Background: an optimization exercise with open tools, aiming at small area. Do not read the settings as production practice. Where RTL was checked, it was by simulation tests only, not by an equivalence proof against the original. Some runs may be left out. An edit can pass the tests and still lose a function that they never use. For runs 2 to 5 and 9, only the layout was checked, not whether the RTL still works. No activity file was given, so power comes from the tool's default toggle rates.

## flow/constraint.sdc

```tcl
create_clock -name core_clock -period 250.0 [get_ports {clk}]
set_input_delay 50.0000 -clock core_clock [delete_from_list [all_inputs] [get_ports {clk}]]
set_output_delay 50.0000 -clock core_clock [all_outputs]
set_load 0.01 [all_outputs]
```

## flow/run.sh

```bash
#!/bin/bash
# synth_recipe.tcl (not shown) runs the flow's synth.tcl, then flattens the netlist and writes it again
# the make line also repeats each setting of config.mk as NAME=value (left out here)
make -C /OpenROAD-flow-scripts/flow DESIGN_CONFIG=/design/flow/config.mk WORK_HOME=/design/flow/orfs CLKGATE_MAP_FILE= SYNTH_SCRIPT=/design/flow/synth_recipe.tcl finish
```

## flow/design.v

```verilog
module debouncer(
    input clk,
    input rst,
    input btnIn,
    output wire btnOut
);
    reg [2:0] cnt;
    reg btnO;
    assign btnOut = btnO;
    always @(posedge clk) begin
        if (~rst) begin
            cnt <= 0;
            btnO <= 1'b0;
        end else begin
            btnO <= ~btnIn & (cnt == 3'd7);
            if (btnIn)
                cnt <= (cnt == 3'd7) ? cnt : cnt + 3'd1;
            else
                cnt <= 0;
        end
    end
endmodule
module debouncer_long(
    input clk,
    input rst,
    input btnIn,
    output wire btnOut,
    output wire btnOutLong
);
    reg [4:0] cnt;
    reg btnO;
    reg btnL;
    assign btnOut = btnO;
    assign btnOutLong = btnL;
    always @(posedge clk) begin
        if (~rst) begin
            cnt <= 0;
            btnO <= 1'b0;
            btnL <= 1'b0;
        end else begin
            btnO <= ~btnIn & (cnt >= 5'd7);
            btnL <= ~btnIn & (cnt == 5'd21);
            if (btnIn)
                cnt <= (cnt == 5'd21) ? cnt : cnt + 5'd1;
            else
                cnt <= 0;
        end
    end
endmodule
module sonic(
    input clk,
    input rst,
    input ech,
    output trg,
    output [10:0] distance
);
    reg [10:0] period_cnt;
    reg counting;
    reg [5:0] rem;
    reg [10:0] quo;
    reg [10:0] dist_r;
    assign trg = (period_cnt != 0) && (period_cnt <= 11'd10);
    assign distance = dist_r;
    always @(posedge clk) begin
        if (~rst) begin
            period_cnt <= 0;
            counting <= 1'b0;
            rem <= 0;
            quo <= 0;
            dist_r <= 0;
        end else begin
            period_cnt <= (period_cnt >= 11'd1999) ? 11'd0 : period_cnt + 11'd1;
            if (~counting)
                dist_r <= quo;
            if (ech) begin
                counting <= 1'b1;
                if (~counting) begin
                    quo <= 0;
                    rem <= 6'd1;
                end else if (rem == 6'd57) begin
                    quo <= quo + 11'd1;
                    rem <= 0;
                end else begin
                    rem <= rem + 6'd1;
                end
            end else begin
                counting <= 1'b0;
            end
        end
    end
endmodule
module seg_dis(
    input [2:0] offset,
    input [1:0] data_left,
    input [1:0] data_type,
    input [18:0] value_to_display,
    output [7:0] segment,
    output [7:0] anode
);
    reg [23:0] bcd;
    reg [3:0] what_number;
    reg [2:0] equal_position;
    reg [3:0] digit;
    reg [7:0] seg_val;
    integer i, j;
    assign anode = ~(8'd1 << offset);
    assign segment = seg_val;
    always @(*) begin
        bcd = 0;
        for (i = 18; i >= 0; i = i - 1) begin
            for (j = 0; j < 6; j = j + 1)
                if (bcd[4*j +: 4] >= 4'd5)
                    bcd[4*j +: 4] = bcd[4*j +: 4] + 4'd3;
            bcd = {bcd[22:0], value_to_display[i]};
        end
        if (bcd[23:20] != 0)      equal_position = 6;
        else if (bcd[19:16] != 0) equal_position = 5;
        else if (bcd[15:12] != 0) equal_position = 4;
        else if (bcd[11:8] != 0)  equal_position = 3;
        else if (bcd[7:4] != 0)   equal_position = 2;
        else                      equal_position = 1;
        case (offset)
            3'd0: digit = bcd[3:0];
            3'd1: digit = bcd[7:4];
            3'd2: digit = bcd[11:8];
            3'd3: digit = bcd[15:12];
            3'd4: digit = bcd[19:16];
            default: digit = bcd[23:20];
        endcase
        if (data_left == 0) begin
            if (offset > equal_position) begin
                if (offset - 3'd1 == equal_position) begin
                    if (data_type == 0)
                        what_number = 11;
                    else if (data_type == 1)
                        what_number = 12;
                    else
                        what_number = 13;
                end else begin
                    what_number = 15;
                end
            end else if (offset == equal_position) begin
                what_number = 10;
            end else begin
                what_number = digit;
            end
        end else begin
            what_number = 14;
        end
    end
    always @(*) begin
        case (what_number)
            4'b0000: seg_val = 8'b11000000;  
            4'b0001: seg_val = 8'b11111001;  
            4'b0010: seg_val = 8'b10100100;  
            4'b0011: seg_val = 8'b10110000;  
            4'b0100: seg_val = 8'b10011001;  
            4'b0101: seg_val = 8'b10010010;  
            4'b0110: seg_val = 8'b10000010;  
            4'b0111: seg_val = 8'b11111000;  
            4'b1000: seg_val = 8'b10000000;  
            4'b1001: seg_val = 8'b10010000;  
            4'b1010: seg_val = 8'b10110111;  
            4'b1011: seg_val = 8'b11000111;  
            4'b1100: seg_val = 8'b10001000;  
            4'b1101: seg_val = 8'b11000001;  
            4'b1110: seg_val = 8'b10111111;  
            default: seg_val = 8'b11111111;  
        endcase
    end
endmodule
module crypto_dimension(
    input clk,
    input btns,
    input btnr,
    input btnd,
    input btnl,
    input btnu,
    input rst,
    input echo,
    input [15:0] sw,
    output led16_b,
    output led16_g,
    output led16_r,
    output led17_b,
    output led17_g,
    output led17_r,
    output trig,
    output [15:0] Led,
    output wire [7:0] seg,
    output wire [7:0] an
);
    wire [10:0] good_data;
    wire s, r, d, l, u, d_long;
    reg rst_seen;
    reg [2:0] offset;
    reg [1:0] dat;
    reg [15:0] pw;
    reg auth;
    reg [15:0] enc_mask;
    reg [1:0] units;
    reg [1:0] dimension;
    reg [1:0] measurements_left;
    reg [1:0] dimension_id;
    reg [10:0] dim0, dim1, dim2;
    reg [1:0] l16;       
    reg l17_blue;        
    reg [6:0] storage_id;
    reg storage_full;
    reg [6:0] current;
    reg orig_valid;
    reg [18:0] orig_data;
    reg [18:0] sec_data;
    reg [18:0] first_data;
    reg [18:0] prev_data;
    reg prev_fetch;
    reg [18:0] hist_val;
    reg [1899:0] ring;
    reg [6:0] rot;
    reg pend;
    reg [6:0] pend_slot;
    assign Led = sw & {16{auth}};
    assign led16_b = l16[1];
    assign led16_g = l16[0];
    assign led16_r = 1'b0;
    assign led17_b = (|l16) & l17_blue;
    assign led17_g = (|l16) & ~l17_blue;
    assign led17_r = 1'b0;
    function [6:0] up_target;
        input [6:0] c;
        input [6:0] size;
        begin
            if (c == 7'd0 || (c - 7'd1) > size)
                up_target = size - 7'd1;
            else
                up_target = c - 7'd1;
        end
    endfunction
    reg rl, unlock, set_pw, auth_n, uu, ss, commit;
    reg [15:0] orig_lo;
    reg [6:0] sid_m1, size, c1, c2, cur_n, sid_inc, sid_n, size_n, x_n, newest_n;
    reg full_n;
    reg [1:0] id_a, id_b;
    reg [10:0] fac, d0n, d1n, d2n, mb, mc;
    reg [18:0] prod, hist_n, prev_n, sel_val;
    reg prev_fetch_n;
    reg [7:0] add_s;
    reg [6:0] add_a, slot;
    reg [18:0] tap;
    reg [6:0] wslot;
    reg wr;
    integer k;
    always @(*) begin
        rl = (r | l) & auth & rst;
        orig_lo = orig_valid ? orig_data[15:0] : 16'd0;
        set_pw = d_long & auth;
        unlock = d & ~auth & (pw == sw);
        auth_n = d ? unlock : auth;
        uu = u & auth_n & rst;
        ss = s & auth_n & rst;
        sid_m1 = storage_id - 7'd1;
        size = storage_full ? 7'd100 : storage_id;
        c1 = rl ? sid_m1 : current;
        c2 = uu ? up_target(c1, size) : c1;
        case (units)
            2'd0: fac = good_data / 7'd100;
            2'd1: fac = good_data;
            2'd2: fac = good_data / 5'd30;
            default: fac = {good_data, 1'b0} / 12'd5;
        endcase
        id_a = rl ? 2'd0 : dimension_id;
        d0n = (ss && id_a == 2'd0) ? fac : dim0;
        d1n = (ss && id_a == 2'd1) ? fac : dim1;
        d2n = (ss && id_a == 2'd2) ? fac : dim2;
        id_b = id_a + 2'd1;
        commit = ss && (id_b >= measurements_left);
        mb = (measurements_left == 2'd1) ? 11'd1 : d1n;
        mc = (measurements_left == 2'd1 || measurements_left == 2'd2) ? 11'd1 : d2n;
        prod = d0n * mb;
        prod = prod * mc;
        sid_inc = (storage_id == 7'd99) ? 7'd0 : storage_id + 7'd1;
        sid_n = commit ? sid_inc : storage_id;
        full_n = storage_full | (commit && storage_id == 7'd99);
        size_n = full_n ? 7'd100 : sid_n;
        cur_n = ss ? ((sid_n != 7'd0) ? sid_n - 7'd1 : 7'd0) : c2;
        if (storage_id >= 7'd2 || (storage_id == 7'd1 && storage_full))
            sel_val = sec_data;
        else if (storage_id == 7'd1 || storage_full)
            sel_val = orig_data;
        else
            sel_val = 19'd0;
        if (ss)
            hist_n = (sid_n == 7'd0) ? first_data : (commit ? prod : orig_data);
        else if (uu && rl)
            hist_n = sel_val;
        else if (uu)
            hist_n = prev_data;
        else if (rl)
            hist_n = (storage_id == 7'd0) ? 19'd0 : orig_data;
        else
            hist_n = hist_val;
        x_n = up_target(cur_n, size_n);
        newest_n = (sid_n == 7'd0) ? 7'd99 : sid_n - 7'd1;
        add_a = commit ? sid_inc : x_n;
        add_s = {1'b0, add_a} + {1'b0, rot};
        slot = (add_s >= 8'd100) ? add_s - 8'd100 : add_s[6:0];
        tap = 19'd0;
        for (k = 0; k < 13; k = k + 1)
            if (slot[6:3] == k)
                tap = ring[152*k +: 19];
        prev_fetch_n = 1'b0;
        if (ss) begin
            if (commit)
                prev_n = (sid_n >= 7'd2 || (sid_n == 7'd1 && full_n)) ? orig_data : prod;
            else
                prev_n = sel_val;
        end else if (rl && !uu) begin
            prev_n = sel_val;
        end else if (uu || prev_fetch) begin
            if (x_n >= 7'd100)
                prev_n = 19'd0;
            else if (x_n == newest_n)
                prev_n = orig_data;
            else if (slot[2:0] == 3'd0)
                prev_n = tap;
            else begin
                prev_n = prev_data;
                prev_fetch_n = 1'b1;
            end
        end else begin
            prev_n = prev_data;
        end
        wslot = (pend_slot >= 7'd99) ? 7'd0 : pend_slot + 7'd1;
        wr = pend && (wslot[2:0] == 3'd0);
    end
    genvar p;
    generate
        for (p = 0; p < 100; p = p + 1) begin : ring_slot
            if (p % 8 == 0) begin : ins
                always @(posedge clk)
                    ring[19*p +: 19] <= (wr && wslot[6:3] == p / 8) ? orig_data
                                                                    : ring[19*((p + 99) % 100) +: 19];
            end else begin : sh
                always @(posedge clk)
                    ring[19*p +: 19] <= ring[19*(p - 1) +: 19];
            end
        end
    endgenerate
    always @(posedge clk) begin
        rot <= (rot >= 7'd99) ? 7'd0 : rot + 7'd1;
        pend <= commit | (pend & ~wr);
        pend_slot <= commit ? slot : wslot;
    end
    always @(posedge clk) begin
        if (rst) begin
            measurements_left <= dimension + 2'd1;
            if (commit) begin
                orig_data <= prod;
                sec_data <= orig_data;
                if (storage_id == 7'd0)
                    first_data <= prod;
            end
        end
    end
    always @(posedge clk) begin
        if (~rst) begin
            rst_seen <= 1'b1;
            offset <= 3'd7;
            dat <= 0;
            pw <= 0;
            auth <= 1'b0;
            enc_mask <= 0;
            units <= 0;
            dimension <= 0;
            dimension_id <= 0;
            dim0 <= 0;
            dim1 <= 0;
            dim2 <= 0;
            l16 <= 0;
            storage_id <= 0;
            storage_full <= 1'b0;
            current <= 7'd127;
            orig_valid <= 1'b0;
            prev_data <= 0;
            prev_fetch <= 1'b0;
            hist_val <= 0;
        end else begin
            rst_seen <= 1'b0;
            offset <= rst_seen ? 3'd7 : offset + 3'd1;
            if (units[1] ? (l16 == 2'b10) : (l16 == 2'b01)) begin
                l16 <= 2'b00;
            end else begin
                l16 <= units[1] ? 2'b10 : 2'b01;
                l17_blue <= units[1] ^ units[0];
            end
            if (r && auth)
                units <= sw[1:0];
            if (l && auth)
                dimension <= dimension + 2'd1;
            if (set_pw)
                pw <= sw;
            auth <= auth_n;
            if (rst_seen)
                enc_mask <= 16'd5000;
            else if (d)
                enc_mask <= unlock ? 16'd0 : {5'd0, good_data} ^ orig_lo;
            if (ss) begin
                dim0 <= d0n;
                dim1 <= d1n;
                dim2 <= d2n;
                dat <= measurements_left - id_b;
                dimension_id <= commit ? 2'd0 : id_b;
            end else begin
                dimension_id <= id_a;
            end
            if (commit) begin
                orig_valid <= 1'b1;
                storage_id <= sid_n;
                storage_full <= full_n;
            end
            current <= cur_n;
            hist_val <= hist_n;
            prev_data <= prev_n;
            prev_fetch <= prev_fetch_n;
        end
    end
    debouncer dbs(clk, rst, btns, s);
    debouncer dbr(clk, rst, btnr, r);
    debouncer dbl(clk, rst, btnl, l);
    debouncer dbu(clk, rst, btnu, u);
    debouncer_long dbd(clk, rst, btnd, d, d_long);
    sonic MEASUREMENT(clk, rst, echo, trig, good_data);
    seg_dis DISP_SEG(offset, dat, dimension, hist_val ^ {3'd0, enc_mask}, seg, an);
endmodule
```

## flow/config.mk

```make
export PLATFORM = sky130hd
export DESIGN_NAME = crypto_dimension
export DESIGN_NICKNAME = crypto_dimension
export VERILOG_FILES = /design/flow/design.v
export SDC_FILE = /design/flow/constraint.sdc
export NUM_CORES = 8
export LEC_CHECK = 0
export ABC_AREA = 1
export CAP_MARGIN = 20
export CORE_MARGIN = 2
export CORE_UTILIZATION = 40
export SLEW_MARGIN = 20
```

Figure 1. Signal wires on met1 (run 1).
Supply wires on this layer in gray.
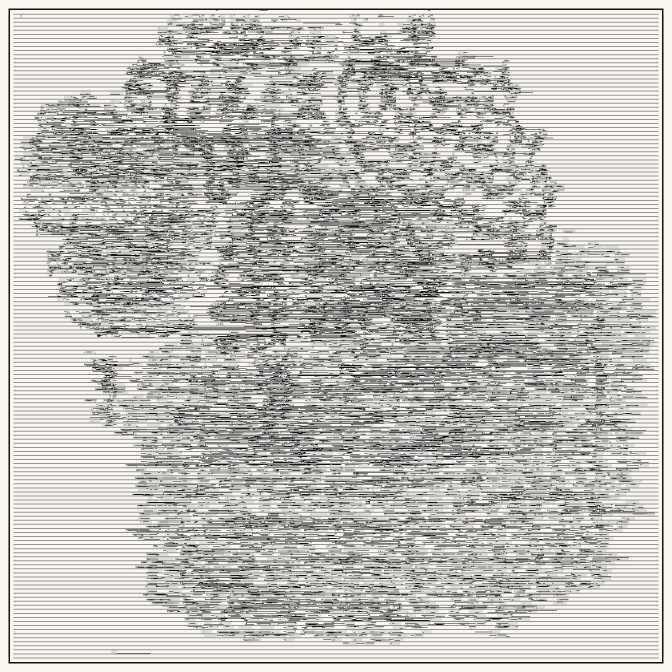
share of all routed wire: 48%
main direction: horizontal
nets with wire on the layer: 8,012
longest straight run: 107 um
wire length on this layer: 79.1 mm

Figure 2. Met2 routing (run 1).
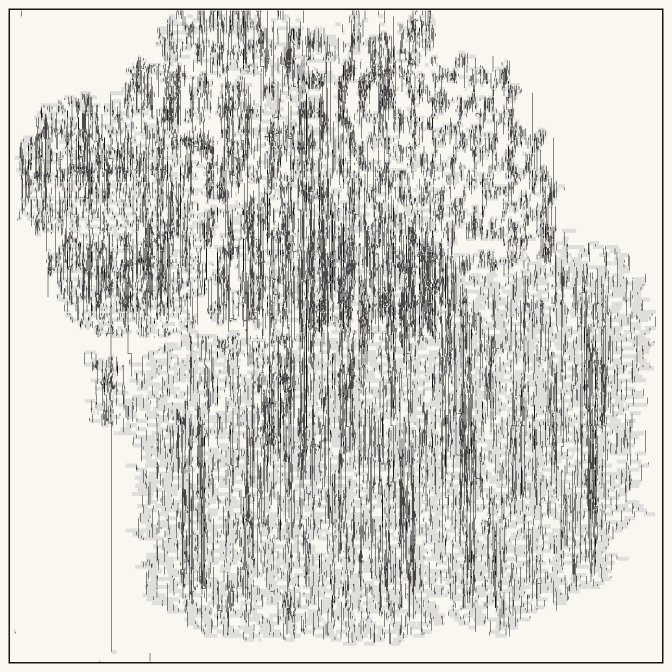
nets with wire on the layer: 6,818
longest straight run: 154 um
main direction: vertical
routed via count: 49,800
sum of routed wire length over all layers: 166,000 um
met2 track demand over resource in global routing: 0.279

==> key figures, run 1 <==
Outcome
  – Outcome: finished clean

STA
  – Final critical-path required period: 101,240 ps
  – Final number of max-transition violations: 0
  – Hold Fails Final Rpt: 0
  – Slew @ Worst Pin: 1090 ps
  – Max Fclk: 0.00988 GHz

Final layout
  – Share of layout cells above drive strength 1: 0.0845
  – Area growth syn-to-layout: 13.4%

Setup path
  – R2R depth: 119
  – Reg2Reg Capture Point: hist_val[18]$_SDFFE_PN0P_
  – Register-to-register setup slack: between 200,000 and 250,000 ps
  – Start-to-end type of the worst setup path: in2out
  – CP Max Fanout: 5

CTS
  – Clk pin slew, worst setup/hold paths: 60 ps
  – Clock tree from TritonCTS: yes
  – Cell chosen for the clock root: clkbuf_16
  – Post-cts hold buffer count: 0
  – Total number of H-tree levels: 4
  – Number of buffers inserted during clock tree synthesis: between 150 and 200

GRT
  – Total global routing track utilization: 0.172
  – Wire length of the first global-routing pass: 265,000 um
  – Remaining global-route overflow: 0

Placed design
  – Routability congestion estimate: a little under 0.9
  – Placed wire-length estimate: 113,000 um
  – Post-placement cell area: 78,600 um2

Route
  – Routed Antenna Nets: 0

Min path
  – Origin of the worst min-delay path: ring[1708]$_DFF_P_

Floorplanning
  – Std cell rows: approximately 160
  – Vert. Die Dim: 438 um

Logic synthesis
  – Top cell type by total area after synthesis: dfxtp_1
  – Register area share after synthesis: 0.585
  – Register bit count reported by yosys: 2,173
  – Biggest area contributors in the synthesized netlist: dfxtp_1 (56%), nand2_1 (7.7%), ha_1 (5.1%)
  – Most instantiated library cell after synthesis: dfxtp_1
  – Mapped Area: about 75,000 um2
  – Top cell types by occurrence after synthesis: dfxtp_1 (2,113), nand2_1 (1,552), inv_1 (873)
  – Most used flip-flop cell after synthesis: dfxtp_1

Pwr
  – Leakage: 37.3 nW
Figure 3. Metal 3 (run 1).
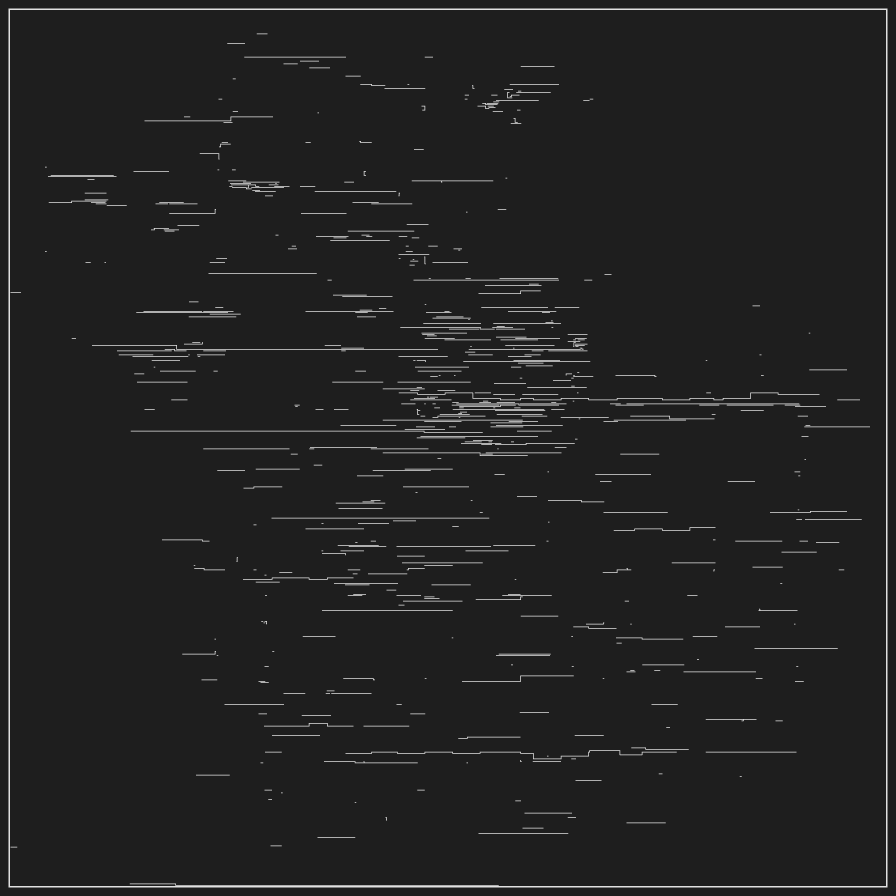
main direction: horizontal
share of all routed wire: 4.6%
wire length on this layer: 7,620 um
nets with wire on the layer: 282
longest straight run: 162 um
met3 GRT Util: 0.0278

==> run 1: cell type report <==
type | instances | area, um2 | share of cell area
repair buffers | 108 | 956 | 0.0112
multi-input cells | 4450 | 26800 | 0.314
clock buffers | 280 | 5830 | 0.0682
flip-flops and latches | 2173 | 44100 | 0.516
inverters | 954 | 3590 | 0.0420
well taps | 2495 | 3120 | 0.0365
diodes | 2 | 5.00 | 0.0000586
clock inverters | 81 | 992 | 0.0116
==> run 1: report_power, final <==
| part | switching (W) | internal [W] | total [W] |
|---|---|---|---|
| Clock | 0.000130 | 0.000177 | 0.000307 |
| Sequential | 0.00000340 | 0.000357 | 0.000361 |
| Combinational | 0.000117 | 0.0000737 | 0.000191 |
==> run 1: worst max-delay path by stage <==
stage	start	endpoint	slack [ps]	cells after the start
floorplan	sw[0]	Led[0]	149880	2
global placement	sw[1]	Led[1]	148770	4
detailed placement	sw[0]	Led[0]	148770	4
CTS	sw[1]	Led[1]	148760	4
global route	sw[0]	Led[0]	148700	4
finish	sw[0]	Led[0]	148760	4
==> run 1: registers in the layout, summed over array words and instances, names as in the netlist, 5 cells and up <==
register / count
ring: 1900
rot: 7
MEASUREMENT.quo: 11
prev_data: 19
first_data: 19
MEASUREMENT.period_cnt: 11
MEASUREMENT.rem: 6
orig_data: 19
storage_id: 7
current: 7
MEASUREMENT.dist_r: 11
pend_slot: 7
hist_val: 19
enc_mask: 16
dbd.cnt: 5
pw: 16
sec_data: 19
dim0: 11
dim1: 11
dim2: 11
==> run 1: logic make-up after synthesis <==
| family | count (synthesis) | share of synthesized area |
|---|---|---|
| adders and majority gates | 488 | 0.0992 |
| and+or+nand+nor | 2780 | 0.160 |
| DFF | 2173 | 0.585 |
| other | 2 | 0.0000997 |
| buffers and inverters | 1155 | 0.0593 |
| AOI/OAI and AO/OA | 1036 | 0.0795 |
| xor gates and xnor gates | 143 | 0.0166 |
==> run 1: cell usage in the layout (no fill, tap or decap), drive strengths merged, types with 13 or more instances in the layout <==
cell type	Yosys	routed
nand2	1649	1649
xnor2	45	45
o22ai	14	14
a221oi	44	44
o21ai	579	579
dfxtp	2113	2113
buf	21	50
clkbuf	180	280
edfxtp	60	60
a21oi	250	250
inv	935	948
bufinv	0	13
o21bai	19	19
nor2	454	454
nand4	62	62
xor2	98	98
clkdlybuf4s50	0	58
ha	306	306
nand3b	14	14
and2	21	21
nand3	484	484
clkinv	19	67
or2	36	36
nor3	44	44
o211ai	57	57
fa	182	182
==> run 1: metal layers <==
metal  wire length, um  share of wire  vias up
li1                  -              -    25000
met2             75300           0.45      984
met5                13       0.000078        -
met3              7620          0.046      248
met1             79100           0.48    23600
met4              3830          0.023        2
==> run 1: critical path, stage by stage <==
cell and delay, ps:
clkdlybuf4s50_1 560, nand2_1 70, inv_1 80, clkdlybuf4s50_1 530
==> run 1: per-stage QoR <==
| step | setup WS [ps] | hold WS (ps) |
|---|---|---|
| 5_1_grt | 148700 | 276 |
| 6_report | 148760 | 259 |
| 3_3_place_gp | 148770 | 310 |
| 2_1_floorplan | 149880 | 310 |
| 3_5_place_dp | 148770 | 312 |
| 4_1_cts | 148760 | 267 |
==> run 2: a larger rewrite; changed files in full <==
==> flow/design.v <==
module debouncer(
    input clk,
    input rst,
    input btnIn,
    output wire btnOut,
    output wire btnNext      
);
    reg [2:0] cnt;
    reg btnO;
    assign btnOut = btnO;
    assign btnNext = ~btnIn & (cnt == 3'd7);
    always @(posedge clk) begin
        if (~rst) begin
            cnt <= 0;
            btnO <= 1'b0;
        end else begin
            btnO <= btnNext;
            if (btnIn)
                cnt <= (cnt == 3'd7) ? cnt : cnt + 3'd1;
            else
                cnt <= 0;
        end
    end
endmodule
module debouncer_long(
    input clk,
    input rst,
    input btnIn,
    output wire btnOut,
    output wire btnOutLong
);
    reg [4:0] cnt;
    reg btnO;
    reg btnL;
    assign btnOut = btnO;
    assign btnOutLong = btnL;
    always @(posedge clk) begin
        if (~rst) begin
            cnt <= 0;
            btnO <= 1'b0;
            btnL <= 1'b0;
        end else begin
            btnO <= ~btnIn & (cnt >= 5'd7);
            btnL <= ~btnIn & (cnt == 5'd21);
            if (btnIn)
                cnt <= (cnt == 5'd21) ? cnt : cnt + 5'd1;
            else
                cnt <= 0;
        end
    end
endmodule
module sonic(
    input clk,
    input rst,
    input ech,
    output trg,
    output [10:0] dist_cm,
    output [3:0] dist_m,
    output [5:0] dist_ft,
    output [8:0] dist_in,
    output [10:0] next_cm,   
    output [3:0] next_m,     
    output [5:0] next_ft,
    output [8:0] next_in
);
    reg [10:0] period_cnt;
    reg counting;
    reg [5:0] rem;       
    reg [10:0] quo;      
    reg [2:0] r5;        
    reg [4:0] t20;       
    reg [2:0] t6;        
    reg [3:0] qm;        
    reg [5:0] qf;        
    reg [8:0] qi;        
    reg [10:0] g_cm;
    reg [3:0] g_m;
    reg [5:0] g_ft;
    reg [8:0] g_in;
    assign trg = (period_cnt != 0) && (period_cnt[10:4] == 0) && (period_cnt[3:0] <= 4'd10);
    assign dist_cm = g_cm;
    assign dist_m = g_m;
    assign dist_ft = g_ft;
    assign dist_in = g_in;
    assign next_cm = counting ? g_cm : quo;
    assign next_m = counting ? g_m : qm;
    assign next_ft = counting ? g_ft : qf;
    assign next_in = counting ? g_in : qi;
    always @(posedge clk) begin
        if (~rst) begin
            period_cnt <= 0;
            counting <= 1'b0;
            rem <= 0;
            quo <= 0;
            r5 <= 0;
            t20 <= 0;
            t6 <= 0;
            qm <= 0;
            qf <= 0;
            qi <= 0;
            g_cm <= 0;
            g_m <= 0;
            g_ft <= 0;
            g_in <= 0;
        end else begin
            period_cnt <= (period_cnt == 11'd1999) ? 11'd0 : period_cnt + 11'd1;
            g_cm <= next_cm;
            g_m <= next_m;
            g_ft <= next_ft;
            g_in <= next_in;
            if (ech) begin
                counting <= 1'b1;
                if (~counting) begin
                    rem <= 6'd1;
                    quo <= 0;
                    r5 <= 0;
                    t20 <= 0;
                    t6 <= 0;
                    qm <= 0;
                    qf <= 0;
                    qi <= 0;
                end else if (rem == 6'd57) begin
                    rem <= 0;
                    quo <= quo + 11'd1;
                    r5 <= (r5 == 3'd4) ? 3'd0 : r5 + 3'd1;
                    if (r5 == 3'd2 || r5 == 3'd4)
                        qi <= qi + 9'd1;
                    if (r5 == 3'd4) begin
                        t20 <= (t20 == 5'd19) ? 5'd0 : t20 + 5'd1;
                        if (t20 == 5'd19)
                            qm <= qm + 4'd1;
                        t6 <= (t6 == 3'd5) ? 3'd0 : t6 + 3'd1;
                        if (t6 == 3'd5)
                            qf <= qf + 6'd1;
                    end
                end else begin
                    rem <= rem + 6'd1;
                end
            end else begin
                counting <= 1'b0;
            end
        end
    end
endmodule
module seg_dis(
    input [2:0] offset,
    input [1:0] data_left,
    input [1:0] data_type,
    input [18:0] value_to_display,
    output [7:0] segment,
    output [7:0] anode
);
    function [3:0] add3;
        input [3:0] x;
        begin
            case (x)
                4'd5: add3 = 4'd8;
                4'd6: add3 = 4'd9;
                4'd7: add3 = 4'd10;
                4'd8: add3 = 4'd11;
                4'd9: add3 = 4'd12;
                default: add3 = x;
            endcase
        end
    endfunction
    reg [23:0] bcd;
    reg [3:0] what_number;
    reg [2:0] equal_position;
    reg [3:0] digit;
    reg [7:0] seg_val;
    integer i, j;
    assign anode = ~(8'd1 << offset);
    assign segment = seg_val;
    always @(*) begin
        bcd = 0;
        for (i = 18; i >= 0; i = i - 1) begin
            for (j = 0; j < 6; j = j + 1)
                bcd[4*j +: 4] = add3(bcd[4*j +: 4]);
            bcd = {bcd[22:0], value_to_display[i]};
        end
        if (bcd[23:20] != 0)      equal_position = 6;
        else if (bcd[19:16] != 0) equal_position = 5;
        else if (bcd[15:12] != 0) equal_position = 4;
        else if (bcd[11:8] != 0)  equal_position = 3;
        else if (bcd[7:4] != 0)   equal_position = 2;
        else                      equal_position = 1;
        case (offset)
            3'd0: digit = bcd[3:0];
            3'd1: digit = bcd[7:4];
            3'd2: digit = bcd[11:8];
            3'd3: digit = bcd[15:12];
            3'd4: digit = bcd[19:16];
            default: digit = bcd[23:20];
        endcase
        if (data_left == 0) begin
            if (offset > equal_position) begin
                if (offset - 3'd1 == equal_position) begin
                    if (data_type == 0)
                        what_number = 11;
                    else if (data_type == 1)
                        what_number = 12;
                    else
                        what_number = 13;
                end else begin
                    what_number = 15;
                end
            end else if (offset == equal_position) begin
                what_number = 10;
            end else begin
                what_number = digit;
            end
        end else begin
            what_number = 14;
        end
    end
    always @(*) begin
        case (what_number)
            4'b0000: seg_val = 8'b11000000;  
            4'b0001: seg_val = 8'b11111001;  
            4'b0010: seg_val = 8'b10100100;  
            4'b0011: seg_val = 8'b10110000;  
            4'b0100: seg_val = 8'b10011001;  
            4'b0101: seg_val = 8'b10010010;  
            4'b0110: seg_val = 8'b10000010;  
            4'b0111: seg_val = 8'b11111000;  
            4'b1000: seg_val = 8'b10000000;  
            4'b1001: seg_val = 8'b10010000;  
            4'b1010: seg_val = 8'b10110111;  
            4'b1011: seg_val = 8'b11000111;  
            4'b1100: seg_val = 8'b10001000;  
            4'b1101: seg_val = 8'b11000001;  
            4'b1110: seg_val = 8'b10111111;  
            default: seg_val = 8'b11111111;  
        endcase
    end
endmodule
module crypto_dimension(
    input clk,
    input btns,
    input btnr,
    input btnd,
    input btnl,
    input btnu,
    input rst,
    input echo,
    input [15:0] sw,
    output led16_b,
    output led16_g,
    output led16_r,
    output led17_b,
    output led17_g,
    output led17_r,
    output trig,
    output [15:0] Led,
    output wire [7:0] seg,
    output wire [7:0] an
);
    wire [10:0] good_data;
    wire [3:0] dist_m;
    wire [5:0] dist_ft;
    wire [8:0] dist_in;
    wire s, r, d, l, u, d_long;
    wire r_next, l_next;
    wire [10:0] cm_next;
    wire [3:0] m_next;
    wire [5:0] ft_next;
    wire [8:0] in_next;
    reg rst_seen;
    reg [2:0] offset;
    reg [1:0] dat;
    reg [15:0] pw;
    reg auth;
    reg [15:0] enc_mask;
    reg [1:0] units;
    reg [1:0] dimension;
    reg [1:0] measurements_left;
    reg [1:0] dimension_id;
    reg [10:0] dim0, dim1, dim2;
    reg [1:0] l16;       
    reg l17_blue;        
    reg [6:0] storage_id;
    reg storage_full;
    reg [6:0] current;
    reg orig_valid;
    reg [18:0] orig_data;
    reg [18:0] sec_data;
    reg [18:0] first_data;
    reg [18:0] prev_data;
    reg prev_fetch;
    reg [18:0] hist_val;
    reg [1899:0] ring;
    reg [6:0] rot;
    reg pend_a;          
    reg pend_b;          
    reg [6:0] pend_slot;     
    reg [18:0] mul_lo;
    assign Led = sw & {16{auth}};
    assign led16_b = l16[1];
    assign led16_g = l16[0];
    assign led16_r = 1'b0;
    assign led17_b = (|l16) & l17_blue;
    assign led17_g = (|l16) & ~l17_blue;
    assign led17_r = 1'b0;
    function [18:0] mul19x11;
        input [18:0] x;
        input [10:0] y;
        reg [18:0] s, cy, pp, t;
        reg cc;
        integer i, j;
        begin
            s = x & {19{y[0]}};
            cy = 0;
            for (i = 1; i < 11; i = i + 1) begin
                pp = (x << i) & {19{y[i]}};
                t = s ^ cy ^ pp;
                cy = ((s & cy) | (s & pp) | (cy & pp)) << 1;
                s = t;
            end
            cc = 1'b0;
            for (j = 0; j < 19; j = j + 1) begin
                mul19x11[j] = s[j] ^ cy[j] ^ cc;
                cc = (s[j] & cy[j]) | (s[j] & cc) | (cy[j] & cc);
            end
        end
    endfunction
    function [6:0] add_mod100;
        input [6:0] a;
        input [6:0] b;
        reg [7:0] sum;
        reg cc;
        integer j;
        begin
            cc = 1'b0;
            for (j = 0; j < 7; j = j + 1) begin
                sum[j] = a[j] ^ b[j] ^ cc;
                cc = (a[j] & b[j]) | (a[j] & cc) | (b[j] & cc);
            end
            sum[7] = cc;
            add_mod100 = (sum >= 8'd100) ? sum - 8'd100 : sum[6:0];
        end
    endfunction
    function [6:0] up_target;
        input [6:0] c;
        input [6:0] size;
        begin
            if (c == 7'd0 || (c - 7'd1) > size)
                up_target = size - 7'd1;
            else
                up_target = c - 7'd1;
        end
    endfunction
    reg rl, unlock, set_pw, auth_n, uu, ss, commit;
    reg [15:0] orig_lo;
    reg [6:0] sid_m1, size, c1, c2, cur_n, sid_inc, sid_n, size_n, x_n, newest_n, second_n;
    reg full_n;
    reg [1:0] id_a, id_b;
    reg [10:0] fac, d0n, d1n, d2n, mc;
    reg [1:0] units_la, ml_la, id_la;
    reg [10:0] fac_la, ma_la, mb_la, mul_y;
    reg [18:0] mul_x, mul_out;
    reg [18:0] prod, hist_n, prev_n, sel_val;
    reg prev_fetch_n;
    reg [6:0] add_a, slot;
    reg [18:0] tap;
    reg [6:0] slot_a, wslot;
    reg wr_a, wr_b, wr;
    reg [18:0] wdata;
    integer k;
    always @(*) begin
        rl = (r | l) & auth & rst;
        orig_lo = orig_valid ? orig_data[15:0] : 16'd0;
        set_pw = d_long & auth;
        unlock = d & ~auth & (pw == sw);
        auth_n = d ? unlock : auth;
        uu = u & auth_n & rst;
        ss = s & auth_n & rst;
        sid_m1 = storage_id - 7'd1;
        size = storage_full ? 7'd100 : storage_id;
        c1 = rl ? sid_m1 : current;
        c2 = uu ? up_target(c1, size) : c1;
        case (units)
            2'd0: fac = {7'd0, dist_m};
            2'd1: fac = good_data;
            2'd2: fac = {5'd0, dist_ft};
            default: fac = {2'd0, dist_in};
        endcase
        id_a = rl ? 2'd0 : dimension_id;
        d0n = (ss && id_a == 2'd0) ? fac : dim0;
        d1n = (ss && id_a == 2'd1) ? fac : dim1;
        d2n = (ss && id_a == 2'd2) ? fac : dim2;
        id_b = id_a + 2'd1;
        commit = ss && (id_b >= measurements_left);
        mc = (measurements_left == 2'd1 || measurements_left == 2'd2) ? 11'd1
             : (id_a == 2'd2) ? fac : dim2;
        units_la = (r && auth && rst) ? sw[1:0] : units;
        case (units_la)
            2'd0: fac_la = {7'd0, m_next};
            2'd1: fac_la = cm_next;
            2'd2: fac_la = {5'd0, ft_next};
            default: fac_la = {2'd0, in_next};
        endcase
        ml_la = dimension + 2'd1;
        id_la = (rl || ((r_next | l_next) && auth_n)) ? 2'd0 : dimension_id;
        ma_la = (id_la == 2'd0) ? fac_la : dim0;
        mb_la = (ml_la == 2'd1) ? 11'd1 : (id_la == 2'd1) ? fac_la : dim1;
        mul_x = s ? mul_lo : {8'd0, ma_la};
        mul_y = s ? mc : mb_la;
        mul_out = mul19x11(mul_x, mul_y);
        prod = mul_out;
        sid_inc = (storage_id == 7'd99) ? 7'd0 : storage_id + 7'd1;
        sid_n = commit ? sid_inc : storage_id;
        full_n = storage_full | (commit && storage_id == 7'd99);
        size_n = full_n ? 7'd100 : sid_n;
        cur_n = ss ? ((sid_n != 7'd0) ? sid_n - 7'd1 : 7'd0) : c2;
        if (storage_id >= 7'd2 || (storage_id == 7'd1 && storage_full))
            sel_val = sec_data;
        else if (storage_id == 7'd1 || storage_full)
            sel_val = orig_data;
        else
            sel_val = 19'd0;
        if (ss)
            hist_n = (sid_n == 7'd0) ? first_data : (commit ? prod : orig_data);
        else if (uu && rl)
            hist_n = sel_val;
        else if (uu)
            hist_n = prev_data;
        else if (rl)
            hist_n = (storage_id == 7'd0) ? 19'd0 : orig_data;
        else
            hist_n = hist_val;
        x_n = up_target(cur_n, size_n);
        newest_n = (sid_n == 7'd0) ? 7'd99 : sid_n - 7'd1;
        second_n = (newest_n == 7'd0) ? 7'd99 : newest_n - 7'd1;
        add_a = commit ? sid_inc : x_n;
        slot = add_mod100(add_a, rot);
        tap = 19'd0;
        for (k = 0; k < 13; k = k + 1)
            if (slot[6:3] == k)
                tap = ring[152*k +: 19];
        prev_fetch_n = 1'b0;
        if (ss) begin
            if (commit)
                prev_n = (sid_n >= 7'd2 || (sid_n == 7'd1 && full_n)) ? orig_data : prod;
            else
                prev_n = sel_val;
        end else if (rl && !uu) begin
            prev_n = sel_val;
        end else if (uu || prev_fetch) begin
            if (x_n >= 7'd100)
                prev_n = 19'd0;
            else if (x_n == newest_n)
                prev_n = orig_data;
            else if (x_n == second_n)
                prev_n = sec_data;
            else if (slot[2:0] == 3'd0)
                prev_n = tap;
            else begin
                prev_n = prev_data;
                prev_fetch_n = 1'b1;
            end
        end else begin
            prev_n = prev_data;
        end
        slot_a = (pend_slot >= 7'd99) ? 7'd0 : pend_slot + 7'd1;
        wr_a = pend_a && (slot_a[3:0] == 4'd0);
        wr_b = pend_b && (pend_slot[3:0] == 4'd0);
        wr = wr_a | wr_b;
        wslot = wr_a ? slot_a : pend_slot;
        wdata = wr_a ? orig_data : sec_data;
    end
    genvar p;
    generate
        for (p = 0; p < 100; p = p + 1) begin : ring_slot
            if (p % 16 == 0) begin : ins
                always @(posedge clk)
                    ring[19*p +: 19] <= (wr && wslot[6:4] == p / 16) ? wdata
                                                                     : ring[19*((p + 99) % 100) +: 19];
            end else begin : sh
                always @(posedge clk)
                    ring[19*p +: 19] <= ring[19*(p - 1) +: 19];
            end
        end
    endgenerate
    always @(posedge clk) begin
        rot <= (rot >= 7'd99) ? 7'd0 : rot + 7'd1;
        mul_lo <= mul_out;
        pend_slot <= commit ? slot : slot_a;
        if (~rst) begin
            pend_a <= 1'b0;
            pend_b <= 1'b0;
        end else if (commit) begin
            pend_a <= 1'b1;
            pend_b <= pend_a & ~wr_a;
        end else begin
            pend_a <= pend_a & ~wr_a;
            pend_b <= pend_b & ~wr_b;
        end
    end
    always @(posedge clk) begin
        if (rst) begin
            measurements_left <= dimension + 2'd1;
            if (commit) begin
                orig_data <= prod;
                sec_data <= orig_data;
                if (storage_id == 7'd0)
                    first_data <= prod;
            end
        end
    end
    always @(posedge clk) begin
        if (~rst) begin
            rst_seen <= 1'b1;
            offset <= 3'd7;
            dat <= 0;
            pw <= 0;
            auth <= 1'b0;
            enc_mask <= 0;
            units <= 0;
            dimension <= 0;
            dimension_id <= 0;
            dim0 <= 0;
            dim1 <= 0;
            dim2 <= 0;
            l16 <= 0;
            storage_id <= 0;
            storage_full <= 1'b0;
            current <= 7'd127;
            orig_valid <= 1'b0;
            prev_data <= 0;
            prev_fetch <= 1'b0;
            hist_val <= 0;
        end else begin
            rst_seen <= 1'b0;
            offset <= rst_seen ? 3'd7 : offset + 3'd1;
            if (units[1] ? (l16 == 2'b10) : (l16 == 2'b01)) begin
                l16 <= 2'b00;
            end else begin
                l16 <= units[1] ? 2'b10 : 2'b01;
                l17_blue <= units[1] ^ units[0];
            end
            if (r && auth)
                units <= sw[1:0];
            if (l && auth)
                dimension <= dimension + 2'd1;
            if (set_pw)
                pw <= sw;
            auth <= auth_n;
            if (rst_seen)
                enc_mask <= 16'd5000;
            else if (d)
                enc_mask <= unlock ? 16'd0 : {5'd0, good_data} ^ orig_lo;
            if (ss) begin
                dim0 <= d0n;
                dim1 <= d1n;
                dim2 <= d2n;
                dat <= measurements_left - id_b;
                dimension_id <= commit ? 2'd0 : id_b;
            end else begin
                dimension_id <= id_a;
            end
            if (commit) begin
                orig_valid <= 1'b1;
                storage_id <= sid_n;
                storage_full <= full_n;
            end
            current <= cur_n;
            hist_val <= hist_n;
            prev_data <= prev_n;
            prev_fetch <= prev_fetch_n;
        end
    end
    debouncer dbs(clk, rst, btns, s, );
    debouncer dbr(clk, rst, btnr, r, r_next);
    debouncer dbl(clk, rst, btnl, l, l_next);
    debouncer dbu(clk, rst, btnu, u, );
    debouncer_long dbd(clk, rst, btnd, d, d_long);
    sonic MEASUREMENT(clk, rst, echo, trig, good_data, dist_m, dist_ft, dist_in,
                      cm_next, m_next, ft_next, in_next);
    seg_dis DISP_SEG(offset, dat, dimension, hist_val ^ {3'd0, enc_mask}, seg, an);
endmodule
==> flow/config.mk <==
export PLATFORM = sky130hd
export DESIGN_NAME = crypto_dimension
export DESIGN_NICKNAME = crypto_dimension
export VERILOG_FILES = /design/flow/design.v
export SDC_FILE = /design/flow/constraint.sdc
export NUM_CORES = 8
export LEC_CHECK = 0
export ABC_AREA = 1
export CAP_MARGIN = 20
export CORE_MARGIN = 2
export CORE_UTILIZATION = 40
export CTS_CLUSTER_DIAMETER = 60
export CTS_CLUSTER_SIZE = 24
export SLEW_MARGIN = 20
Figure 4. IR drop map (run 2).
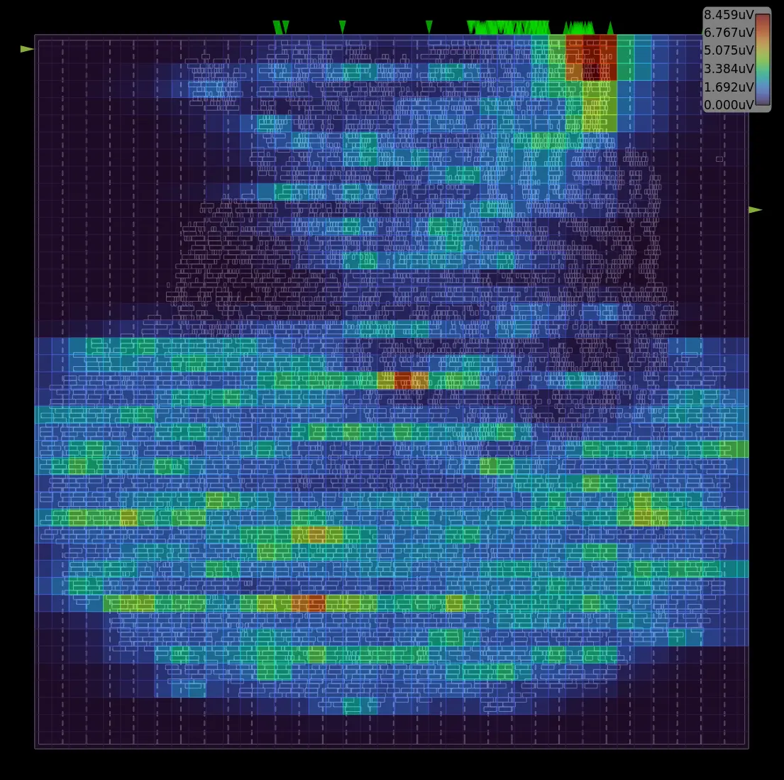
cell internal pwr: 0.000490 W
Net Sw Power: 0.000163 W
post-layout power: 0.000654 W
ratio of total power to cell area: 8.66 nW/um2

==> run 2 against run 1 <==
Synthesized cell count down 19%. Total power down 24%. Still clean. Largest cell class unchanged. Critical path depth unchanged. Flip-flop and latch count up 69. Synthesized area down 9.6%. Setup slack worse by 12 ps. Cell count down 17%. Highest routed layer is now met4. Global-route usage down 0.98 points. Utilization down 1.0 points.
==> key figures, run 2 <==
Final layout
  – Diode insertion count for antenna repair: 0 (-2)
  – Area growth syn-to-layout: 10.8%
  – Share of layout cells above drive strength 1: 0.0884 (+0.00387)
  – Leading cell type in the layout, fill and taps excluded: dfxtp_1
  – Leading cell types in the layout, fill and taps excluded: dfxtp_1 (2,181), nand2_1 (1,068), inv_1 (573)

Logic synthesis
  – Most instantiated library cell after synthesis: dfxtp_1
  – Most used flip-flop cell after synthesis: dfxtp_1
  – Register area share after synthesis: 0.668 (+0.0823)
  – Top cell type by total area after synthesis: dfxtp_1

Setup path
  – CP Max Fanout: 5 (unchanged)
  – Highest cell delay on the worst timing path: 580 ps (+20 ps)
  – Cell with the most instances on the worst path: clkdlybuf4s50_1
  – Start-to-end type of the worst setup path: in2out
  – Cell with the largest stage delay on the worst path: clkdlybuf4s50_1
  – Top Family by Delay on Critical Path: buffers and inverters

CTS
  – Clock tree from TritonCTS: yes
  – Cell chosen for the clock root: clkbuf_16
  – Total number of H-tree levels: 4 (unchanged)
  – Number of buffers inserted during clock tree synthesis: 130 (-34%)

Route
  – Sum of routed wire length over all layers: 142,000 um (-14%)
  – Routed Antenna Nets: 0 (unchanged)
  – Routed via count: 41,600 (-16%)

STA
  – Final critical-path required period: 101,250 ps (+12.0 ps)
  – Max Fclk: 0.00988 GHz (about the same)

GRT
  – Remaining global-route overflow: 0 (unchanged)

Outcome
  – Outcome: finished clean

Floorplanning
  – Std cell rows: 151 (-5.0%)
  – Vert. Die Dim: 417 um (-4.9%)

Placed design
  – Routability congestion estimate: 0.840 (-4.3%)
Figure 5. Met2 routing (run 2).
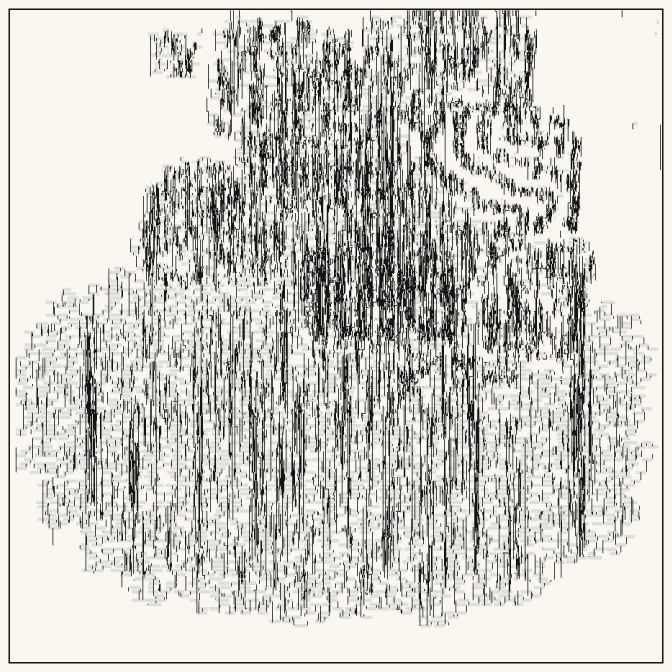
share of all routed wire: 44%
main direction: vertical
longest straight run: 106 um
nets with wire on the layer: 5,645
wire length on this layer: 62.4 mm

-- run 2: changes by cell type after synthesis, sizes merged, moves of 133 or more --
cell,previous run,this run
nand2,1649,1107
inv,935,625
o21ai,579,348
nand3,484,275
ha,306,103
mux2,0,133
-- run 2: area by class of cell --
class	count	area, um2
Sequential cell	2242	45500
Clock inverter	46	657
Inverter	639	2400
Fill cell	15700	93800
Multi-Input combinational cell	3289	19800
Tap cell	2218	2780
Timing Repair Buffer	128	1100
Clock buffer	139	3300
-- run 2: cells by family (layout without fill, tap and decap cells) --
kind of cell,count (synthesis),in the layout,synth area share
flip-flops,2242,2242,0.668
AND/OR/NAND/NOR,1971,1971,0.124
AO/OA/AOI/OAI,857,857,0.0749
buffers and inverters,796,952,0.0441
adder cells (fa/ha/maj),224,224,0.0545
multiplexers,137,137,0.0226
XOR/XNOR,97,97,0.0125
other,2,3,0.000110
-- run 2: worst reg2reg max path, delay by kind of cell (launching register included) --
kind                       cells  cell delay, ps
AOI/OAI and AO/OA             15            4540
DFF                            1             770
and+or+nand+nor               20            3210
adders and majority gates     11            3050
xor gates and xnor gates       1             250
buffers and inverters         23            5070
-- run 2: power breakdown --
part           internal [W]  switching, W
logic             0.0000276     0.0000440
clock network      0.000103      0.000118
registers          0.000360    0.00000159
total              0.000490      0.000163
-- run 2: metal layers --
layer / GRT usage / wire length [um] / up-vias
met1: 0.234 / 70500 / 20000
li1: - / - / 20600
met3: 0.0245 / 6410 / 196
met5: 0 / 0 / -
met2: 0.253 / 62400 / 877
met4: 0.0424 / 2880 / 0
-- run 2: through the flow --
| stage | instance area, um2 | worst slack (ps) | std cells | hold WS (ps) |
|---|---|---|---|---|
| 3_5_place_dp | 71500 | 148750 | 8515 | 312 |
| 2_1_floorplan | 68100 | 149880 | 6327 | 310 |
| 5_1_grt | 75500 | 148680 | 8701 | 311 |
| 3_3_place_gp | 71500 | 148750 | 8515 | 310 |
| 6_report | 75500 | 148750 | 8701 | 305 |
| 4_1_cts | 75500 | 148750 | 8700 | 295 |
-- run 2: worst paths after layout --
kind | start | endpoint | slack [ps] | cells after the start
max | sw[0] | Led[0] | 148750 | 4
min | ring[1059]$_DFF_P_ | ring[1078]$_DFF_P_ | 310 | 0
max reg2reg | auth$_SDFF_PN0_ | prev_data[11]$_SDFFE_PN0P_ | 232960 | 70
min reg2reg | ring[1059]$_DFF_P_ | ring[1078]$_DFF_P_ | 310 | 0
==> run 2 -> run 3 <==
--- a/flow/config.mk
+++ b/flow/config.mk
@@ -9,6 +9,6 @@
 export CAP_MARGIN = 20
 export CORE_MARGIN = 2
 export CORE_UTILIZATION = 40
-export CTS_CLUSTER_DIAMETER = 60
-export CTS_CLUSTER_SIZE = 24
+export CTS_CLUSTER_DIAMETER = 80
+export CTS_CLUSTER_SIZE = 30
 export SLEW_MARGIN = 20
Figure 6. IR drop map (run 3).
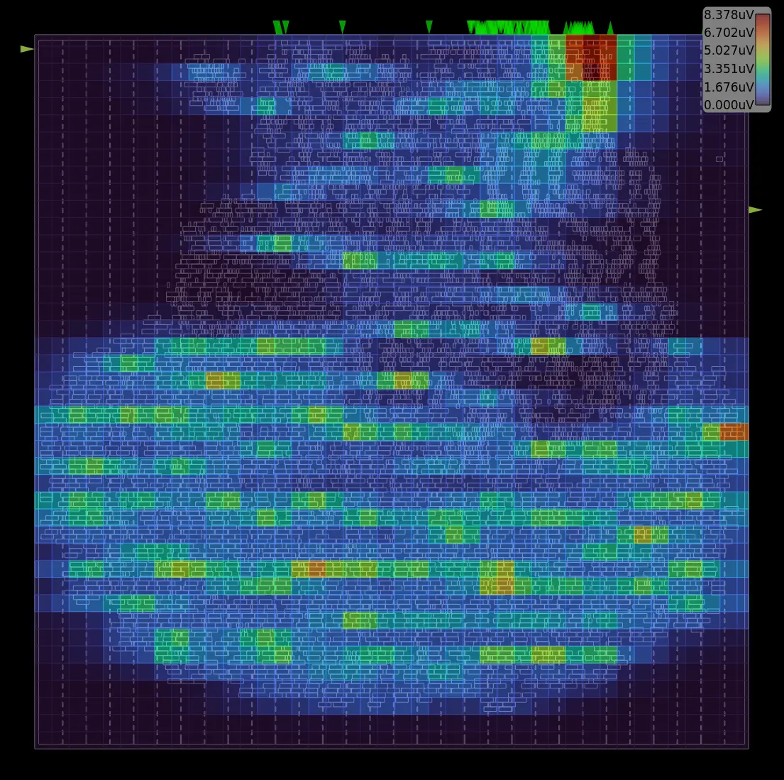
cell internal pwr: 0.000463 W
Net Sw Power: 0.000158 W
ratio of total power to cell area: 8.33 nW/um2
post-layout power: 0.000621 W

Figure 7. Metal 3 (run 3).
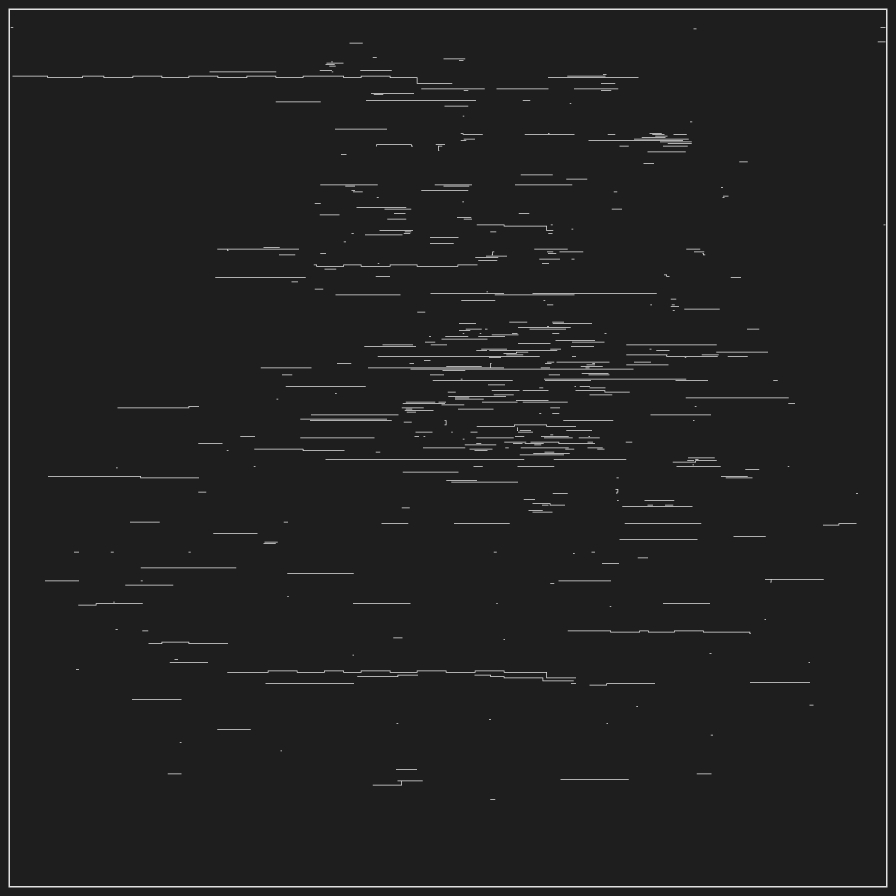
nets with wire on the layer: 237
main direction: horizontal
share of all routed wire: 3.8%
wire length on this layer: 5,400 um
sum of routed wire length over all layers: 141,000 um
met3 GRT Util: 0.0217
routed via count: 41,200

==> run 3 against run 2 <==
Maximum frequency is essentially flat. Routed wire length shrank 0.70%. Critical path depth did not move. Largest cell class unchanged.
==> key figures, run 3 <==
Outcome
  – Outcome: finished clean

Final layout
  – Area taken by flip-flops and latches: 45,500 um2 (unchanged)
  – Leading cell type in the layout, fill and taps excluded: dfxtp_1
  – Area growth syn-to-layout: 9.37%
  – Share of layout cells above drive strength 1: 0.0812 (-0.00717)
  – Diode insertion count for antenna repair: 0 (unchanged)
  – Multi-input combinational cell area: 19,800 um2 (unchanged)

CTS
  – Number of buffers inserted during clock tree synthesis: 95 (-27%)
  – Clock tree from TritonCTS: yes
  – Total number of H-tree levels: 3 (-1)
  – Cell chosen for the clock root: clkbuf_16

Placed design
  – Routability congestion estimate: 0.840 (unchanged)
  – Placed instance count: 8,515 (unchanged)

STA
  – Final critical-path required period: 101,250 ps (-1.00 ps)
  – Max Fclk: 0.00988 GHz (about the same)

Setup path
  – Highest cell delay on the worst timing path: 580 ps (about the same)
  – R2R Path Start: auth$_SDFF_PN0_
  – Cell with the largest stage delay on the worst path: clkdlybuf4s50_1
  – Cell with the most instances on the worst path: clkdlybuf4s50_1
  – R2R depth: 71 (+1.4%)
  – Reg2Reg Capture Point: prev_data[11]$_SDFFE_PN0P_
  – Register-to-register setup slack: 232,930 ps (-30 ps)
  – Start-to-end type of the worst setup path: in2out
  – CP Max Fanout: 5 (unchanged)
  – Crit path launch: sw[0]

Route
  – Routed Antenna Nets: 0 (unchanged)

Pwr
  – Seq pwr share: 0.583 (+0.030)
  – Clock power share: 0.302 (-0.035)
  – Switching portion of total power: 0.254 (+0.00397)
  – Combinational share of power: 0.115 (+0.005)

Logic synthesis
  – Top cell type by total area after synthesis: dfxtp_1
  – Register area share after synthesis: 0.668 (unchanged)

Floorplanning
  – Vert. Die Dim: 417 um (unchanged)
  – Std cell rows: 151 (unchanged)

GRT
  – Remaining global-route overflow: 0 (unchanged)
-- run 3: cell counts after synthesis --
Identical to the previous run, type by type.
-- run 3: stage by stage --
stage | worst slack (ps) | instance area [um2] | util | hold WS (ps)
6_report | 148750 | 74500 | 0.440 | 307
2_1_floorplan | 149880 | 68100 | - | 310
3_3_place_gp | 148750 | 71500 | 0.422 | 310
5_1_grt | 148680 | 74500 | 0.440 | 318
4_1_cts | 148750 | 74500 | 0.440 | 308
3_5_place_dp | 148750 | 71500 | 0.422 | 312
-- run 3: layer usage --
| layer | share of wire | vias to the layer above | global-route usage |
|---|---|---|---|
| met5 | 0 | - | 0 |
| met4 | 0.022 | 0 | 0.0407 |
| met3 | 0.038 | 186 | 0.0217 |
| met2 | 0.44 | 717 | 0.252 |
| met1 | 0.50 | 19900 | 0.233 |
| li1 | - | 20500 | - |
-- run 3: worst min path at each step --
stage / slack [ps] / startpoint / end / depth (start not counted)
2_1_floorplan: 310 / ring[981]$_DFF_P_ / ring[1000]$_DFF_P_ / 0
3_3_place_gp: 310 / ring[1721]$_DFF_P_ / ring[1740]$_DFF_P_ / 0
3_5_place_dp: 310 / ring[1183]$_DFF_P_ / ring[1202]$_DFF_P_ / 0
4_1_cts: 310 / ring[253]$_DFF_P_ / ring[272]$_DFF_P_ / 0
5_1_grt: 320 / ring[253]$_DFF_P_ / ring[272]$_DFF_P_ / 0
6_report: 310 / ring[253]$_DFF_P_ / ring[272]$_DFF_P_ / 0
-- run 3: final cells by class --
| type | count | area share |
|---|---|---|
| Timing Repair Buffer | 128 | 0.0148 |
| Sequential cell | 2242 | 0.611 |
| Multi-Input combinational cell | 3289 | 0.265 |
| Clock buffer | 100 | 0.0326 |
| Clock inverter | 29 | 0.00749 |
| Inverter | 639 | 0.0322 |
| Tap cell | 2218 | 0.0373 |
-- run 3: cells by family after synthesis --
family          count (synthesis)  synth area share
flops                        2242             0.668
simple gates                 1971             0.124
compound gates                857            0.0749
buf+inv                       796            0.0441
fa+ha+maj                     224            0.0545
mux                           137            0.0226
xor+xnor                       97            0.0125
other cells                     2          0.000110
-- run 3: power by group through the flow --
stage                     clock network [W]   logic, W  registers [W]
final                              0.000188  0.0000716       0.000362
after global routing               0.000205  0.0000816       0.000362
after CTS                          0.000193  0.0000716       0.000362
after detailed placement                  0  0.0000710       0.000370
after global placement                    0  0.0000699       0.000370
after floorplan                           0  0.0000487       0.000369
-- run 3: critical path, delay by kind of cell --
family | cells | cell delay, ps
simple gates | 1 | 70
buf+inv | 3 | 1170
==> run 3 -> run 4 <==
--- a/flow/design.v
+++ b/flow/design.v
@@ -87,27 +87,21 @@
     assign next_ft = counting ? g_ft : qf;
     assign next_in = counting ? g_in : qi;
     always @(posedge clk) begin
+        g_cm <= next_cm;
+        g_m <= next_m;
+        g_ft <= next_ft;
+        g_in <= next_in;
+    end
+    always @(posedge clk) begin
         if (~rst) begin
             period_cnt <= 0;
             counting <= 1'b0;
-            rem <= 0;
             quo <= 0;
-            r5 <= 0;
-            t20 <= 0;
-            t6 <= 0;
             qm <= 0;
             qf <= 0;
             qi <= 0;
-            g_cm <= 0;
-            g_m <= 0;
-            g_ft <= 0;
-            g_in <= 0;
         end else begin
             period_cnt <= (period_cnt == 11'd1999) ? 11'd0 : period_cnt + 11'd1;
-            g_cm <= next_cm;
-            g_m <= next_m;
-            g_ft <= next_ft;
-            g_in <= next_in;
             if (ech) begin
                 counting <= 1'b1;
                 if (~counting) begin
@@ -343,7 +337,7 @@
         input [6:0] c;
         input [6:0] size;
         begin
-            if (c == 7'd0 || (c - 7'd1) > size)
+            if (c == 7'd0 || c == 7'd127)
                 up_target = size - 7'd1;
             else
                 up_target = c - 7'd1;
@@ -446,7 +440,7 @@
         end else if (rl && !uu) begin
             prev_n = sel_val;
         end else if (uu || prev_fetch) begin
-            if (x_n >= 7'd100)
+            if (x_n == 7'd127)
                 prev_n = 19'd0;
             else if (x_n == newest_n)
                 prev_n = orig_data;
@@ -484,6 +478,7 @@
     always @(posedge clk) begin
         rot <= (rot >= 7'd99) ? 7'd0 : rot + 7'd1;
         mul_lo <= mul_out;
+        prev_data <= prev_n;
         pend_slot <= commit ? slot : slot_a;
         if (~rst) begin
             pend_a <= 1'b0;
@@ -526,8 +521,7 @@
             storage_full <= 1'b0;
             current <= 7'd127;
             orig_valid <= 1'b0;
-            prev_data <= 0;
-            prev_fetch <= 1'b0;
+            prev_fetch <= 1'b1;
             hist_val <= 0;
         end else begin
             rst_seen <= 1'b0;
@@ -565,7 +559,6 @@
             end
             current <= cur_n;
             hist_val <= hist_n;
-            prev_data <= prev_n;
             prev_fetch <= prev_fetch_n;
         end
     end
--- a/flow/config.mk
+++ b/flow/config.mk
@@ -9,6 +9,6 @@
 export CAP_MARGIN = 20
 export CORE_MARGIN = 2
 export CORE_UTILIZATION = 40
-export CTS_CLUSTER_DIAMETER = 80
-export CTS_CLUSTER_SIZE = 30
+export CTS_CLUSTER_DIAMETER = 70
+export CTS_CLUSTER_SIZE = 36
 export SLEW_MARGIN = 20
Figure 8. Metal 3 (run 4).
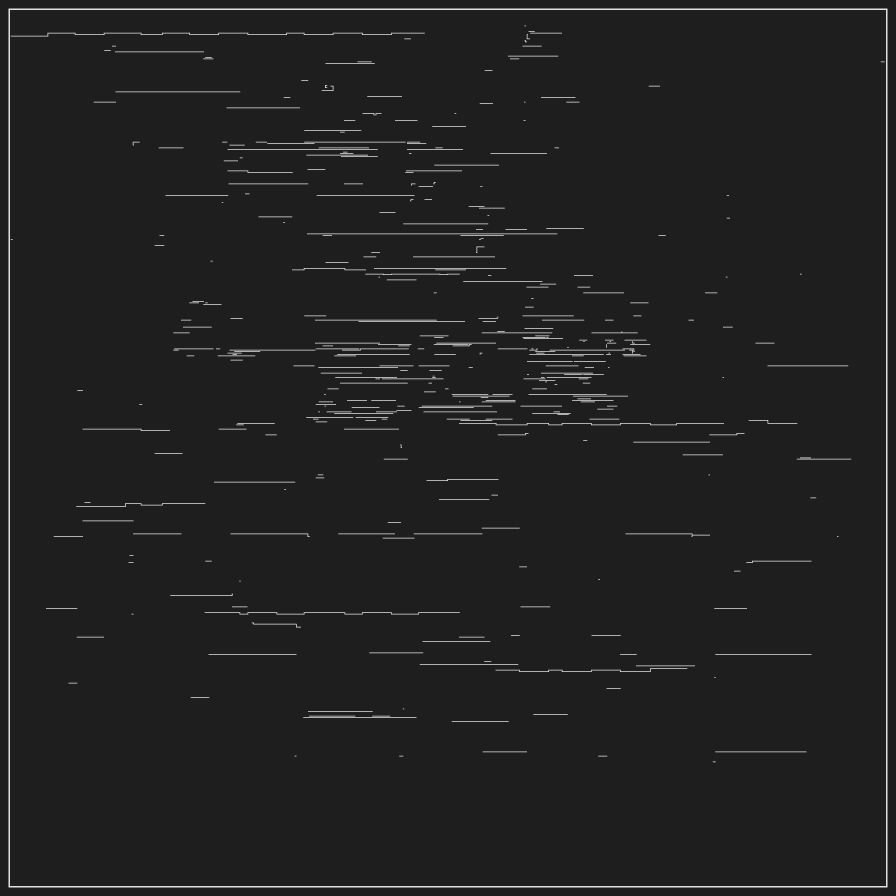
share of all routed wire: 3.9%
nets with wire on the layer: 182
main direction: horizontal
wire length on this layer: 5,310 um
longest straight run: 118 um

==> run 4 against run 3 <==
Still clean. Register-to-register slack improved by 3300 ps. Non-clock buffer count decreased by 2. Flip-flop and latch count stayed put. Synthesized cell count fell by 2.4%. Critical endpoint unchanged. Largest cell class unchanged. Largest power group unchanged.
==> key figures, run 4 <==
Setup path
  – Cell with the most instances on the worst path: clkdlybuf4s50_1
  – Cell with the largest stage delay on the worst path: clkdlybuf4s50_1
  – Start-to-end type of the worst setup path: in2out
  – Reg2Reg Capture Point: prev_data[8]$_DFFE_PP_
  – R2R depth: 66 (-7.0%)
  – Top Family by Delay on Critical Path: buffers and inverters
  – Highest cell delay on the worst timing path: 550 ps (-30 ps)
  – CP Max Fanout: 5 (unchanged)
  – Worst path bufs/invs: 3 (unchanged)
  – R2R Path Start: auth$_SDFF_PN0_

Logic synthesis
  – Post-synthesis compound-gate area fraction: 0.0782 (+0.00322)
  – Simple-gate share of the synthesized area: 0.114 (-0.00974)
  – Post-synthesis share of cell area spent on full adders, half adders and majority gates: 0.0521 (-0.00239)
  – Biggest area contributors in the synthesized netlist: dfxtp_1 (64%), nand2_1 (5.9%), edfxtp_1 (4.3%)
  – Main combinational cell family by area after synthesis: simple AND/OR/NAND/NOR gates
  – Fraction of synthesized area in multiplexers: 0.0223 (-0.000286)
  – Synth Area in XOR/XNOR: 0.0111 (-0.00134)
  – Top cell type by total area after synthesis: dfxtp_1
  – Synth warnings: 5
  – Register area share after synthesis: 0.678 (+0.00998)

Min path
  – Worst hold stages: 0 (unchanged)
  – Origin of the worst min-delay path: ring[1727]$_DFF_P_
  – Sink of the worst hold path: ring[1746]$_DFF_P_

Pwr
  – Switching portion of total power: 0.257 (+0.00349)
  – Ratio of total power to cell area: 8.56 nW/um2 (+2.7%)
  – Net Sw Power: 0.000164 W (+4.0%)
  – Clock power share: 0.315 (+0.013)
  – Combinational share of power: 0.114 (about the same)
  – Seq pwr share: 0.571 (-0.012)
  – Cell internal pwr: 0.000473 W (+2.1%)

Floorplanning
  – Std cell rows: 150 (-0.66%)
  – Vert. Die Dim: 415 um (-0.34%)
  – Ports placed on the boundary: 63

STA
  – Slew @ Worst Pin: approximately 1100 ps
  – # setup viols final: 0
  – Final critical-path required period: 101,220 ps (-23.0 ps)
  – Max Fclk: 0.00988 GHz (about the same)

GRT
  – Total global routing track utilization: 0.155

CTS
  – Total number of H-tree levels: 3 (unchanged)
  – Clock tree from TritonCTS: yes
  – Deepest clock path buffer count: 3
  – Post-cts hold buffer count: 0
  – Number of buffers inserted during clock tree synthesis: 93 (-2.1%)
  – Cell chosen for the clock root: clkbuf_16

Final layout
  – Leading cell type in the layout, fill and taps excluded: dfxtp_1
  – Share of layout cells above drive strength 1: 0.0861 (+0.00483)

Route
  – Violation count after the first detailed-route iteration: 2,788
  – Routed Antenna Nets: 0 (unchanged)

Outcome
  – Outcome: finished clean

Placed design
  – Placed instance count: 8,354 (-1.9%)
  – Routability congestion estimate: 0.885 (+5.4%)
Figure 9. Signal wires on met4 (run 4).
Supply wires on this layer in gray.
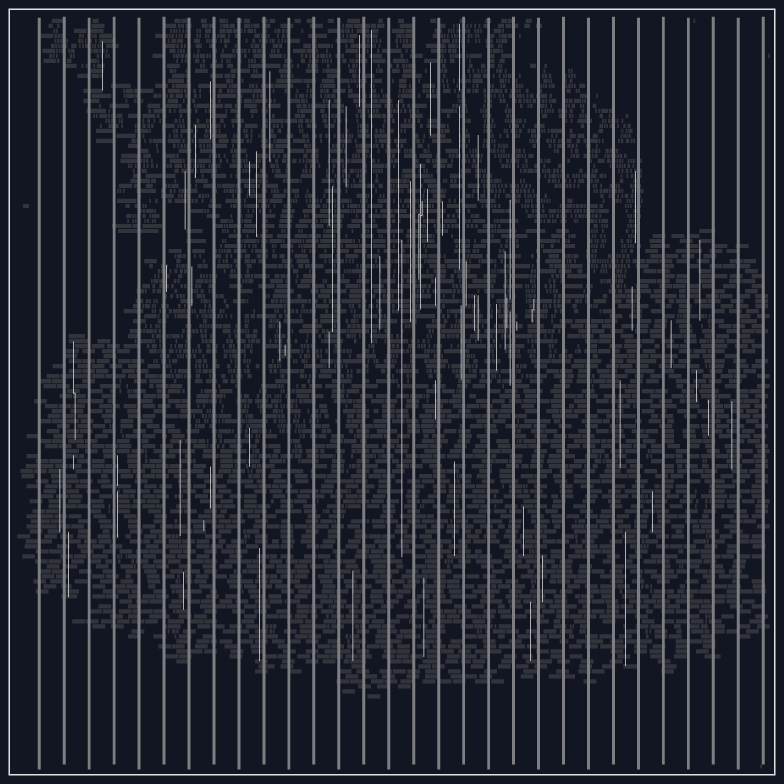
main direction: vertical
wire length on this layer: 2,770 um
routed via count: 40,100
sum of routed wire length over all layers: 136,000 um

==> run 4: cell count changes after synthesis, sizes merged, moves of 13 or more <==
| cell | before | now |
|---|---|---|
| dfxtp | 2182 | 2146 |
| a31oi | 33 | 60 |
| nand3 | 275 | 237 |
| a21oi | 263 | 250 |
| edfxtp | 60 | 96 |
| o22ai | 22 | 35 |
| nor3b | 18 | 3 |
| ha | 103 | 88 |
| nor2 | 407 | 346 |
==> run 4: layer usage <==
| metal | vias up | GRT usage | share of wire | wire [um] |
|---|---|---|---|---|
| met3 | 171 | 0.0215 | 0.039 | 5310 |
| met4 | 0 | 0.0382 | 0.020 | 2770 |
| met5 | - | 0 | 0 | 0 |
| met2 | 670 | 0.240 | 0.44 | 59300 |
| met1 | 19300 | 0.228 | 0.51 | 68800 |
| li1 | 20000 | - | - | - |
==> run 4: worst max-delay path by stage <==
stage | from | to | slack (ps) | cells after the start
after global placement | sw[0] | Led[0] | 148790 | 4
after detailed placement | sw[0] | Led[0] | 148790 | 4
after floorplan | sw[10] | Led[10] | 149880 | 2
after CTS | sw[0] | Led[0] | 148780 | 4
after global routing | sw[0] | Led[0] | 148730 | 4
final | sw[0] | Led[0] | 148780 | 4
==> run 4: worst register-to-register path, delay by kind of cell (launching register included) <==
kind | cells | cell delay [ps]
and+or+nand+nor | 22 | 2840
buffers and inverters | 22 | 4110
adders and majority gates | 9 | 2660
DFF | 1 | 770
AOI/OAI and AO/OA | 13 | 3250
==> run 4: metrics by stage <==
stage | hold slack (ps) | utilization | total power, W | cell area (um2) | setup slack (ps)
2_1_floorplan | 310 | - | 0.000420 | 67600 | 149880
3_3_place_gp | 310 | 0.424 | 0.000442 | 71000 | 148790
3_5_place_dp | 312 | 0.424 | 0.000444 | 71000 | 148790
4_1_cts | 268 | 0.444 | 0.000643 | 74400 | 148780
5_1_grt | 276 | 0.444 | 0.000665 | 74500 | 148730
6_report | 273 | 0.444 | 0.000637 | 74500 | 148780
==> run 4: kinds of logic after synthesis <==
group,Yosys count
compound gates,876
simple gates,1828
other cells,2
fa+ha+maj,209
mux,134
xor+xnor,86
buf+inv,798
flops,2242
==> run 4: power groups by stage <==
stage / Sequential, W / Combinational, W / Clock (W)
finish: 0.000364 / 0.0000729 / 0.000201
global route: 0.000364 / 0.0000825 / 0.000218
CTS: 0.000364 / 0.0000727 / 0.000206
detailed placement: 0.000372 / 0.0000725 / 0
global placement: 0.000372 / 0.0000706 / 0
floorplan: 0.000371 / 0.0000490 / 0
==> run 4: area by class of cell <==
type / count / area, um2
diodes: 2 / 5.00
well taps: 2204 / 2760
inverters: 647 / 2430
flip-flops and latches: 2242 / 45800
multi-input cells: 3136 / 18900
clock inverters: 56 / 1010
fillers: 15500 / 93100
repair buffers: 126 / 1110
clock buffers: 103 / 2420
==> run 4 -> run 5 <==
--- a/flow/config.mk
+++ b/flow/config.mk
@@ -9,6 +9,7 @@
 export CAP_MARGIN = 20
 export CORE_MARGIN = 2
 export CORE_UTILIZATION = 40
-export CTS_CLUSTER_DIAMETER = 70
-export CTS_CLUSTER_SIZE = 36
+export CTS_BUF_LIST = sky130_fd_sc_hd__clkbuf_8
+export CTS_CLUSTER_DIAMETER = 50
+export CTS_CLUSTER_SIZE = 20
 export SLEW_MARGIN = 20
Figure 10. Signal wires on met1 (run 5).
Supply wires on this layer in gray.
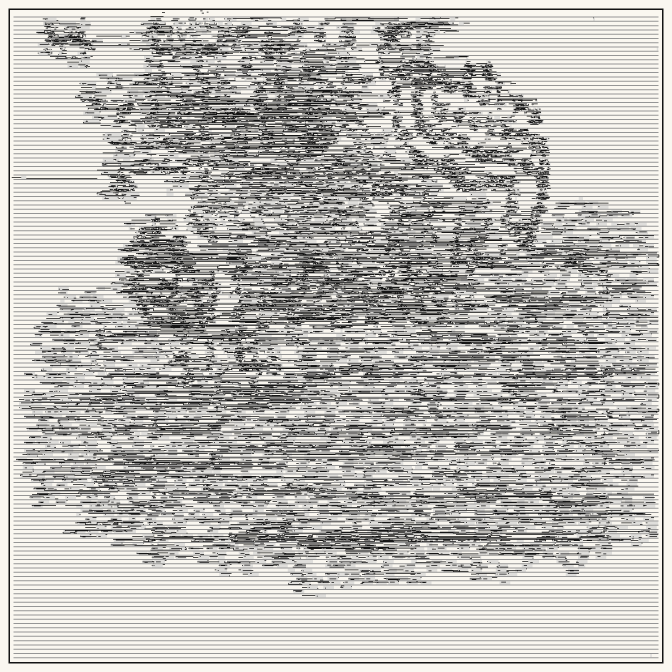
main direction: horizontal
share of all routed wire: 50%
wire length on this layer: 68.3 mm
longest straight run: 115 um

==> run 5 against run 4 <==
Via count rose by 0.86%. Flip-flop and latch count did not move. Combinational power barely moved. Register-to-register slack got worse by 30 ps. Synthesized cell count did not move. Clock-buffer cell count rose by 61. Cell count rose by 0.90%. Cell area fell by 0.55%. Utilization fell by 0.24 points.
==> key figures, run 5 <==
Route
  – Average via count per standard cell: 4.71
  – Number of iterations in the first detailed-routing pass: 6
  – Routed Antenna Nets: 0 (unchanged)
  – Violation count after the first detailed-route iteration: 2,725 (-2.3%)
  – Mean routed wirelength per cell: 16.0 um

Logic synthesis
  – Synth warnings: 5 (unchanged)
  – Simple-gate share of the synthesized area: 0.114 (unchanged)
  – Fraction of synthesized area in multiplexers: 0.0223 (unchanged)
  – Biggest area contributors in the synthesized netlist: dfxtp_1 (64%), nand2_1 (5.9%), edfxtp_1 (4.3%)
  – Post-synthesis area per instance: 11.0 um2
  – Main combinational cell family by area after synthesis: simple AND/OR/NAND/NOR gates
  – Post-synthesis share of cell area spent on full adders, half adders and majority gates: 0.0521 (unchanged)
  – Register area share after synthesis: 0.678 (unchanged)
  – Top cell type by total area after synthesis: dfxtp_1
  – Post-synthesis compound-gate area fraction: 0.0782 (unchanged)
  – Synth Area in XOR/XNOR: 0.0111 (unchanged)

Setup path
  – Cell with the largest stage delay on the worst path: clkdlybuf4s50_1
  – CP Max Fanout: 5 (unchanged)
  – Ordered list of cells on the worst path: clkdlybuf4s50_1 > nand2_1 > inv_1 > clkdlybuf4s50_1
  – Start-to-end type of the worst setup path: in2out
  – Top Family by Delay on Critical Path: buffers and inverters
  – Worst path bufs/invs: 3 (unchanged)
  – Type of element capturing the critical path: output pin
  – Highest cell delay on the worst timing path: 540 ps (about the same)
  – Cell with the most instances on the worst path: clkdlybuf4s50_1

Floorplanning
  – Vert. Die Dim: 415 um (unchanged)
  – Starting utilization of the core area: 0.404
  – Std cell rows: 150 (unchanged)
  – Ports placed on the boundary: 63 (unchanged)

STA
  – # setup viols final: 0 (unchanged)
  – Max Fclk: 0.00988 GHz (about the same)
  – Slew @ Worst Pin: 1140 ps (+27.0 ps)
  – Final number of max-transition violations: 0
  – Final critical-path required period: 101,220 ps (-3.00 ps)

Final layout
  – Leading cell type in the layout, fill and taps excluded: dfxtp_1
  – Share of layout cells above drive strength 1: 0.0957 (+0.00964)
  – Final core utilization: 0.442 (-0.00243)
  – Design area: 74,100 um2 (-0.55%)
  – FILL cells: 15,500 (+0.45%)

CTS
  – Post-cts hold buffer count: 0 (unchanged)
  – Deepest clock path buffer count: 3 (unchanged)
  – Total number of H-tree levels: 4 (+1)
  – Cell chosen for the clock root: clkbuf_8
  – Number of buffers inserted during clock tree synthesis: 157 (+69%)

Placed design
  – Post-placement cell area: 71,000 um2 (unchanged)
  – Placed instance count: 8,354 (unchanged)
  – Routability congestion estimate: 0.885 (unchanged)

GRT
  – Total global routing track utilization: 0.157 (+0.00198)
  – Busiest layer in global routing: met2
  – Met2 track demand over resource in global routing: 0.241 (+0.000764)
  – M1 GR Usage: 0.228 (+0.000354)

Outcome
  – Outcome: finished clean

Pwr
  – Ratio of total power to cell area: 8.38 nW/um2 (-2.1%)
Figure 11. Metal 3 (run 5).
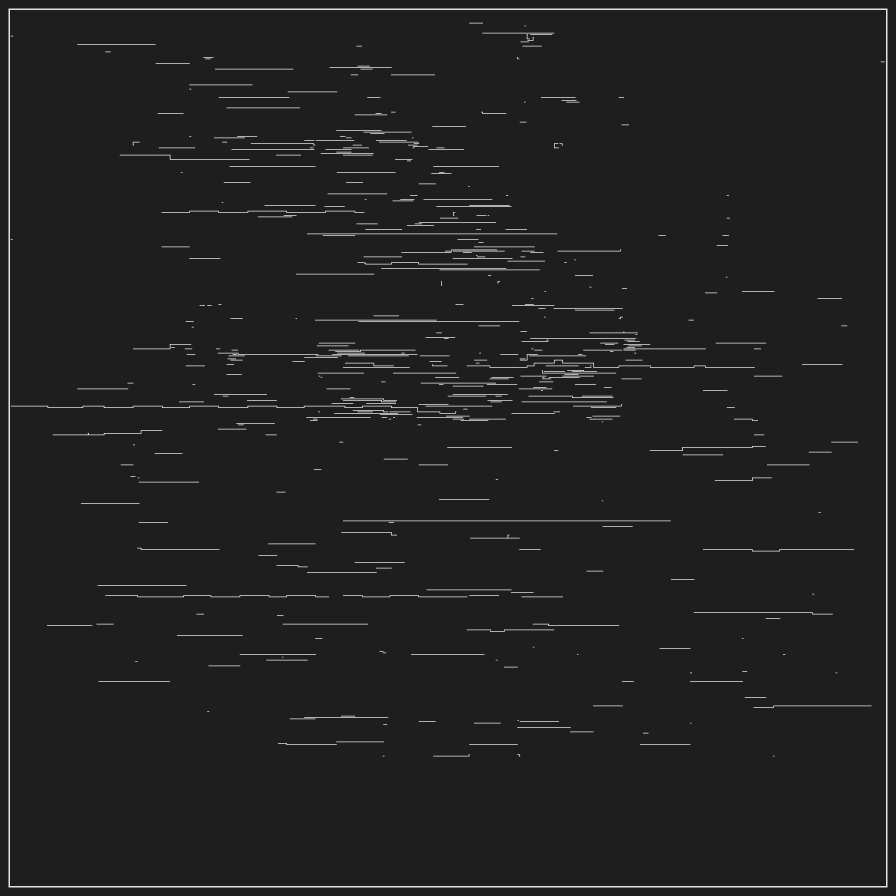
wire length on this layer: 6,460 um
longest straight run: 155 um
nets with wire on the layer: 212
share of all routed wire: 4.7%
sum of routed wire length over all layers: 137,000 um
met3 GRT Util: 0.0260
routed via count: 40,500

## run 5: cell counts after synthesis
Identical to the previous run, type by type.
## run 5: per-layer routing
metal  up-vias  part of all wire
met5         -                 0
met4         0             0.021
met3       220             0.047
met2       794              0.43
met1     19300              0.50
li1      20100                 -
## run 5: path summary, 6_finish.rpt
check,start,to,depth (start not counted)
hold reg to reg,ring[1428]$_DFF_P_,ring[1447]$_DFF_P_,0
setup reg to reg,auth$_SDFF_PN0_,prev_data[8]$_DFFE_PP_,65
setup / recovery,sw[0],Led[0],4
hold / removal,ring[1428]$_DFF_P_,ring[1447]$_DFF_P_,0
## run 5: final cells by class
cell class	instances	area [um2]	area share
diodes	4	10.0	0.000135
clock buffers	164	2260	0.0305
clock inverters	70	758	0.0102
inverters	647	2430	0.0328
multi-input cells	3136	18900	0.255
flip-flops and latches	2242	45800	0.619
well taps	2204	2760	0.0372
repair buffers	126	1110	0.0150
## run 5: cell families after synthesis
| family | Yosys count |
|---|---|
| xor+xnor | 86 |
| fa+ha+maj | 209 |
| buf+inv | 798 |
| flops | 2242 |
| compound gates | 876 |
| mux | 134 |
| other cells | 2 |
| simple gates | 1828 |
## run 5: worst register-to-register path: cells and delay by family (launching register included)
| family | cells | cell delay [ps] |
|---|---|---|
| AO/OA/AOI/OAI | 12 | 2680 |
| adder cells (fa/ha/maj) | 10 | 2860 |
| buffers and inverters | 21 | 3870 |
| flip-flops | 1 | 770 |
| AND/OR/NAND/NOR | 22 | 3470 |
## run 5: report_power, final
part,switching (W),internal (W)
logic,0.0000454,0.0000276
registers,0.00000165,0.000362
clock network,0.000112,0.0000716
## run 5: through the flow
step | power [W] | setup slack (ps) | hold slack [ps]
floorplan | 0.000420 | 149880 | 310
global placement | 0.000442 | 148790 | 310
CTS | 0.000626 | 148780 | 270
detailed placement | 0.000444 | 148790 | 312
finish | 0.000620 | 148780 | 277
global route | 0.000649 | 148730 | 263
==> run 5 -> run 6 <==
--- a/flow/design.v
+++ b/flow/design.v
@@ -57,12 +57,12 @@
     output [10:0] dist_cm,
     output [3:0] dist_m,
     output [5:0] dist_ft,
-    output [8:0] dist_in,
-    output [10:0] next_cm,   
-    output [3:0] next_m,     
-    output [5:0] next_ft,
-    output [8:0] next_in
+    output [8:0] dist_in
 );
+    wire [10:0] next_cm;
+    wire [3:0] next_m;
+    wire [5:0] next_ft;
+    wire [8:0] next_in;
     reg [10:0] period_cnt;
     reg counting;
     reg [5:0] rem;       
@@ -255,10 +255,6 @@
     wire [8:0] dist_in;
     wire s, r, d, l, u, d_long;
     wire r_next, l_next;
-    wire [10:0] cm_next;
-    wire [3:0] m_next;
-    wire [5:0] ft_next;
-    wire [8:0] in_next;
     reg rst_seen;
     reg [2:0] offset;
     reg [1:0] dat;
@@ -349,8 +345,8 @@
     reg full_n;
     reg [1:0] id_a, id_b;
     reg [10:0] fac, d0n, d1n, d2n, mc;
-    reg [1:0] units_la, ml_la, id_la;
-    reg [10:0] fac_la, ma_la, mb_la, mul_y;
+    reg [1:0] ml_la, id_la;
+    reg [10:0] ma_la, mb_la, mul_y;
     reg [18:0] mul_x, mul_out;
     reg [18:0] prod, hist_n, prev_n, sel_val;
     reg prev_fetch_n;
@@ -384,19 +380,19 @@
         d2n = (ss && id_a == 2'd2) ? fac : dim2;
         id_b = id_a + 2'd1;
         commit = ss && (id_b >= measurements_left);
-        mc = (measurements_left == 2'd1 || measurements_left == 2'd2) ? 11'd1
-             : (id_a == 2'd2) ? fac : dim2;
-        units_la = (r && auth && rst) ? sw[1:0] : units;
-        case (units_la)
-            2'd0: fac_la = {7'd0, m_next};
-            2'd1: fac_la = cm_next;
-            2'd2: fac_la = {5'd0, ft_next};
-            default: fac_la = {2'd0, in_next};
-        endcase
         ml_la = dimension + 2'd1;
         id_la = (rl || ((r_next | l_next) && auth_n)) ? 2'd0 : dimension_id;
-        ma_la = (id_la == 2'd0) ? fac_la : dim0;
-        mb_la = (ml_la == 2'd1) ? 11'd1 : (id_la == 2'd1) ? fac_la : dim1;
+        if (ml_la == 2'd1)
+            ma_la = (id_la == 2'd0) ? 11'd1 : dim0;
+        else
+            ma_la = (id_la == 2'd0) ? dim1 : dim0;
+        if (ml_la == 2'd1)
+            mb_la = 11'd1;
+        else if (ml_la == 2'd2)
+            mb_la = (id_la == 2'd2) ? dim1 : 11'd1;
+        else
+            mb_la = (id_la == 2'd2) ? dim1 : dim2;
+        mc = (id_a < measurements_left || measurements_left == 2'd0) ? fac : 11'd1;
         mul_x = s ? mul_lo : {8'd0, ma_la};
         mul_y = s ? mc : mb_la;
         mul_out = mul19x11(mul_x, mul_y);
@@ -567,7 +563,6 @@
     debouncer dbl(clk, rst, btnl, l, l_next);
     debouncer dbu(clk, rst, btnu, u, );
     debouncer_long dbd(clk, rst, btnd, d, d_long);
-    sonic MEASUREMENT(clk, rst, echo, trig, good_data, dist_m, dist_ft, dist_in,
-                      cm_next, m_next, ft_next, in_next);
+    sonic MEASUREMENT(clk, rst, echo, trig, good_data, dist_m, dist_ft, dist_in);
     seg_dis DISP_SEG(offset, dat, dimension, hist_val ^ {3'd0, enc_mask}, seg, an);
 endmodule
==> run 6 against run 5 <==
Cell area decreased by 1.2%. Via count down 0.64%. Clock-buffer cell count is 1 lower. Combinational power is 8.9% lower. Routed wire length about the same. Flip-flop and latch count unchanged. Synthesized cell count about the same. Maximum frequency is essentially flat. Synthesized area is 1.1% lower. Total power decreased by 1.1%. Clock skew decreased by 17 ps. Global-route usage rose by 0.48 points. Critical endpoint is now Led[5]. Highest routed layer unchanged.
==> key figures, run 6 <==
CTS
  – Post-cts hold buffer count: 0 (unchanged)
  – Total number of H-tree levels: 4 (unchanged)
  – Deepest clock path buffer count: 3 (unchanged)

Setup path
  – Cell with the most instances on the worst path: clkdlybuf4s50_1
  – Start-to-end type of the worst setup path: in2out
  – Highest cell delay on the worst timing path: 530 ps (about the same)
  – Ordered list of cells on the worst path: clkdlybuf4s50_1 > nand2_1 > inv_1 > clkdlybuf4s50_1
  – CP Max Fanout: 4 (-1)
  – Type of element capturing the critical path: output pin
  – Cell with the largest stage delay on the worst path: clkdlybuf4s50_1

Route
  – Average via count per standard cell: 4.69 (-0.43%)
  – Number of iterations in the first detailed-routing pass: 5 (-1)
  – Top Layer Used: met4
  – Routed via count: 40,200 (-0.64%)
  – Violation count after the first detailed-route iteration: 2,981 (+9.4%)

STA
  – Max Fclk: 0.00988 GHz (about the same)
  – Slew @ Worst Pin: 1180 ps (+41.1 ps)

Outcome
  – Outcome: finished clean

Floorplanning
  – Starting utilization of the core area: 0.401 (-0.00213)
  – Ports placed on the boundary: 63 (unchanged)

Final layout
  – FILL cells: 15,600 (+0.045%)

Logic synthesis
  – Fraction of synthesized area in multiplexers: 0 (-0.0223)
  – Synth Area in XOR/XNOR: 0.0119 (+0.000758)
  – Post-synthesis compound-gate area fraction: 0.0814 (+0.00323)
  – Register area share after synthesis: 0.690 (+0.0119)
  – Top cell type by total area after synthesis: dfxtp_1
  – Main combinational cell family by area after synthesis: simple AND/OR/NAND/NOR gates
  – Post-synthesis share of cell area spent on full adders, half adders and majority gates: 0.0532 (+0.00113)
  – Synth warnings: 5 (unchanged)

Placed design
  – Routability congestion estimate: 0.848 (-4.2%)
## run 6: cell count changes after synthesis, moves of 30 or more
| cell | previous run | this run |
|---|---|---|
| o211ai_1 | 56 | 24 |
| edfxtp_1 | 96 | 126 |
| o21ai_0 | 291 | 427 |
| mux2_2 | 133 | 0 |
| dfxtp_1 | 2146 | 2116 |
| nand2_1 | 1068 | 1102 |
| nor2_1 | 323 | 354 |
## run 6: cells by family (layout without fill, tap and decap cells)
family / count (synthesis) / in the layout
AOI/OAI and AO/OA: 941 / 941
adders and majority gates: 212 / 212
and+or+nand+nor: 1925 / 1925
DFF: 2242 / 2242
buffers and inverters: 762 / 953
xor gates and xnor gates: 90 / 90
other: 2 / 8
## run 6: worst paths after layout
| kind | start | slack [ps] | cells after the start | to |
|---|---|---|---|---|
| hold / removal | ring[1149]$_DFF_P_ | 310 | 0 | ring[1168]$_DFF_P_ |
| setup reg to reg | auth$_SDFF_PN0_ | 235060 | 64 | prev_data[4]$_DFFE_PP_ |
| setup / recovery | sw[5] | 148800 | 4 | Led[5] |
| hold reg to reg | ring[1149]$_DFF_P_ | 310 | 0 | ring[1168]$_DFF_P_ |
## run 6: cell type report
type                    count  area, um2  area share
clock buffers             163       2240      0.0307
clock inverters            73        763      0.0104
well taps                2204       2760      0.0377
flip-flops and latches   2242      46100       0.630
diodes                      5       12.5    0.000171
multi-input cells        3171      18000       0.246
repair buffers            113       1030      0.0141
inverters                 604       2270      0.0310
## run 6: through the flow
step	total power [W]	std cells	cell area, um2	hold slack (ps)	util
6_report	0.000613	8575	73200	306	0.439
3_5_place_dp	0.000438	8332	70100	312	0.421
2_1_floorplan	0.000418	6175	66900	310	-
3_3_place_gp	0.000436	8332	70100	310	0.421
5_1_grt	0.000642	8573	73200	310	0.439
4_1_cts	0.000619	8568	73100	302	0.439
## run 6: power by group
group / total, W / internal [W] / switching [W]
Sequential: 0.000364 / 0.000362 / 0.00000170
Clock: 0.000183 / 0.0000684 / 0.000115
Combinational: 0.0000665 / 0.0000260 / 0.0000405
Total: 0.000613 / 0.000456 / 0.000157
## run 6: layer usage
layer	global-route usage	vias up
li1	-	20100
met2	0.249	836
met4	0.0501	0
met5	0	-
met3	0.0341	222
met1	0.228	19100
Figure 12. Met2 routing (run 6).
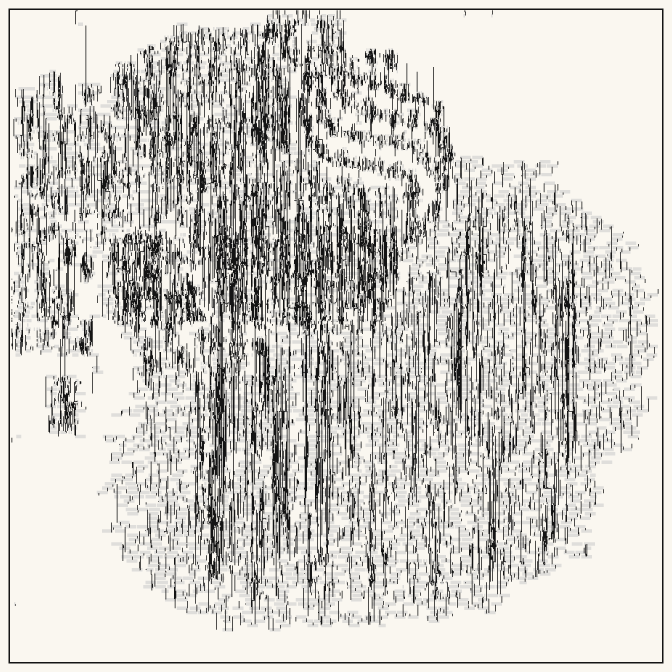
main direction: vertical
wire length on this layer: 59.7 mm
share of all routed wire: 43%
nets with wire on the layer: 5,390

Figure 13. IR drop map (run 6).
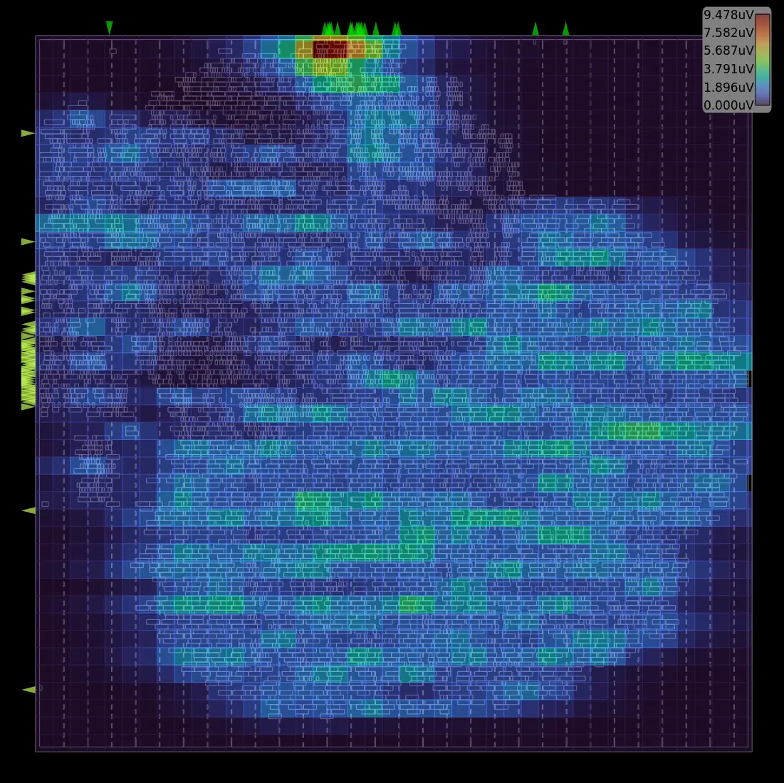
cell internal pwr: 0.000456 W
Net Sw Power: 0.000157 W
ratio of total power to cell area: 8.38 nW/um2
post-layout power: 0.000613 W

==> run 6 -> run 7 <==
==> flow/flow/run.sh (new file) <==
#!/bin/bash
# Own layout flow:
#  1. the standard synthesis (standard.sh synth), unchanged;
#  2. its combinational logic mapped again for area with Yosys and ABC
#     (remap.tcl, remap.abc); every register and tie cell stays as it is;
#  3. the standard layout from floorplan to finish on that netlist, with
#     the clock tree built without dummy loads (CTS_ARGS).
# Each tool's output goes to a log file of its own in the work folder.
set -euo pipefail
WORK=$(pwd)
RES=$WORK/orfs/results/$FLOW_PLATFORM/crypto_dimension/base
PLAT=$FLOW_HOME/platforms/$FLOW_PLATFORM

bash standard.sh synth > 1_synth_standard.log 2>&1
cp "$RES/1_2_yosys.v" "$WORK/1_2_yosys_standard.v"

export REMAP_LIB=$PLAT/lib/sky130_fd_sc_hd__tt_025C_1v80.lib
export REMAP_IN=$WORK/1_2_yosys_standard.v
export REMAP_TOP=$FLOW_TOP
export REMAP_ABC=$WORK/flow/remap.abc
export REMAP_OUT=$RES/1_2_yosys.v
export REMAP_DONT_USE="$(sed -n '/DONT_USE_CELLS += /,/^$/p' "$PLAT/config.mk" | tr -d '\\' | sed 's/export DONT_USE_CELLS += //' | tr '\n' ' ')"
yosys -c flow/remap.tcl > 1_remap.log 2>&1
rm -f "$RES/1_synth.odb" "$RES/1_synth.sdc"

export CTS_ARGS="-sink_clustering_enable -repair_clock_nets -sink_clustering_size 20 -sink_clustering_max_diameter 50 -buf_list sky130_fd_sc_hd__clkbuf_8 -dont_use_dummy_load"
bash standard.sh > 2_layout.log 2>&1
==> flow/flow/remap.abc (new file) <==
strash
&get -n
&fraig -x
&put
dch -f
amap
mfs2
strash
dch -f
amap
topo
==> flow/flow/remap.tcl (new file) <==
# Re-map the combinational logic of the standard synthesis netlist for area.
# Every register and tie cell is kept as it is (same instance, name and cell).
yosys -import
set lib $::env(REMAP_LIB)
read_liberty -ignore_miss_func $lib
read_verilog -noblackbox $::env(REMAP_IN)
hierarchy -top $::env(REMAP_TOP)
# the sequential and tie cells stay as they are
blackbox =sky130_fd_sc_hd__*df* =sky130_fd_sc_hd__*dl* =sky130_fd_sc_hd__conb_*
setattr -set keep 1 t:sky130_fd_sc_hd__*df* t:sky130_fd_sc_hd__*dl* t:sky130_fd_sc_hd__conb_*
flatten
opt_clean -purge
opt_expr
opt_clean -purge
set du {}
foreach c $::env(REMAP_DONT_USE) { lappend du -dont_use $c }
abc -liberty $lib {*}$du -script $::env(REMAP_ABC)
opt_clean -purge
splitnets
opt_clean -purge
hilomap -singleton -hicell sky130_fd_sc_hd__conb_1 HI -locell sky130_fd_sc_hd__conb_1 LO
insbuf -buf sky130_fd_sc_hd__buf_4 A X
opt_clean -purge
select -module $::env(REMAP_TOP)
stat -liberty $lib
write_verilog -noattr -nohex -nodec -selected $::env(REMAP_OUT)
==> flow/standard.sh (new file) <==
#!/bin/bash
# synth_recipe.tcl (not shown) runs the flow's synth.tcl, then flattens the netlist and writes it again
# the make line also repeats each setting of config.mk as NAME=value (left out here)
make -C /OpenROAD-flow-scripts/flow DESIGN_CONFIG=/design/flow/config.mk WORK_HOME=/design/flow/orfs CLKGATE_MAP_FILE= SYNTH_SCRIPT=/design/flow/synth_recipe.tcl "${@:-finish}"
--- a/flow/config.mk
+++ b/flow/config.mk
@@ -9,7 +9,4 @@
 export CAP_MARGIN = 20
 export CORE_MARGIN = 2
 export CORE_UTILIZATION = 40
-export CTS_BUF_LIST = sky130_fd_sc_hd__clkbuf_8
-export CTS_CLUSTER_DIAMETER = 50
-export CTS_CLUSTER_SIZE = 20
 export SLEW_MARGIN = 20
removed: flow/run.sh
Figure 14. Signal wires on met4 (run 7).
Supply wires on this layer in gray.
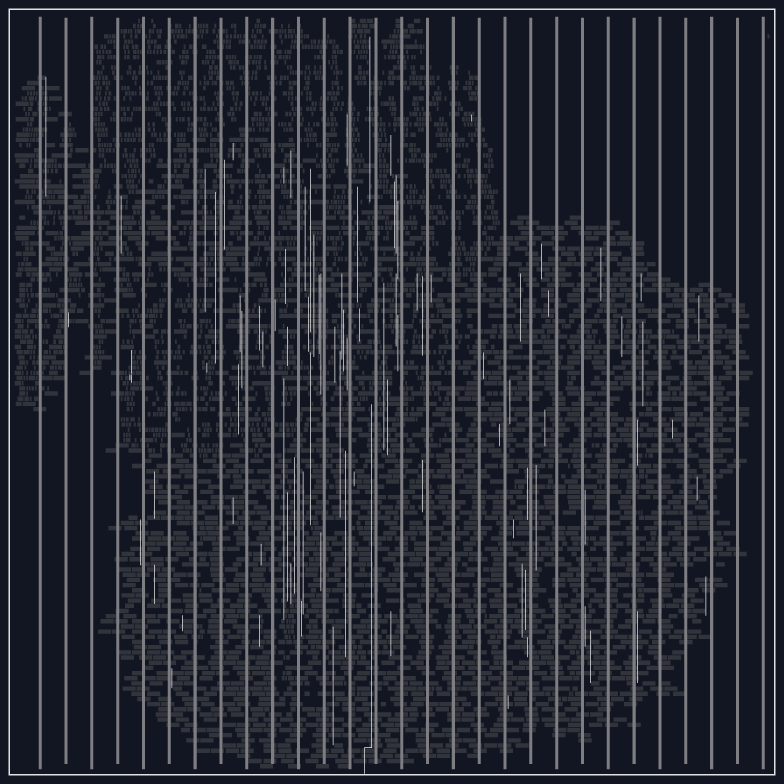
wire length on this layer: 3,420 um
share of all routed wire: 2.4%
nets with wire on the layer: 55
longest straight run: 180 um
main direction: vertical

Figure 15. Met2 routing (run 7).
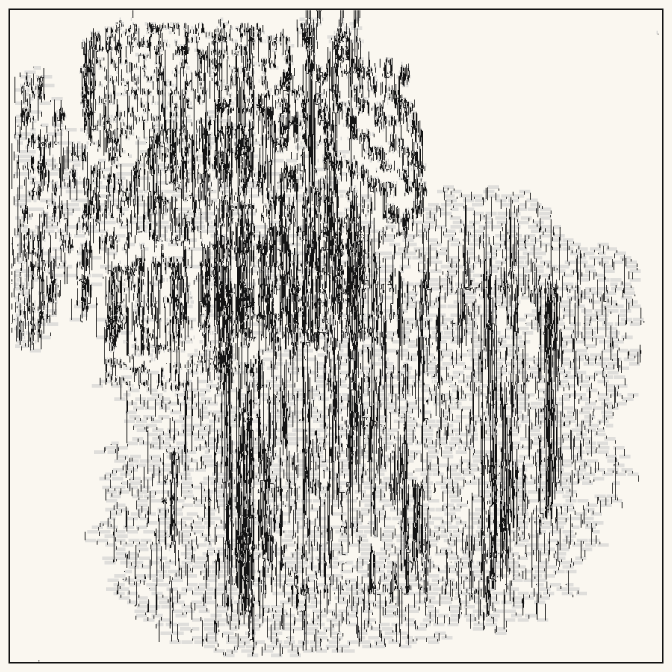
main direction: vertical
nets with wire on the layer: 5,013
longest straight run: 131 um
wire length on this layer: 62.0 mm
share of all routed wire: 43%

==> run 7 against run 6 <==
Highest routed layer unchanged. Die area decreased by 5.5%. Largest cell class unchanged. Critical endpoint is now Led[10]. Synthesized area decreased by 5.6%. Clock skew increased by 60 ps.
==> key figures, run 7 <==
Pwr
  – Ratio of total power to cell area: 8.03 nW/um2 (-4.2%)
  – Leakage: 25.4 nW

Route
  – Routed via count: 40,300 (+0.067%)
  – Average via count per standard cell: 5.07 (+8.1%)
  – Number of iterations in the first detailed-routing pass: 8 (+3)
  – Routed Antenna Nets: 0
  – Mean routed wirelength per cell: 18.1 um
  – Sum of routed wire length over all layers: 143,000 um
  – Violation count after the first detailed-route iteration: 3,200 (+7.3%)

CTS
  – Clk pin slew, worst setup/hold paths: 100 ps
  – Deepest clock path buffer count: 3 (unchanged)
  – Number of buffers inserted during clock tree synthesis: between 150 and 200
  – Post-cts hold buffer count: 0 (unchanged)
  – Cell chosen for the clock root: clkbuf_8
  – Total number of H-tree levels: 4 (unchanged)
  – Clock tree from TritonCTS: yes

STA
  – Setup TNS: 0 ps
  – Unrepaired setup endpoints after global routing: no
  – Slew @ Worst Pin: 1140 ps (-42.9 ps)
  – Max Fclk: 0.00987 GHz (about the same)
  – Worst Skew: around 110 ps
  – Hold Fails Final Rpt: 0
  – Final critical-path required period: 101,300 ps

Placed design
  – Routability congestion estimate: 0.853 (+0.53%)
  – Post-placement cell area: 67,100 um2 (-4.3%)
  – Placed instance count: 7,778 (-6.6%)

Setup path
  – Cell with the largest stage delay on the worst path: clkdlybuf4s50_1
  – CP Max Fanout: 4 (unchanged)
  – Register-to-register setup slack: 233,630 ps (-1430 ps)
  – Start-to-end type of the worst setup path: in2out
  – Cell with the most instances on the worst path: clkdlybuf4s50_1
  – Ordered list of cells on the worst path: clkdlybuf4s50_1 > clkinv_1 > nor2_1 > clkdlybuf4s50_1
  – Type of element capturing the critical path: output pin
  – Top Family by Delay on Critical Path: buffers and inverters
  – Highest cell delay on the worst timing path: 570 ps (+40 ps)

Logic synthesis
  – Synth warnings: 5 (unchanged)
  – Count of mapped cells out of synthesis: approximately 5,600

Final layout
  – Leading cell type in the layout, fill and taps excluded: dfxtp_1
  – Number of nets in the layout: 5,900
  – Design area: 69,200 um2 (-5.4%)
  – Final core utilization: 0.442 (+0.00296)
  – Post-layout instance count excluding filler cells: 7,936 (-7.5%)
  – FILL cells: 14,400 (-7.6%)
  – Area taken by flip-flops and latches: 46,100 um2 (unchanged)
  – Multi-input combinational cell area: 15,800 um2 (-12%)

Flow run
  – Max capacitance violation total: 0

Floorplanning
  – Starting utilization of the core area: 0.404 (+0.00213)
  – Ports placed on the boundary: 63 (unchanged)
  – Std cell rows: 145
  – Vert. Die Dim: 401 um

Min path
  – Worst hold-check path type: reg2reg

GRT
  – Total global routing track utilization: 0.175
  – Wire length of the first global-routing pass: 219,000 um

Outcome
  – Outcome: finished clean
[run 7: final timing paths]
| path | to | cells after the start | start |
|---|---|---|---|
| min | ring[110]$_DFF_P_ | 0 | ring[91]$_DFF_P_ |
| max reg2reg | prev_data[5]$_DFFE_PP_ | 63 | pw[0]$_SDFFE_PN0P_ |
| max | Led[10] | 4 | sw[10] |
| min reg2reg | ring[110]$_DFF_P_ | 0 | ring[91]$_DFF_P_ |
[run 7: layer usage]
layer / track usage / part of all wire
met1: 0.252 / 0.48
met3: 0.0311 / 0.060
met2: 0.267 / 0.43
met5: 0 / 0
met4: 0.0505 / 0.024
[run 7: layout make-up]
type,instances,share of cell area
flip-flops and latches,2242,0.667
multi-input cells,2971,0.228
well taps,2058,0.0372
repair buffers,151,0.0184
inverters,358,0.0194
diodes,4,0.000145
clock buffers,152,0.0302
[run 7: power breakdown]
part	switching, W	total [W]	internal (W)	leakage (nW)
registers	0.00000136	0.000364	0.000362	18.3
clock network	0.000101	0.000156	0.0000546	1.09
logic	0.0000215	0.0000363	0.0000149	5.99
[run 7: stage by stage]
stage	worst slack, ps	power, W	hold WS (ps)
after detailed placement	148680	0.000408	312
final	148700	0.000556	266
after global routing	148640	0.000579	260
after floorplan	149730	0.000396	310
after CTS	148670	0.000561	263
after global placement	148710	0.000407	310
==> run 7 -> run 8 <==
--- a/flow/flow/run.sh
+++ b/flow/flow/run.sh
@@ -23,5 +23,7 @@
 yosys -c flow/remap.tcl > 1_remap.log 2>&1
 rm -f "$RES/1_synth.odb" "$RES/1_synth.sdc"
 
+# delay cells are no use here: setup slack is large and hold is met with buffers
+export DONT_USE_CELLS="sky130_fd_sc_hd__clkdlybuf4s15_1 sky130_fd_sc_hd__clkdlybuf4s15_2 sky130_fd_sc_hd__clkdlybuf4s18_1 sky130_fd_sc_hd__clkdlybuf4s18_2 sky130_fd_sc_hd__clkdlybuf4s25_1 sky130_fd_sc_hd__clkdlybuf4s25_2 sky130_fd_sc_hd__clkdlybuf4s50_1 sky130_fd_sc_hd__clkdlybuf4s50_2"
 export CTS_ARGS="-sink_clustering_enable -repair_clock_nets -sink_clustering_size 20 -sink_clustering_max_diameter 50 -buf_list sky130_fd_sc_hd__clkbuf_8 -dont_use_dummy_load"
 bash standard.sh > 2_layout.log 2>&1
==> flow/flow/remap.abc (replaced) <==
strash
&get -n
&deepsyn -T 300
&put
dch -f
amap
mfs2
strash
dch -f
amap
topo
--- a/flow/config.mk
+++ b/flow/config.mk
@@ -6,7 +6,7 @@
 export NUM_CORES = 8
 export LEC_CHECK = 0
 export ABC_AREA = 1
-export CAP_MARGIN = 20
+export CAP_MARGIN = 0
 export CORE_MARGIN = 2
 export CORE_UTILIZATION = 40
-export SLEW_MARGIN = 20
+export SLEW_MARGIN = 0
Figure 16. Routing congestion map (run 8).
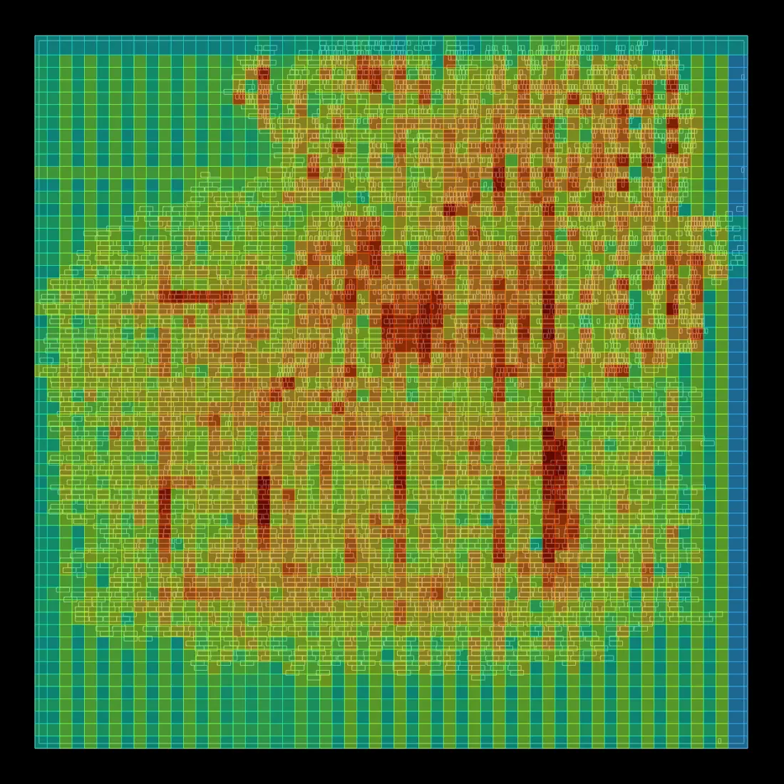
met3 GRT Util: 0.0283
final core utilization: 0.440

==> run 8 against run 7 <==
Still clean on timing, DRC and antenna. Routed wire length decreased by 1.3%. Utilization decreased by 0.19 points. Clock-buffer cell count decreased by 2. Synthesized area decreased by 2.2%. Synthesized cell count decreased by 5.6%. Sequential share of layout area increased by 1.5 points. Sequential power about the same. Die area decreased by 2.1%. Clock power about the same. Critical path type unchanged. Largest cell class unchanged. Largest power group unchanged.
==> key figures, run 8 <==
Outcome
  – Outcome: finished clean

Final layout
  – Area taken by flip-flops and latches: 46,100 um2 (unchanged)
  – Number of nets in the layout: 5,571 (-5.6%)
  – FILL cells: 14,300 (-0.32%)
  – Post-layout instance count excluding filler cells: 7,593 (-4.3%)
  – Multi-input combinational cell area: 14,200 um2 (-9.9%)

Floorplanning
  – Starting utilization of the core area: 0.402 (-0.00179)
  – Std cell rows: 144 (-0.69%)
  – Ports placed on the boundary: 63 (unchanged)

Pwr
  – Cell internal pwr: 0.000445 W (+3.1%)
  – Combinational share of power: 0.125 (+0.060)
  – Clock power share: 0.261 (-0.019)
  – Seq pwr share: 0.614 (-0.040)
  – Switching portion of total power: 0.248 (+0.0244)

Route
  – Mean routed wirelength per cell: 18.6 um (+3.2%)
  – Routed via count: 38,400 (-4.5%)
  – Routed Antenna Nets: 0 (unchanged)
  – Average via count per standard cell: 5.06 (-0.16%)

Logic synthesis
  – Synth warnings: 5 (unchanged)

STA
  – Max Fclk: 0.00987 GHz (about the same)
  – Hold Fails Final Rpt: 0 (unchanged)
  – Slew @ Worst Pin: 1300 ps (+160 ps)
  – Unrepaired setup endpoints after global routing: no
  – Setup TNS: 0 ps (unchanged)

Setup path
  – Critical path destination: Led[1]
  – Start-to-end type of the worst setup path: in2out
  – Reg2Reg Capture Point: prev_data[3]$_DFFE_PP_
  – Type of element capturing the critical path: output pin
  – Crit path launch: sw[1]
  – CP Max Fanout: 3 (-1)
  – R2R Path Start: pw[11]$_SDFFE_PN0P_
  – Register-to-register setup slack: 235,970 ps (+2340 ps)

CTS
  – Cell chosen for the clock root: clkbuf_8
  – Clock tree from TritonCTS: yes
  – Total number of H-tree levels: 4 (unchanged)
  – Deepest clock path buffer count: 3 (unchanged)

Flow run
  – Max capacitance violation total: 0 (unchanged)

Min path
  – Worst hold stages: 0 (unchanged)

GRT
  – Wire length of the first global-routing pass: 213,000 um (-2.8%)

Placed design
  – Placed instance count: 7,439 (-4.4%)
  – Routability congestion estimate: 0.908 (+6.5%)
  – Post-placement cell area: 65,700 um2 (-2.2%)
Figure 17. Signal wires on met4 (run 8).
Supply wires on this layer in gray.
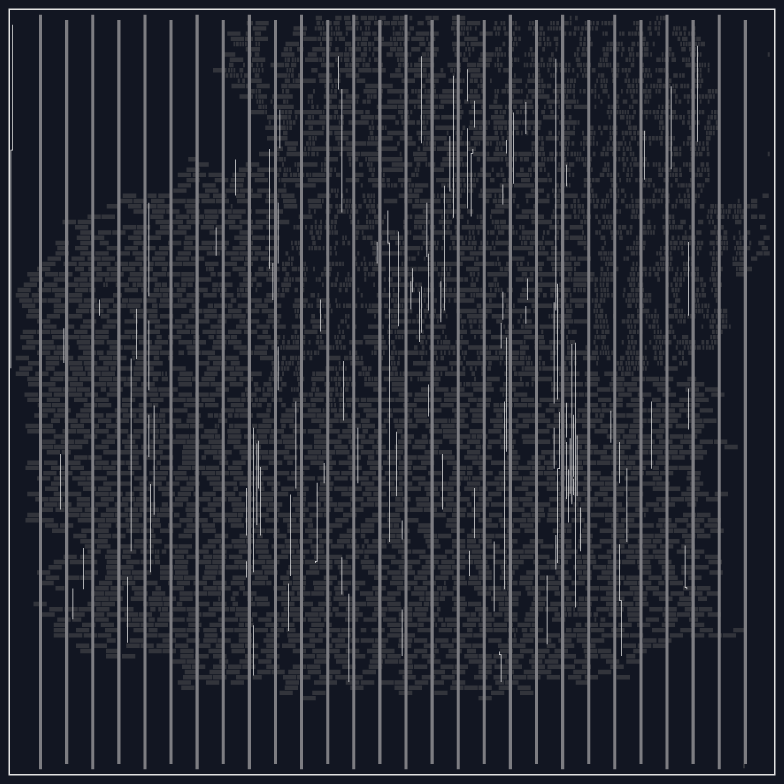
nets with wire on the layer: 59
main direction: vertical
share of all routed wire: 2.7%

run 8: worst max-delay path, cell delays in order:
cell and delay [ps]:
clkdlybuf4s50_1 510, clkinv_1 130, nor2_1 110, clkdlybuf4s50_1 580
run 8: power groups by stage:
stage	sequential (W)	combinational (W)	clock (W)
6_report	0.000363	0.0000740	0.000154
5_1_grt	0.000363	0.0000831	0.000172
4_1_cts	0.000363	0.0000732	0.000160
3_5_place_dp	0.000371	0.0000728	0
3_3_place_gp	0.000371	0.0000707	0
2_1_floorplan	0.000371	0.0000490	0
run 8: worst min-delay path by stage:
stage,from,end,slack (ps)
floorplan,ring[981]$_DFF_P_,ring[1000]$_DFF_P_,310
global placement,ring[738]$_DFF_P_,ring[757]$_DFF_P_,310
detailed placement,ring[1362]$_DFF_P_,ring[1381]$_DFF_P_,310
CTS,ring[1171]$_DFF_P_,ring[1190]$_DFF_P_,270
global route,ring[1491]$_DFF_P_,ring[1510]$_DFF_P_,280
finish,ring[654]$_DFF_P_,ring[673]$_DFF_P_,270
run 8: cell type report:
type / count / area share
well taps: 2044 / 0.0378
inverters: 421 / 0.0233
flip-flops and latches: 2242 / 0.681
repair buffers: 136 / 0.0172
diodes: 4 / 0.000148
clock buffers: 150 / 0.0305
multi-input cells: 2596 / 0.210
run 8: per-stage QoR:
stage | worst slack [ps] | power [W]
6_report | 148670 | 0.000591
4_1_cts | 148700 | 0.000596
5_1_grt | 148630 | 0.000619
3_5_place_dp | 148700 | 0.000444
3_3_place_gp | 148710 | 0.000442
2_1_floorplan | 149750 | 0.000420
run 8: routing by layer:
layer	share of wire	GRT usage	wire (um)
met5	0	0	0
met4	0.027	0.0584	3820
met3	0.054	0.0283	7620
met2	0.43	0.266	60700
met1	0.49	0.257	69300
Figure 18. Met2 routing (run 8).
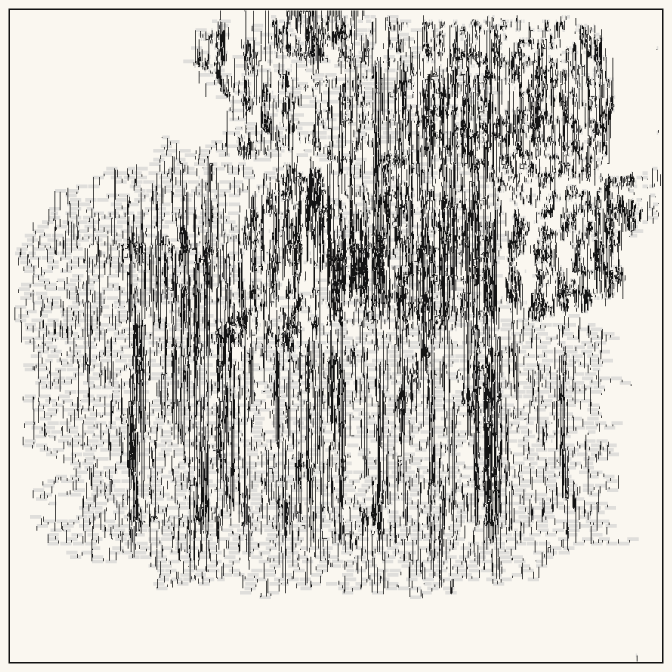

==> run 8 -> run 9 <==
--- a/flow/design.v
+++ b/flow/design.v
@@ -268,6 +268,8 @@
     reg [10:0] dim0, dim1, dim2;
     reg [1:0] l16;       
     reg l17_blue;        
+    localparam [2:0] SEL_ZERO = 3'd0, SEL_A = 3'd1, SEL_B = 3'd2,
+                     SEL_ORIG = 3'd3, SEL_SEC = 3'd4, SEL_FIRST = 3'd5;
     reg [6:0] storage_id;
     reg storage_full;
     reg [6:0] current;
@@ -275,10 +277,12 @@
     reg [18:0] orig_data;
     reg [18:0] sec_data;
     reg [18:0] first_data;
-    reg [18:0] prev_data;
-    reg prev_fetch;
-    reg [18:0] hist_val;
-    reg [1899:0] ring;
+    reg [18:0] buf_a;
+    reg [18:0] buf_b;
+    reg [2:0] disp_sel;
+    reg [2:0] next_sel;
+    reg next_fetch;      
+    reg [1880:0] ring;   
     reg [6:0] rot;
     reg pend_a;          
     reg pend_b;          
@@ -313,7 +317,7 @@
             end
         end
     endfunction
-    function [6:0] add_mod100;
+    function [6:0] add_mod99;
         input [6:0] a;
         input [6:0] b;
         reg [7:0] sum;
@@ -326,7 +330,7 @@
                 cc = (a[j] & b[j]) | (a[j] & cc) | (b[j] & cc);
             end
             sum[7] = cc;
-            add_mod100 = (sum >= 8'd100) ? sum - 8'd100 : sum[6:0];
+            add_mod99 = (sum >= 8'd99) ? sum - 8'd99 : sum[6:0];
         end
     endfunction
     function [6:0] up_target;
@@ -347,9 +351,9 @@
     reg [10:0] fac, d0n, d1n, d2n, mc;
     reg [1:0] ml_la, id_la;
     reg [10:0] ma_la, mb_la, mul_y;
-    reg [18:0] mul_x, mul_out;
-    reg [18:0] prod, hist_n, prev_n, sel_val;
-    reg prev_fetch_n;
+    reg [18:0] mul_x, mul_out, hist_val;
+    reg [2:0] sel_jump, disp_n, next_n, fetch_to;
+    reg next_fetch_n, load_a, load_b;
     reg [6:0] add_a, slot;
     reg [18:0] tap;
     reg [6:0] slot_a, wslot;
@@ -396,62 +400,80 @@
         mul_x = s ? mul_lo : {8'd0, ma_la};
         mul_y = s ? mc : mb_la;
         mul_out = mul19x11(mul_x, mul_y);
-        prod = mul_out;
         sid_inc = (storage_id == 7'd99) ? 7'd0 : storage_id + 7'd1;
         sid_n = commit ? sid_inc : storage_id;
         full_n = storage_full | (commit && storage_id == 7'd99);
         size_n = full_n ? 7'd100 : sid_n;
         cur_n = ss ? ((sid_n != 7'd0) ? sid_n - 7'd1 : 7'd0) : c2;
         if (storage_id >= 7'd2 || (storage_id == 7'd1 && storage_full))
-            sel_val = sec_data;
+            sel_jump = SEL_SEC;
         else if (storage_id == 7'd1 || storage_full)
-            sel_val = orig_data;
+            sel_jump = SEL_ORIG;
         else
-            sel_val = 19'd0;
+            sel_jump = SEL_ZERO;
         if (ss)
-            hist_n = (sid_n == 7'd0) ? first_data : (commit ? prod : orig_data);
+            disp_n = (sid_n == 7'd0) ? SEL_FIRST : SEL_ORIG;
         else if (uu && rl)
-            hist_n = sel_val;
+            disp_n = sel_jump;
         else if (uu)
-            hist_n = prev_data;
+            disp_n = next_sel;
         else if (rl)
-            hist_n = (storage_id == 7'd0) ? 19'd0 : orig_data;
+            disp_n = (storage_id == 7'd0) ? SEL_ZERO : SEL_ORIG;
         else
-            hist_n = hist_val;
+            disp_n = disp_sel;
         x_n = up_target(cur_n, size_n);
         newest_n = (sid_n == 7'd0) ? 7'd99 : sid_n - 7'd1;
         second_n = (newest_n == 7'd0) ? 7'd99 : newest_n - 7'd1;
-        add_a = commit ? sid_inc : x_n;
-        slot = add_mod100(add_a, rot);
+        if (commit)
+            add_a = (storage_id == 7'd0) ? 7'd2 : (storage_id == 7'd99) ? 7'd1 : storage_id + 7'd1;
+        else
+            add_a = x_n;
+        slot = add_mod99(add_a, rot);
         tap = 19'd0;
         for (k = 0; k < 13; k = k + 1)
             if (slot[6:3] == k)
                 tap = ring[152*k +: 19];
-        prev_fetch_n = 1'b0;
+        fetch_to = (disp_n == SEL_A) ? SEL_B : SEL_A;
+        next_fetch_n = 1'b0;
+        load_a = 1'b0;
+        load_b = 1'b0;
         if (ss) begin
             if (commit)
-                prev_n = (sid_n >= 7'd2 || (sid_n == 7'd1 && full_n)) ? orig_data : prod;
+                next_n = (sid_n >= 7'd2 || (sid_n == 7'd1 && full_n)) ? SEL_SEC : SEL_ORIG;
             else
-                prev_n = sel_val;
+                next_n = sel_jump;
         end else if (rl && !uu) begin
-            prev_n = sel_val;
-        end else if (uu || prev_fetch) begin
+            next_n = sel_jump;
+        end else if (uu || next_fetch) begin
             if (x_n == 7'd127)
-                prev_n = 19'd0;
+                next_n = SEL_ZERO;
             else if (x_n == newest_n)
-                prev_n = orig_data;
+                next_n = SEL_ORIG;
             else if (x_n == second_n)
-                prev_n = sec_data;
-            else if (slot[2:0] == 3'd0)
-                prev_n = tap;
+                next_n = SEL_SEC;
+            else if (x_n == 7'd0)
+                next_n = SEL_FIRST;
             else begin
-                prev_n = prev_data;
-                prev_fetch_n = 1'b1;
+                next_n = fetch_to;
+                if (slot[2:0] == 3'd0) begin
+                    load_a = (fetch_to == SEL_A);
+                    load_b = (fetch_to == SEL_B);
+                end else begin
+                    next_fetch_n = 1'b1;
+                end
             end
         end else begin
-            prev_n = prev_data;
+            next_n = next_sel;
         end
-        slot_a = (pend_slot >= 7'd99) ? 7'd0 : pend_slot + 7'd1;
+        case (disp_sel)
+            SEL_A: hist_val = buf_a;
+            SEL_B: hist_val = buf_b;
+            SEL_ORIG: hist_val = orig_data;
+            SEL_SEC: hist_val = sec_data;
+            SEL_FIRST: hist_val = first_data;
+            default: hist_val = 19'd0;
+        endcase
+        slot_a = (pend_slot >= 7'd98) ? 7'd0 : pend_slot + 7'd1;
         wr_a = pend_a && (slot_a[3:0] == 4'd0);
         wr_b = pend_b && (pend_slot[3:0] == 4'd0);
         wr = wr_a | wr_b;
@@ -460,11 +482,11 @@
     end
     genvar p;
     generate
-        for (p = 0; p < 100; p = p + 1) begin : ring_slot
+        for (p = 0; p < 99; p = p + 1) begin : ring_slot
             if (p % 16 == 0) begin : ins
                 always @(posedge clk)
                     ring[19*p +: 19] <= (wr && wslot[6:4] == p / 16) ? wdata
-                                                                     : ring[19*((p + 99) % 100) +: 19];
+                                                                     : ring[19*((p + 98) % 99) +: 19];
             end else begin : sh
                 always @(posedge clk)
                     ring[19*p +: 19] <= ring[19*(p - 1) +: 19];
@@ -472,29 +494,32 @@
         end
     endgenerate
     always @(posedge clk) begin
-        rot <= (rot >= 7'd99) ? 7'd0 : rot + 7'd1;
+        rot <= (rot >= 7'd98) ? 7'd0 : rot + 7'd1;
         mul_lo <= mul_out;
-        prev_data <= prev_n;
         pend_slot <= commit ? slot : slot_a;
         if (~rst) begin
             pend_a <= 1'b0;
             pend_b <= 1'b0;
         end else if (commit) begin
-            pend_a <= 1'b1;
+            pend_a <= (storage_id != 7'd0);
             pend_b <= pend_a & ~wr_a;
         end else begin
             pend_a <= pend_a & ~wr_a;
             pend_b <= pend_b & ~wr_b;
         end
+        if (load_a)
+            buf_a <= tap;
+        if (load_b)
+            buf_b <= tap;
     end
     always @(posedge clk) begin
         if (rst) begin
             measurements_left <= dimension + 2'd1;
             if (commit) begin
-                orig_data <= prod;
+                orig_data <= mul_out;
                 sec_data <= orig_data;
                 if (storage_id == 7'd0)
-                    first_data <= prod;
+                    first_data <= mul_out;
             end
         end
     end
@@ -517,8 +542,9 @@
             storage_full <= 1'b0;
             current <= 7'd127;
             orig_valid <= 1'b0;
-            prev_fetch <= 1'b1;
-            hist_val <= 0;
+            disp_sel <= SEL_ZERO;
+            next_sel <= SEL_ZERO;
+            next_fetch <= 1'b0;
         end else begin
             rst_seen <= 1'b0;
             offset <= rst_seen ? 3'd7 : offset + 3'd1;
@@ -554,8 +580,9 @@
                 storage_full <= full_n;
             end
             current <= cur_n;
-            hist_val <= hist_n;
-            prev_fetch <= prev_fetch_n;
+            disp_sel <= disp_n;
+            next_sel <= next_n;
+            next_fetch <= next_fetch_n;
         end
     end
     debouncer dbs(clk, rst, btns, s, );
--- a/flow/flow/run.sh
+++ b/flow/flow/run.sh
@@ -23,7 +23,7 @@
 yosys -c flow/remap.tcl > 1_remap.log 2>&1
 rm -f "$RES/1_synth.odb" "$RES/1_synth.sdc"
 
-# delay cells are no use here: setup slack is large and hold is met with buffers
-export DONT_USE_CELLS="sky130_fd_sc_hd__clkdlybuf4s15_1 sky130_fd_sc_hd__clkdlybuf4s15_2 sky130_fd_sc_hd__clkdlybuf4s18_1 sky130_fd_sc_hd__clkdlybuf4s18_2 sky130_fd_sc_hd__clkdlybuf4s25_1 sky130_fd_sc_hd__clkdlybuf4s25_2 sky130_fd_sc_hd__clkdlybuf4s50_1 sky130_fd_sc_hd__clkdlybuf4s50_2"
+# plain buffers on the ports (the delay cells the default picks are larger)
+export BUFFER_PORTS_ARGS="-buffer_cell sky130_fd_sc_hd__buf_1"
 export CTS_ARGS="-sink_clustering_enable -repair_clock_nets -sink_clustering_size 20 -sink_clustering_max_diameter 50 -buf_list sky130_fd_sc_hd__clkbuf_8 -dont_use_dummy_load"
 bash standard.sh > 2_layout.log 2>&1
--- a/flow/config.mk
+++ b/flow/config.mk
@@ -8,5 +8,6 @@
 export ABC_AREA = 1
 export CAP_MARGIN = 0
 export CORE_MARGIN = 2
-export CORE_UTILIZATION = 40
+export CORE_UTILIZATION = 60
+export PLACE_DENSITY = 0.72
 export SLEW_MARGIN = 0
Figure 19. Met2 routing (run 9).
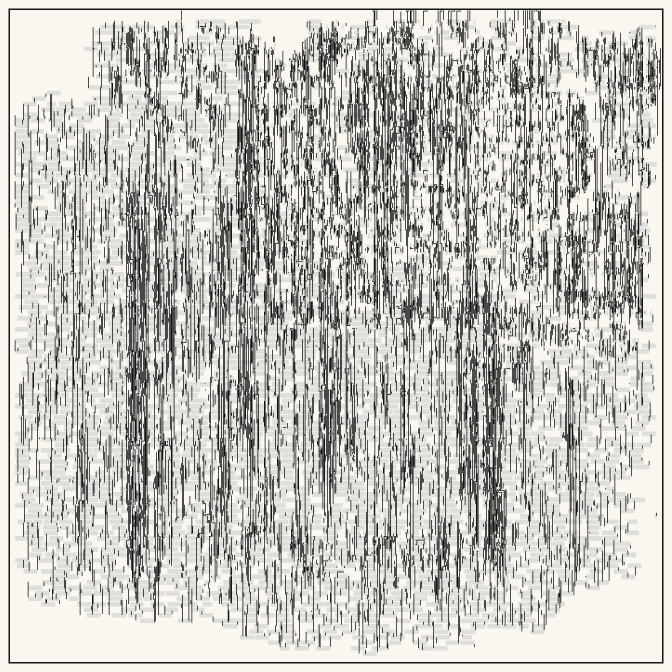
longest straight run: 121 um
wire length on this layer: 54.6 mm
routed via count: 36,700
met2 track demand over resource in global routing: 0.367
sum of routed wire length over all layers: 126,000 um

Figure 20. Routing congestion map (run 9).
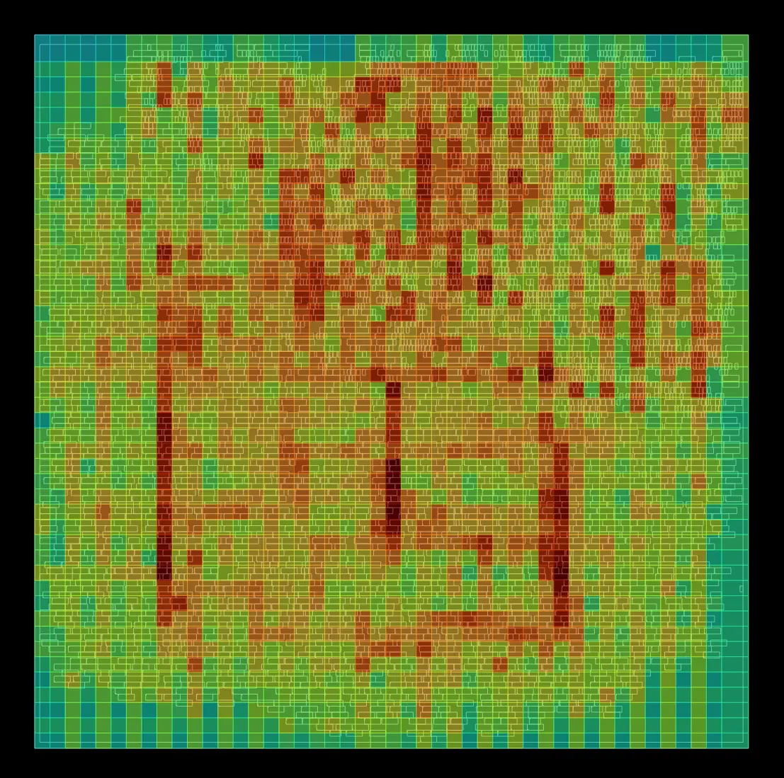
met3 GRT Util: 0.0418
final core utilization: 0.653
M1 GR Usage: 0.351
busiest layer in global routing: met2
total global routing track utilization: 0.241

==> run 9 against run 8 <==
Critical path depth stayed put. Still clean on timing, DRC and antenna. Critical endpoint unchanged. Highest routed layer unchanged. Total power is 6.3% lower. Die area is 34% lower. Global-route usage is 6.5 points higher. Largest cell class unchanged. Cell count is 12% lower. Clock power hardly changed. Sequential power hardly changed.
==> key figures, run 9 <==
Flow run
  – Max capacitance violation total: 0 (unchanged)

Logic synthesis
  – Synth warnings: 5 (unchanged)
  – Count of mapped cells out of synthesis: 5,070

Setup path
  – CP Max Fanout: 4 (+1)
  – Type of element capturing the critical path: output pin
  – Start-to-end type of the worst setup path: in2out

STA
  – Slew @ Worst Pin: 1230 ps (-66.8 ps)
  – Max Fclk: 0.00994 GHz (+0.69%)
  – Final critical-path required period: 100,640 ps
  – Hold Fails Final Rpt: 0 (unchanged)
  – Unrepaired setup endpoints after global routing: no
  – Setup TNS: 0 ps (unchanged)

CTS
  – Post-cts repair resize count: 0
  – Deepest clock path buffer count: 3 (unchanged)
  – Clk pin slew, worst setup/hold paths: 100 ps
  – Cell chosen for the clock root: clkbuf_8
  – Number of setup buffers added after CTS: 0
  – Total number of H-tree levels: 4 (unchanged)
  – Clock tree from TritonCTS: yes
  – Number of buffers inserted during clock tree synthesis: 153

Floorplanning
  – Std cell rows: 116 (-19%)
  – Core area: 100,000 um2
  – Ports placed on the boundary: 63 (unchanged)
  – Starting utilization of the core area: 0.607 (+0.205)

Route
  – Average via count per standard cell: 5.48 (+8.2%)
  – Mean routed wirelength per cell: 18.8 um (+1.1%)
  – Routed Antenna Nets: 0 (unchanged)
  – Violation count after the first detailed-route iteration: 3,310

Final layout
  – Number of nets in the layout: 5,367 (-3.7%)
  – Top register by number of flip-flops: ring
  – Leading cell types in the layout, fill and taps excluded: dfxtp_1 (2,084), nor2_1 (703), o21ai_0 (342)

Placed design
  – Routability congestion estimate: 0.930 (+2.4%)
  – Count of port buffers added during placement: 59

GRT
  – Wire length of the first global-routing pass: 191,000 um (-10%)

Outcome
  – Outcome: finished clean
==> run 9: worst max-delay path: stages <==
cell and delay (ps):
buf_1 160, clkinv_1 180, nor2_1 120, buf_1 180
==> run 9: worst paths after layout <==
path,start,end,slack (ps),depth (start not counted)
hold reg to reg,ring[852]$_DFF_P_,ring[871]$_DFF_P_,270,0
setup reg to reg,auth$_SDFF_PN0_,buf_a[7]$_DFFE_PP_,235580,69
setup / recovery,sw[1],Led[1],149360,4
hold / removal,ring[852]$_DFF_P_,ring[871]$_DFF_P_,270,0
==> run 9: layer usage <==
metal  up-vias  wire length, um
met3       257             8790
li1      18100                -
met2      1122            54600
met5         -                0
met4         0             3670
met1     17300            59000
==> run 9: power breakdown <==
group	switching, W	leakage (nW)	total (W)	internal [W]
logic	0.0000251	5.07	0.0000370	0.0000118
registers	0.00000206	18.3	0.000364	0.000362
clock network	0.0000984	1.10	0.000153	0.0000549
==> run 9: layout make-up <==
| class | count | area (um2) |
|---|---|---|
| clock buffers | 153 | 2110 |
| well taps | 1357 | 1700 |
| diodes | 2 | 5.00 |
| flip-flops and latches | 2229 | 46100 |
| fillers | 7504 | 34800 |
| multi-input cells | 2574 | 13900 |
| inverters | 265 | 995 |
| repair buffers | 120 | 681 |
==> run 9: metrics by stage <==
| step | setup WS (ps) | cells | total power (W) | area [um2] |
|---|---|---|---|---|
| finish | 149360 | 6700 | 0.000554 | 65500 |
| detailed placement | 149360 | 6545 | 0.000408 | 63400 |
| CTS | 149360 | 6698 | 0.000557 | 65500 |
| floorplan | 149730 | 5071 | 0.000398 | 60900 |
| global placement | 149370 | 6545 | 0.000407 | 63400 |
| global route | 149260 | 6699 | 0.000576 | 65500 |

[separate check: timing with driven ports]
The results above use ideal ports. As a check the final layouts listed here were re-extracted and re-timed, cells and wires unchanged. Step 1: set_driving_cell puts a clkbuf_16 on clk and a buf_2 on each other input, an assumption about the parent block. Step 2 times the ports against the registers' clock, not the clock port: input delays grow and output delays shrink by t, the midpoint of the rising clock arrivals with the driver on. a / b / c = no drivers / after step 1 / after step 2; a / b = the first two.
run	shift t [ns]	setup WS [ns]	pins driven straight from the clock port
run 1	0.870	148.764 / 148.735 / 148.735	1
run 2	0.856	148.752 / 148.722 / 148.722	1
run 3	0.830	148.753 / 148.723 / 148.723	1
run 4	0.822	148.776 / 148.742 / 148.742	1
run 5	0.952	148.779 / 148.746 / 148.746	1
run 6	0.987	148.795 / 148.764 / 148.764	1
run 7	0.923	148.701 / 148.675 / 148.675	1
run 8	0.920	148.670 / 148.632 / 148.632	1
run 9	0.871	149.361 / 149.335 / 149.335	1
After both steps every run listed still meets setup and hold. For run 8, which loses most, drivers alone change the setup slack by -0.038 ns; drivers and shift together by -0.038 ns.
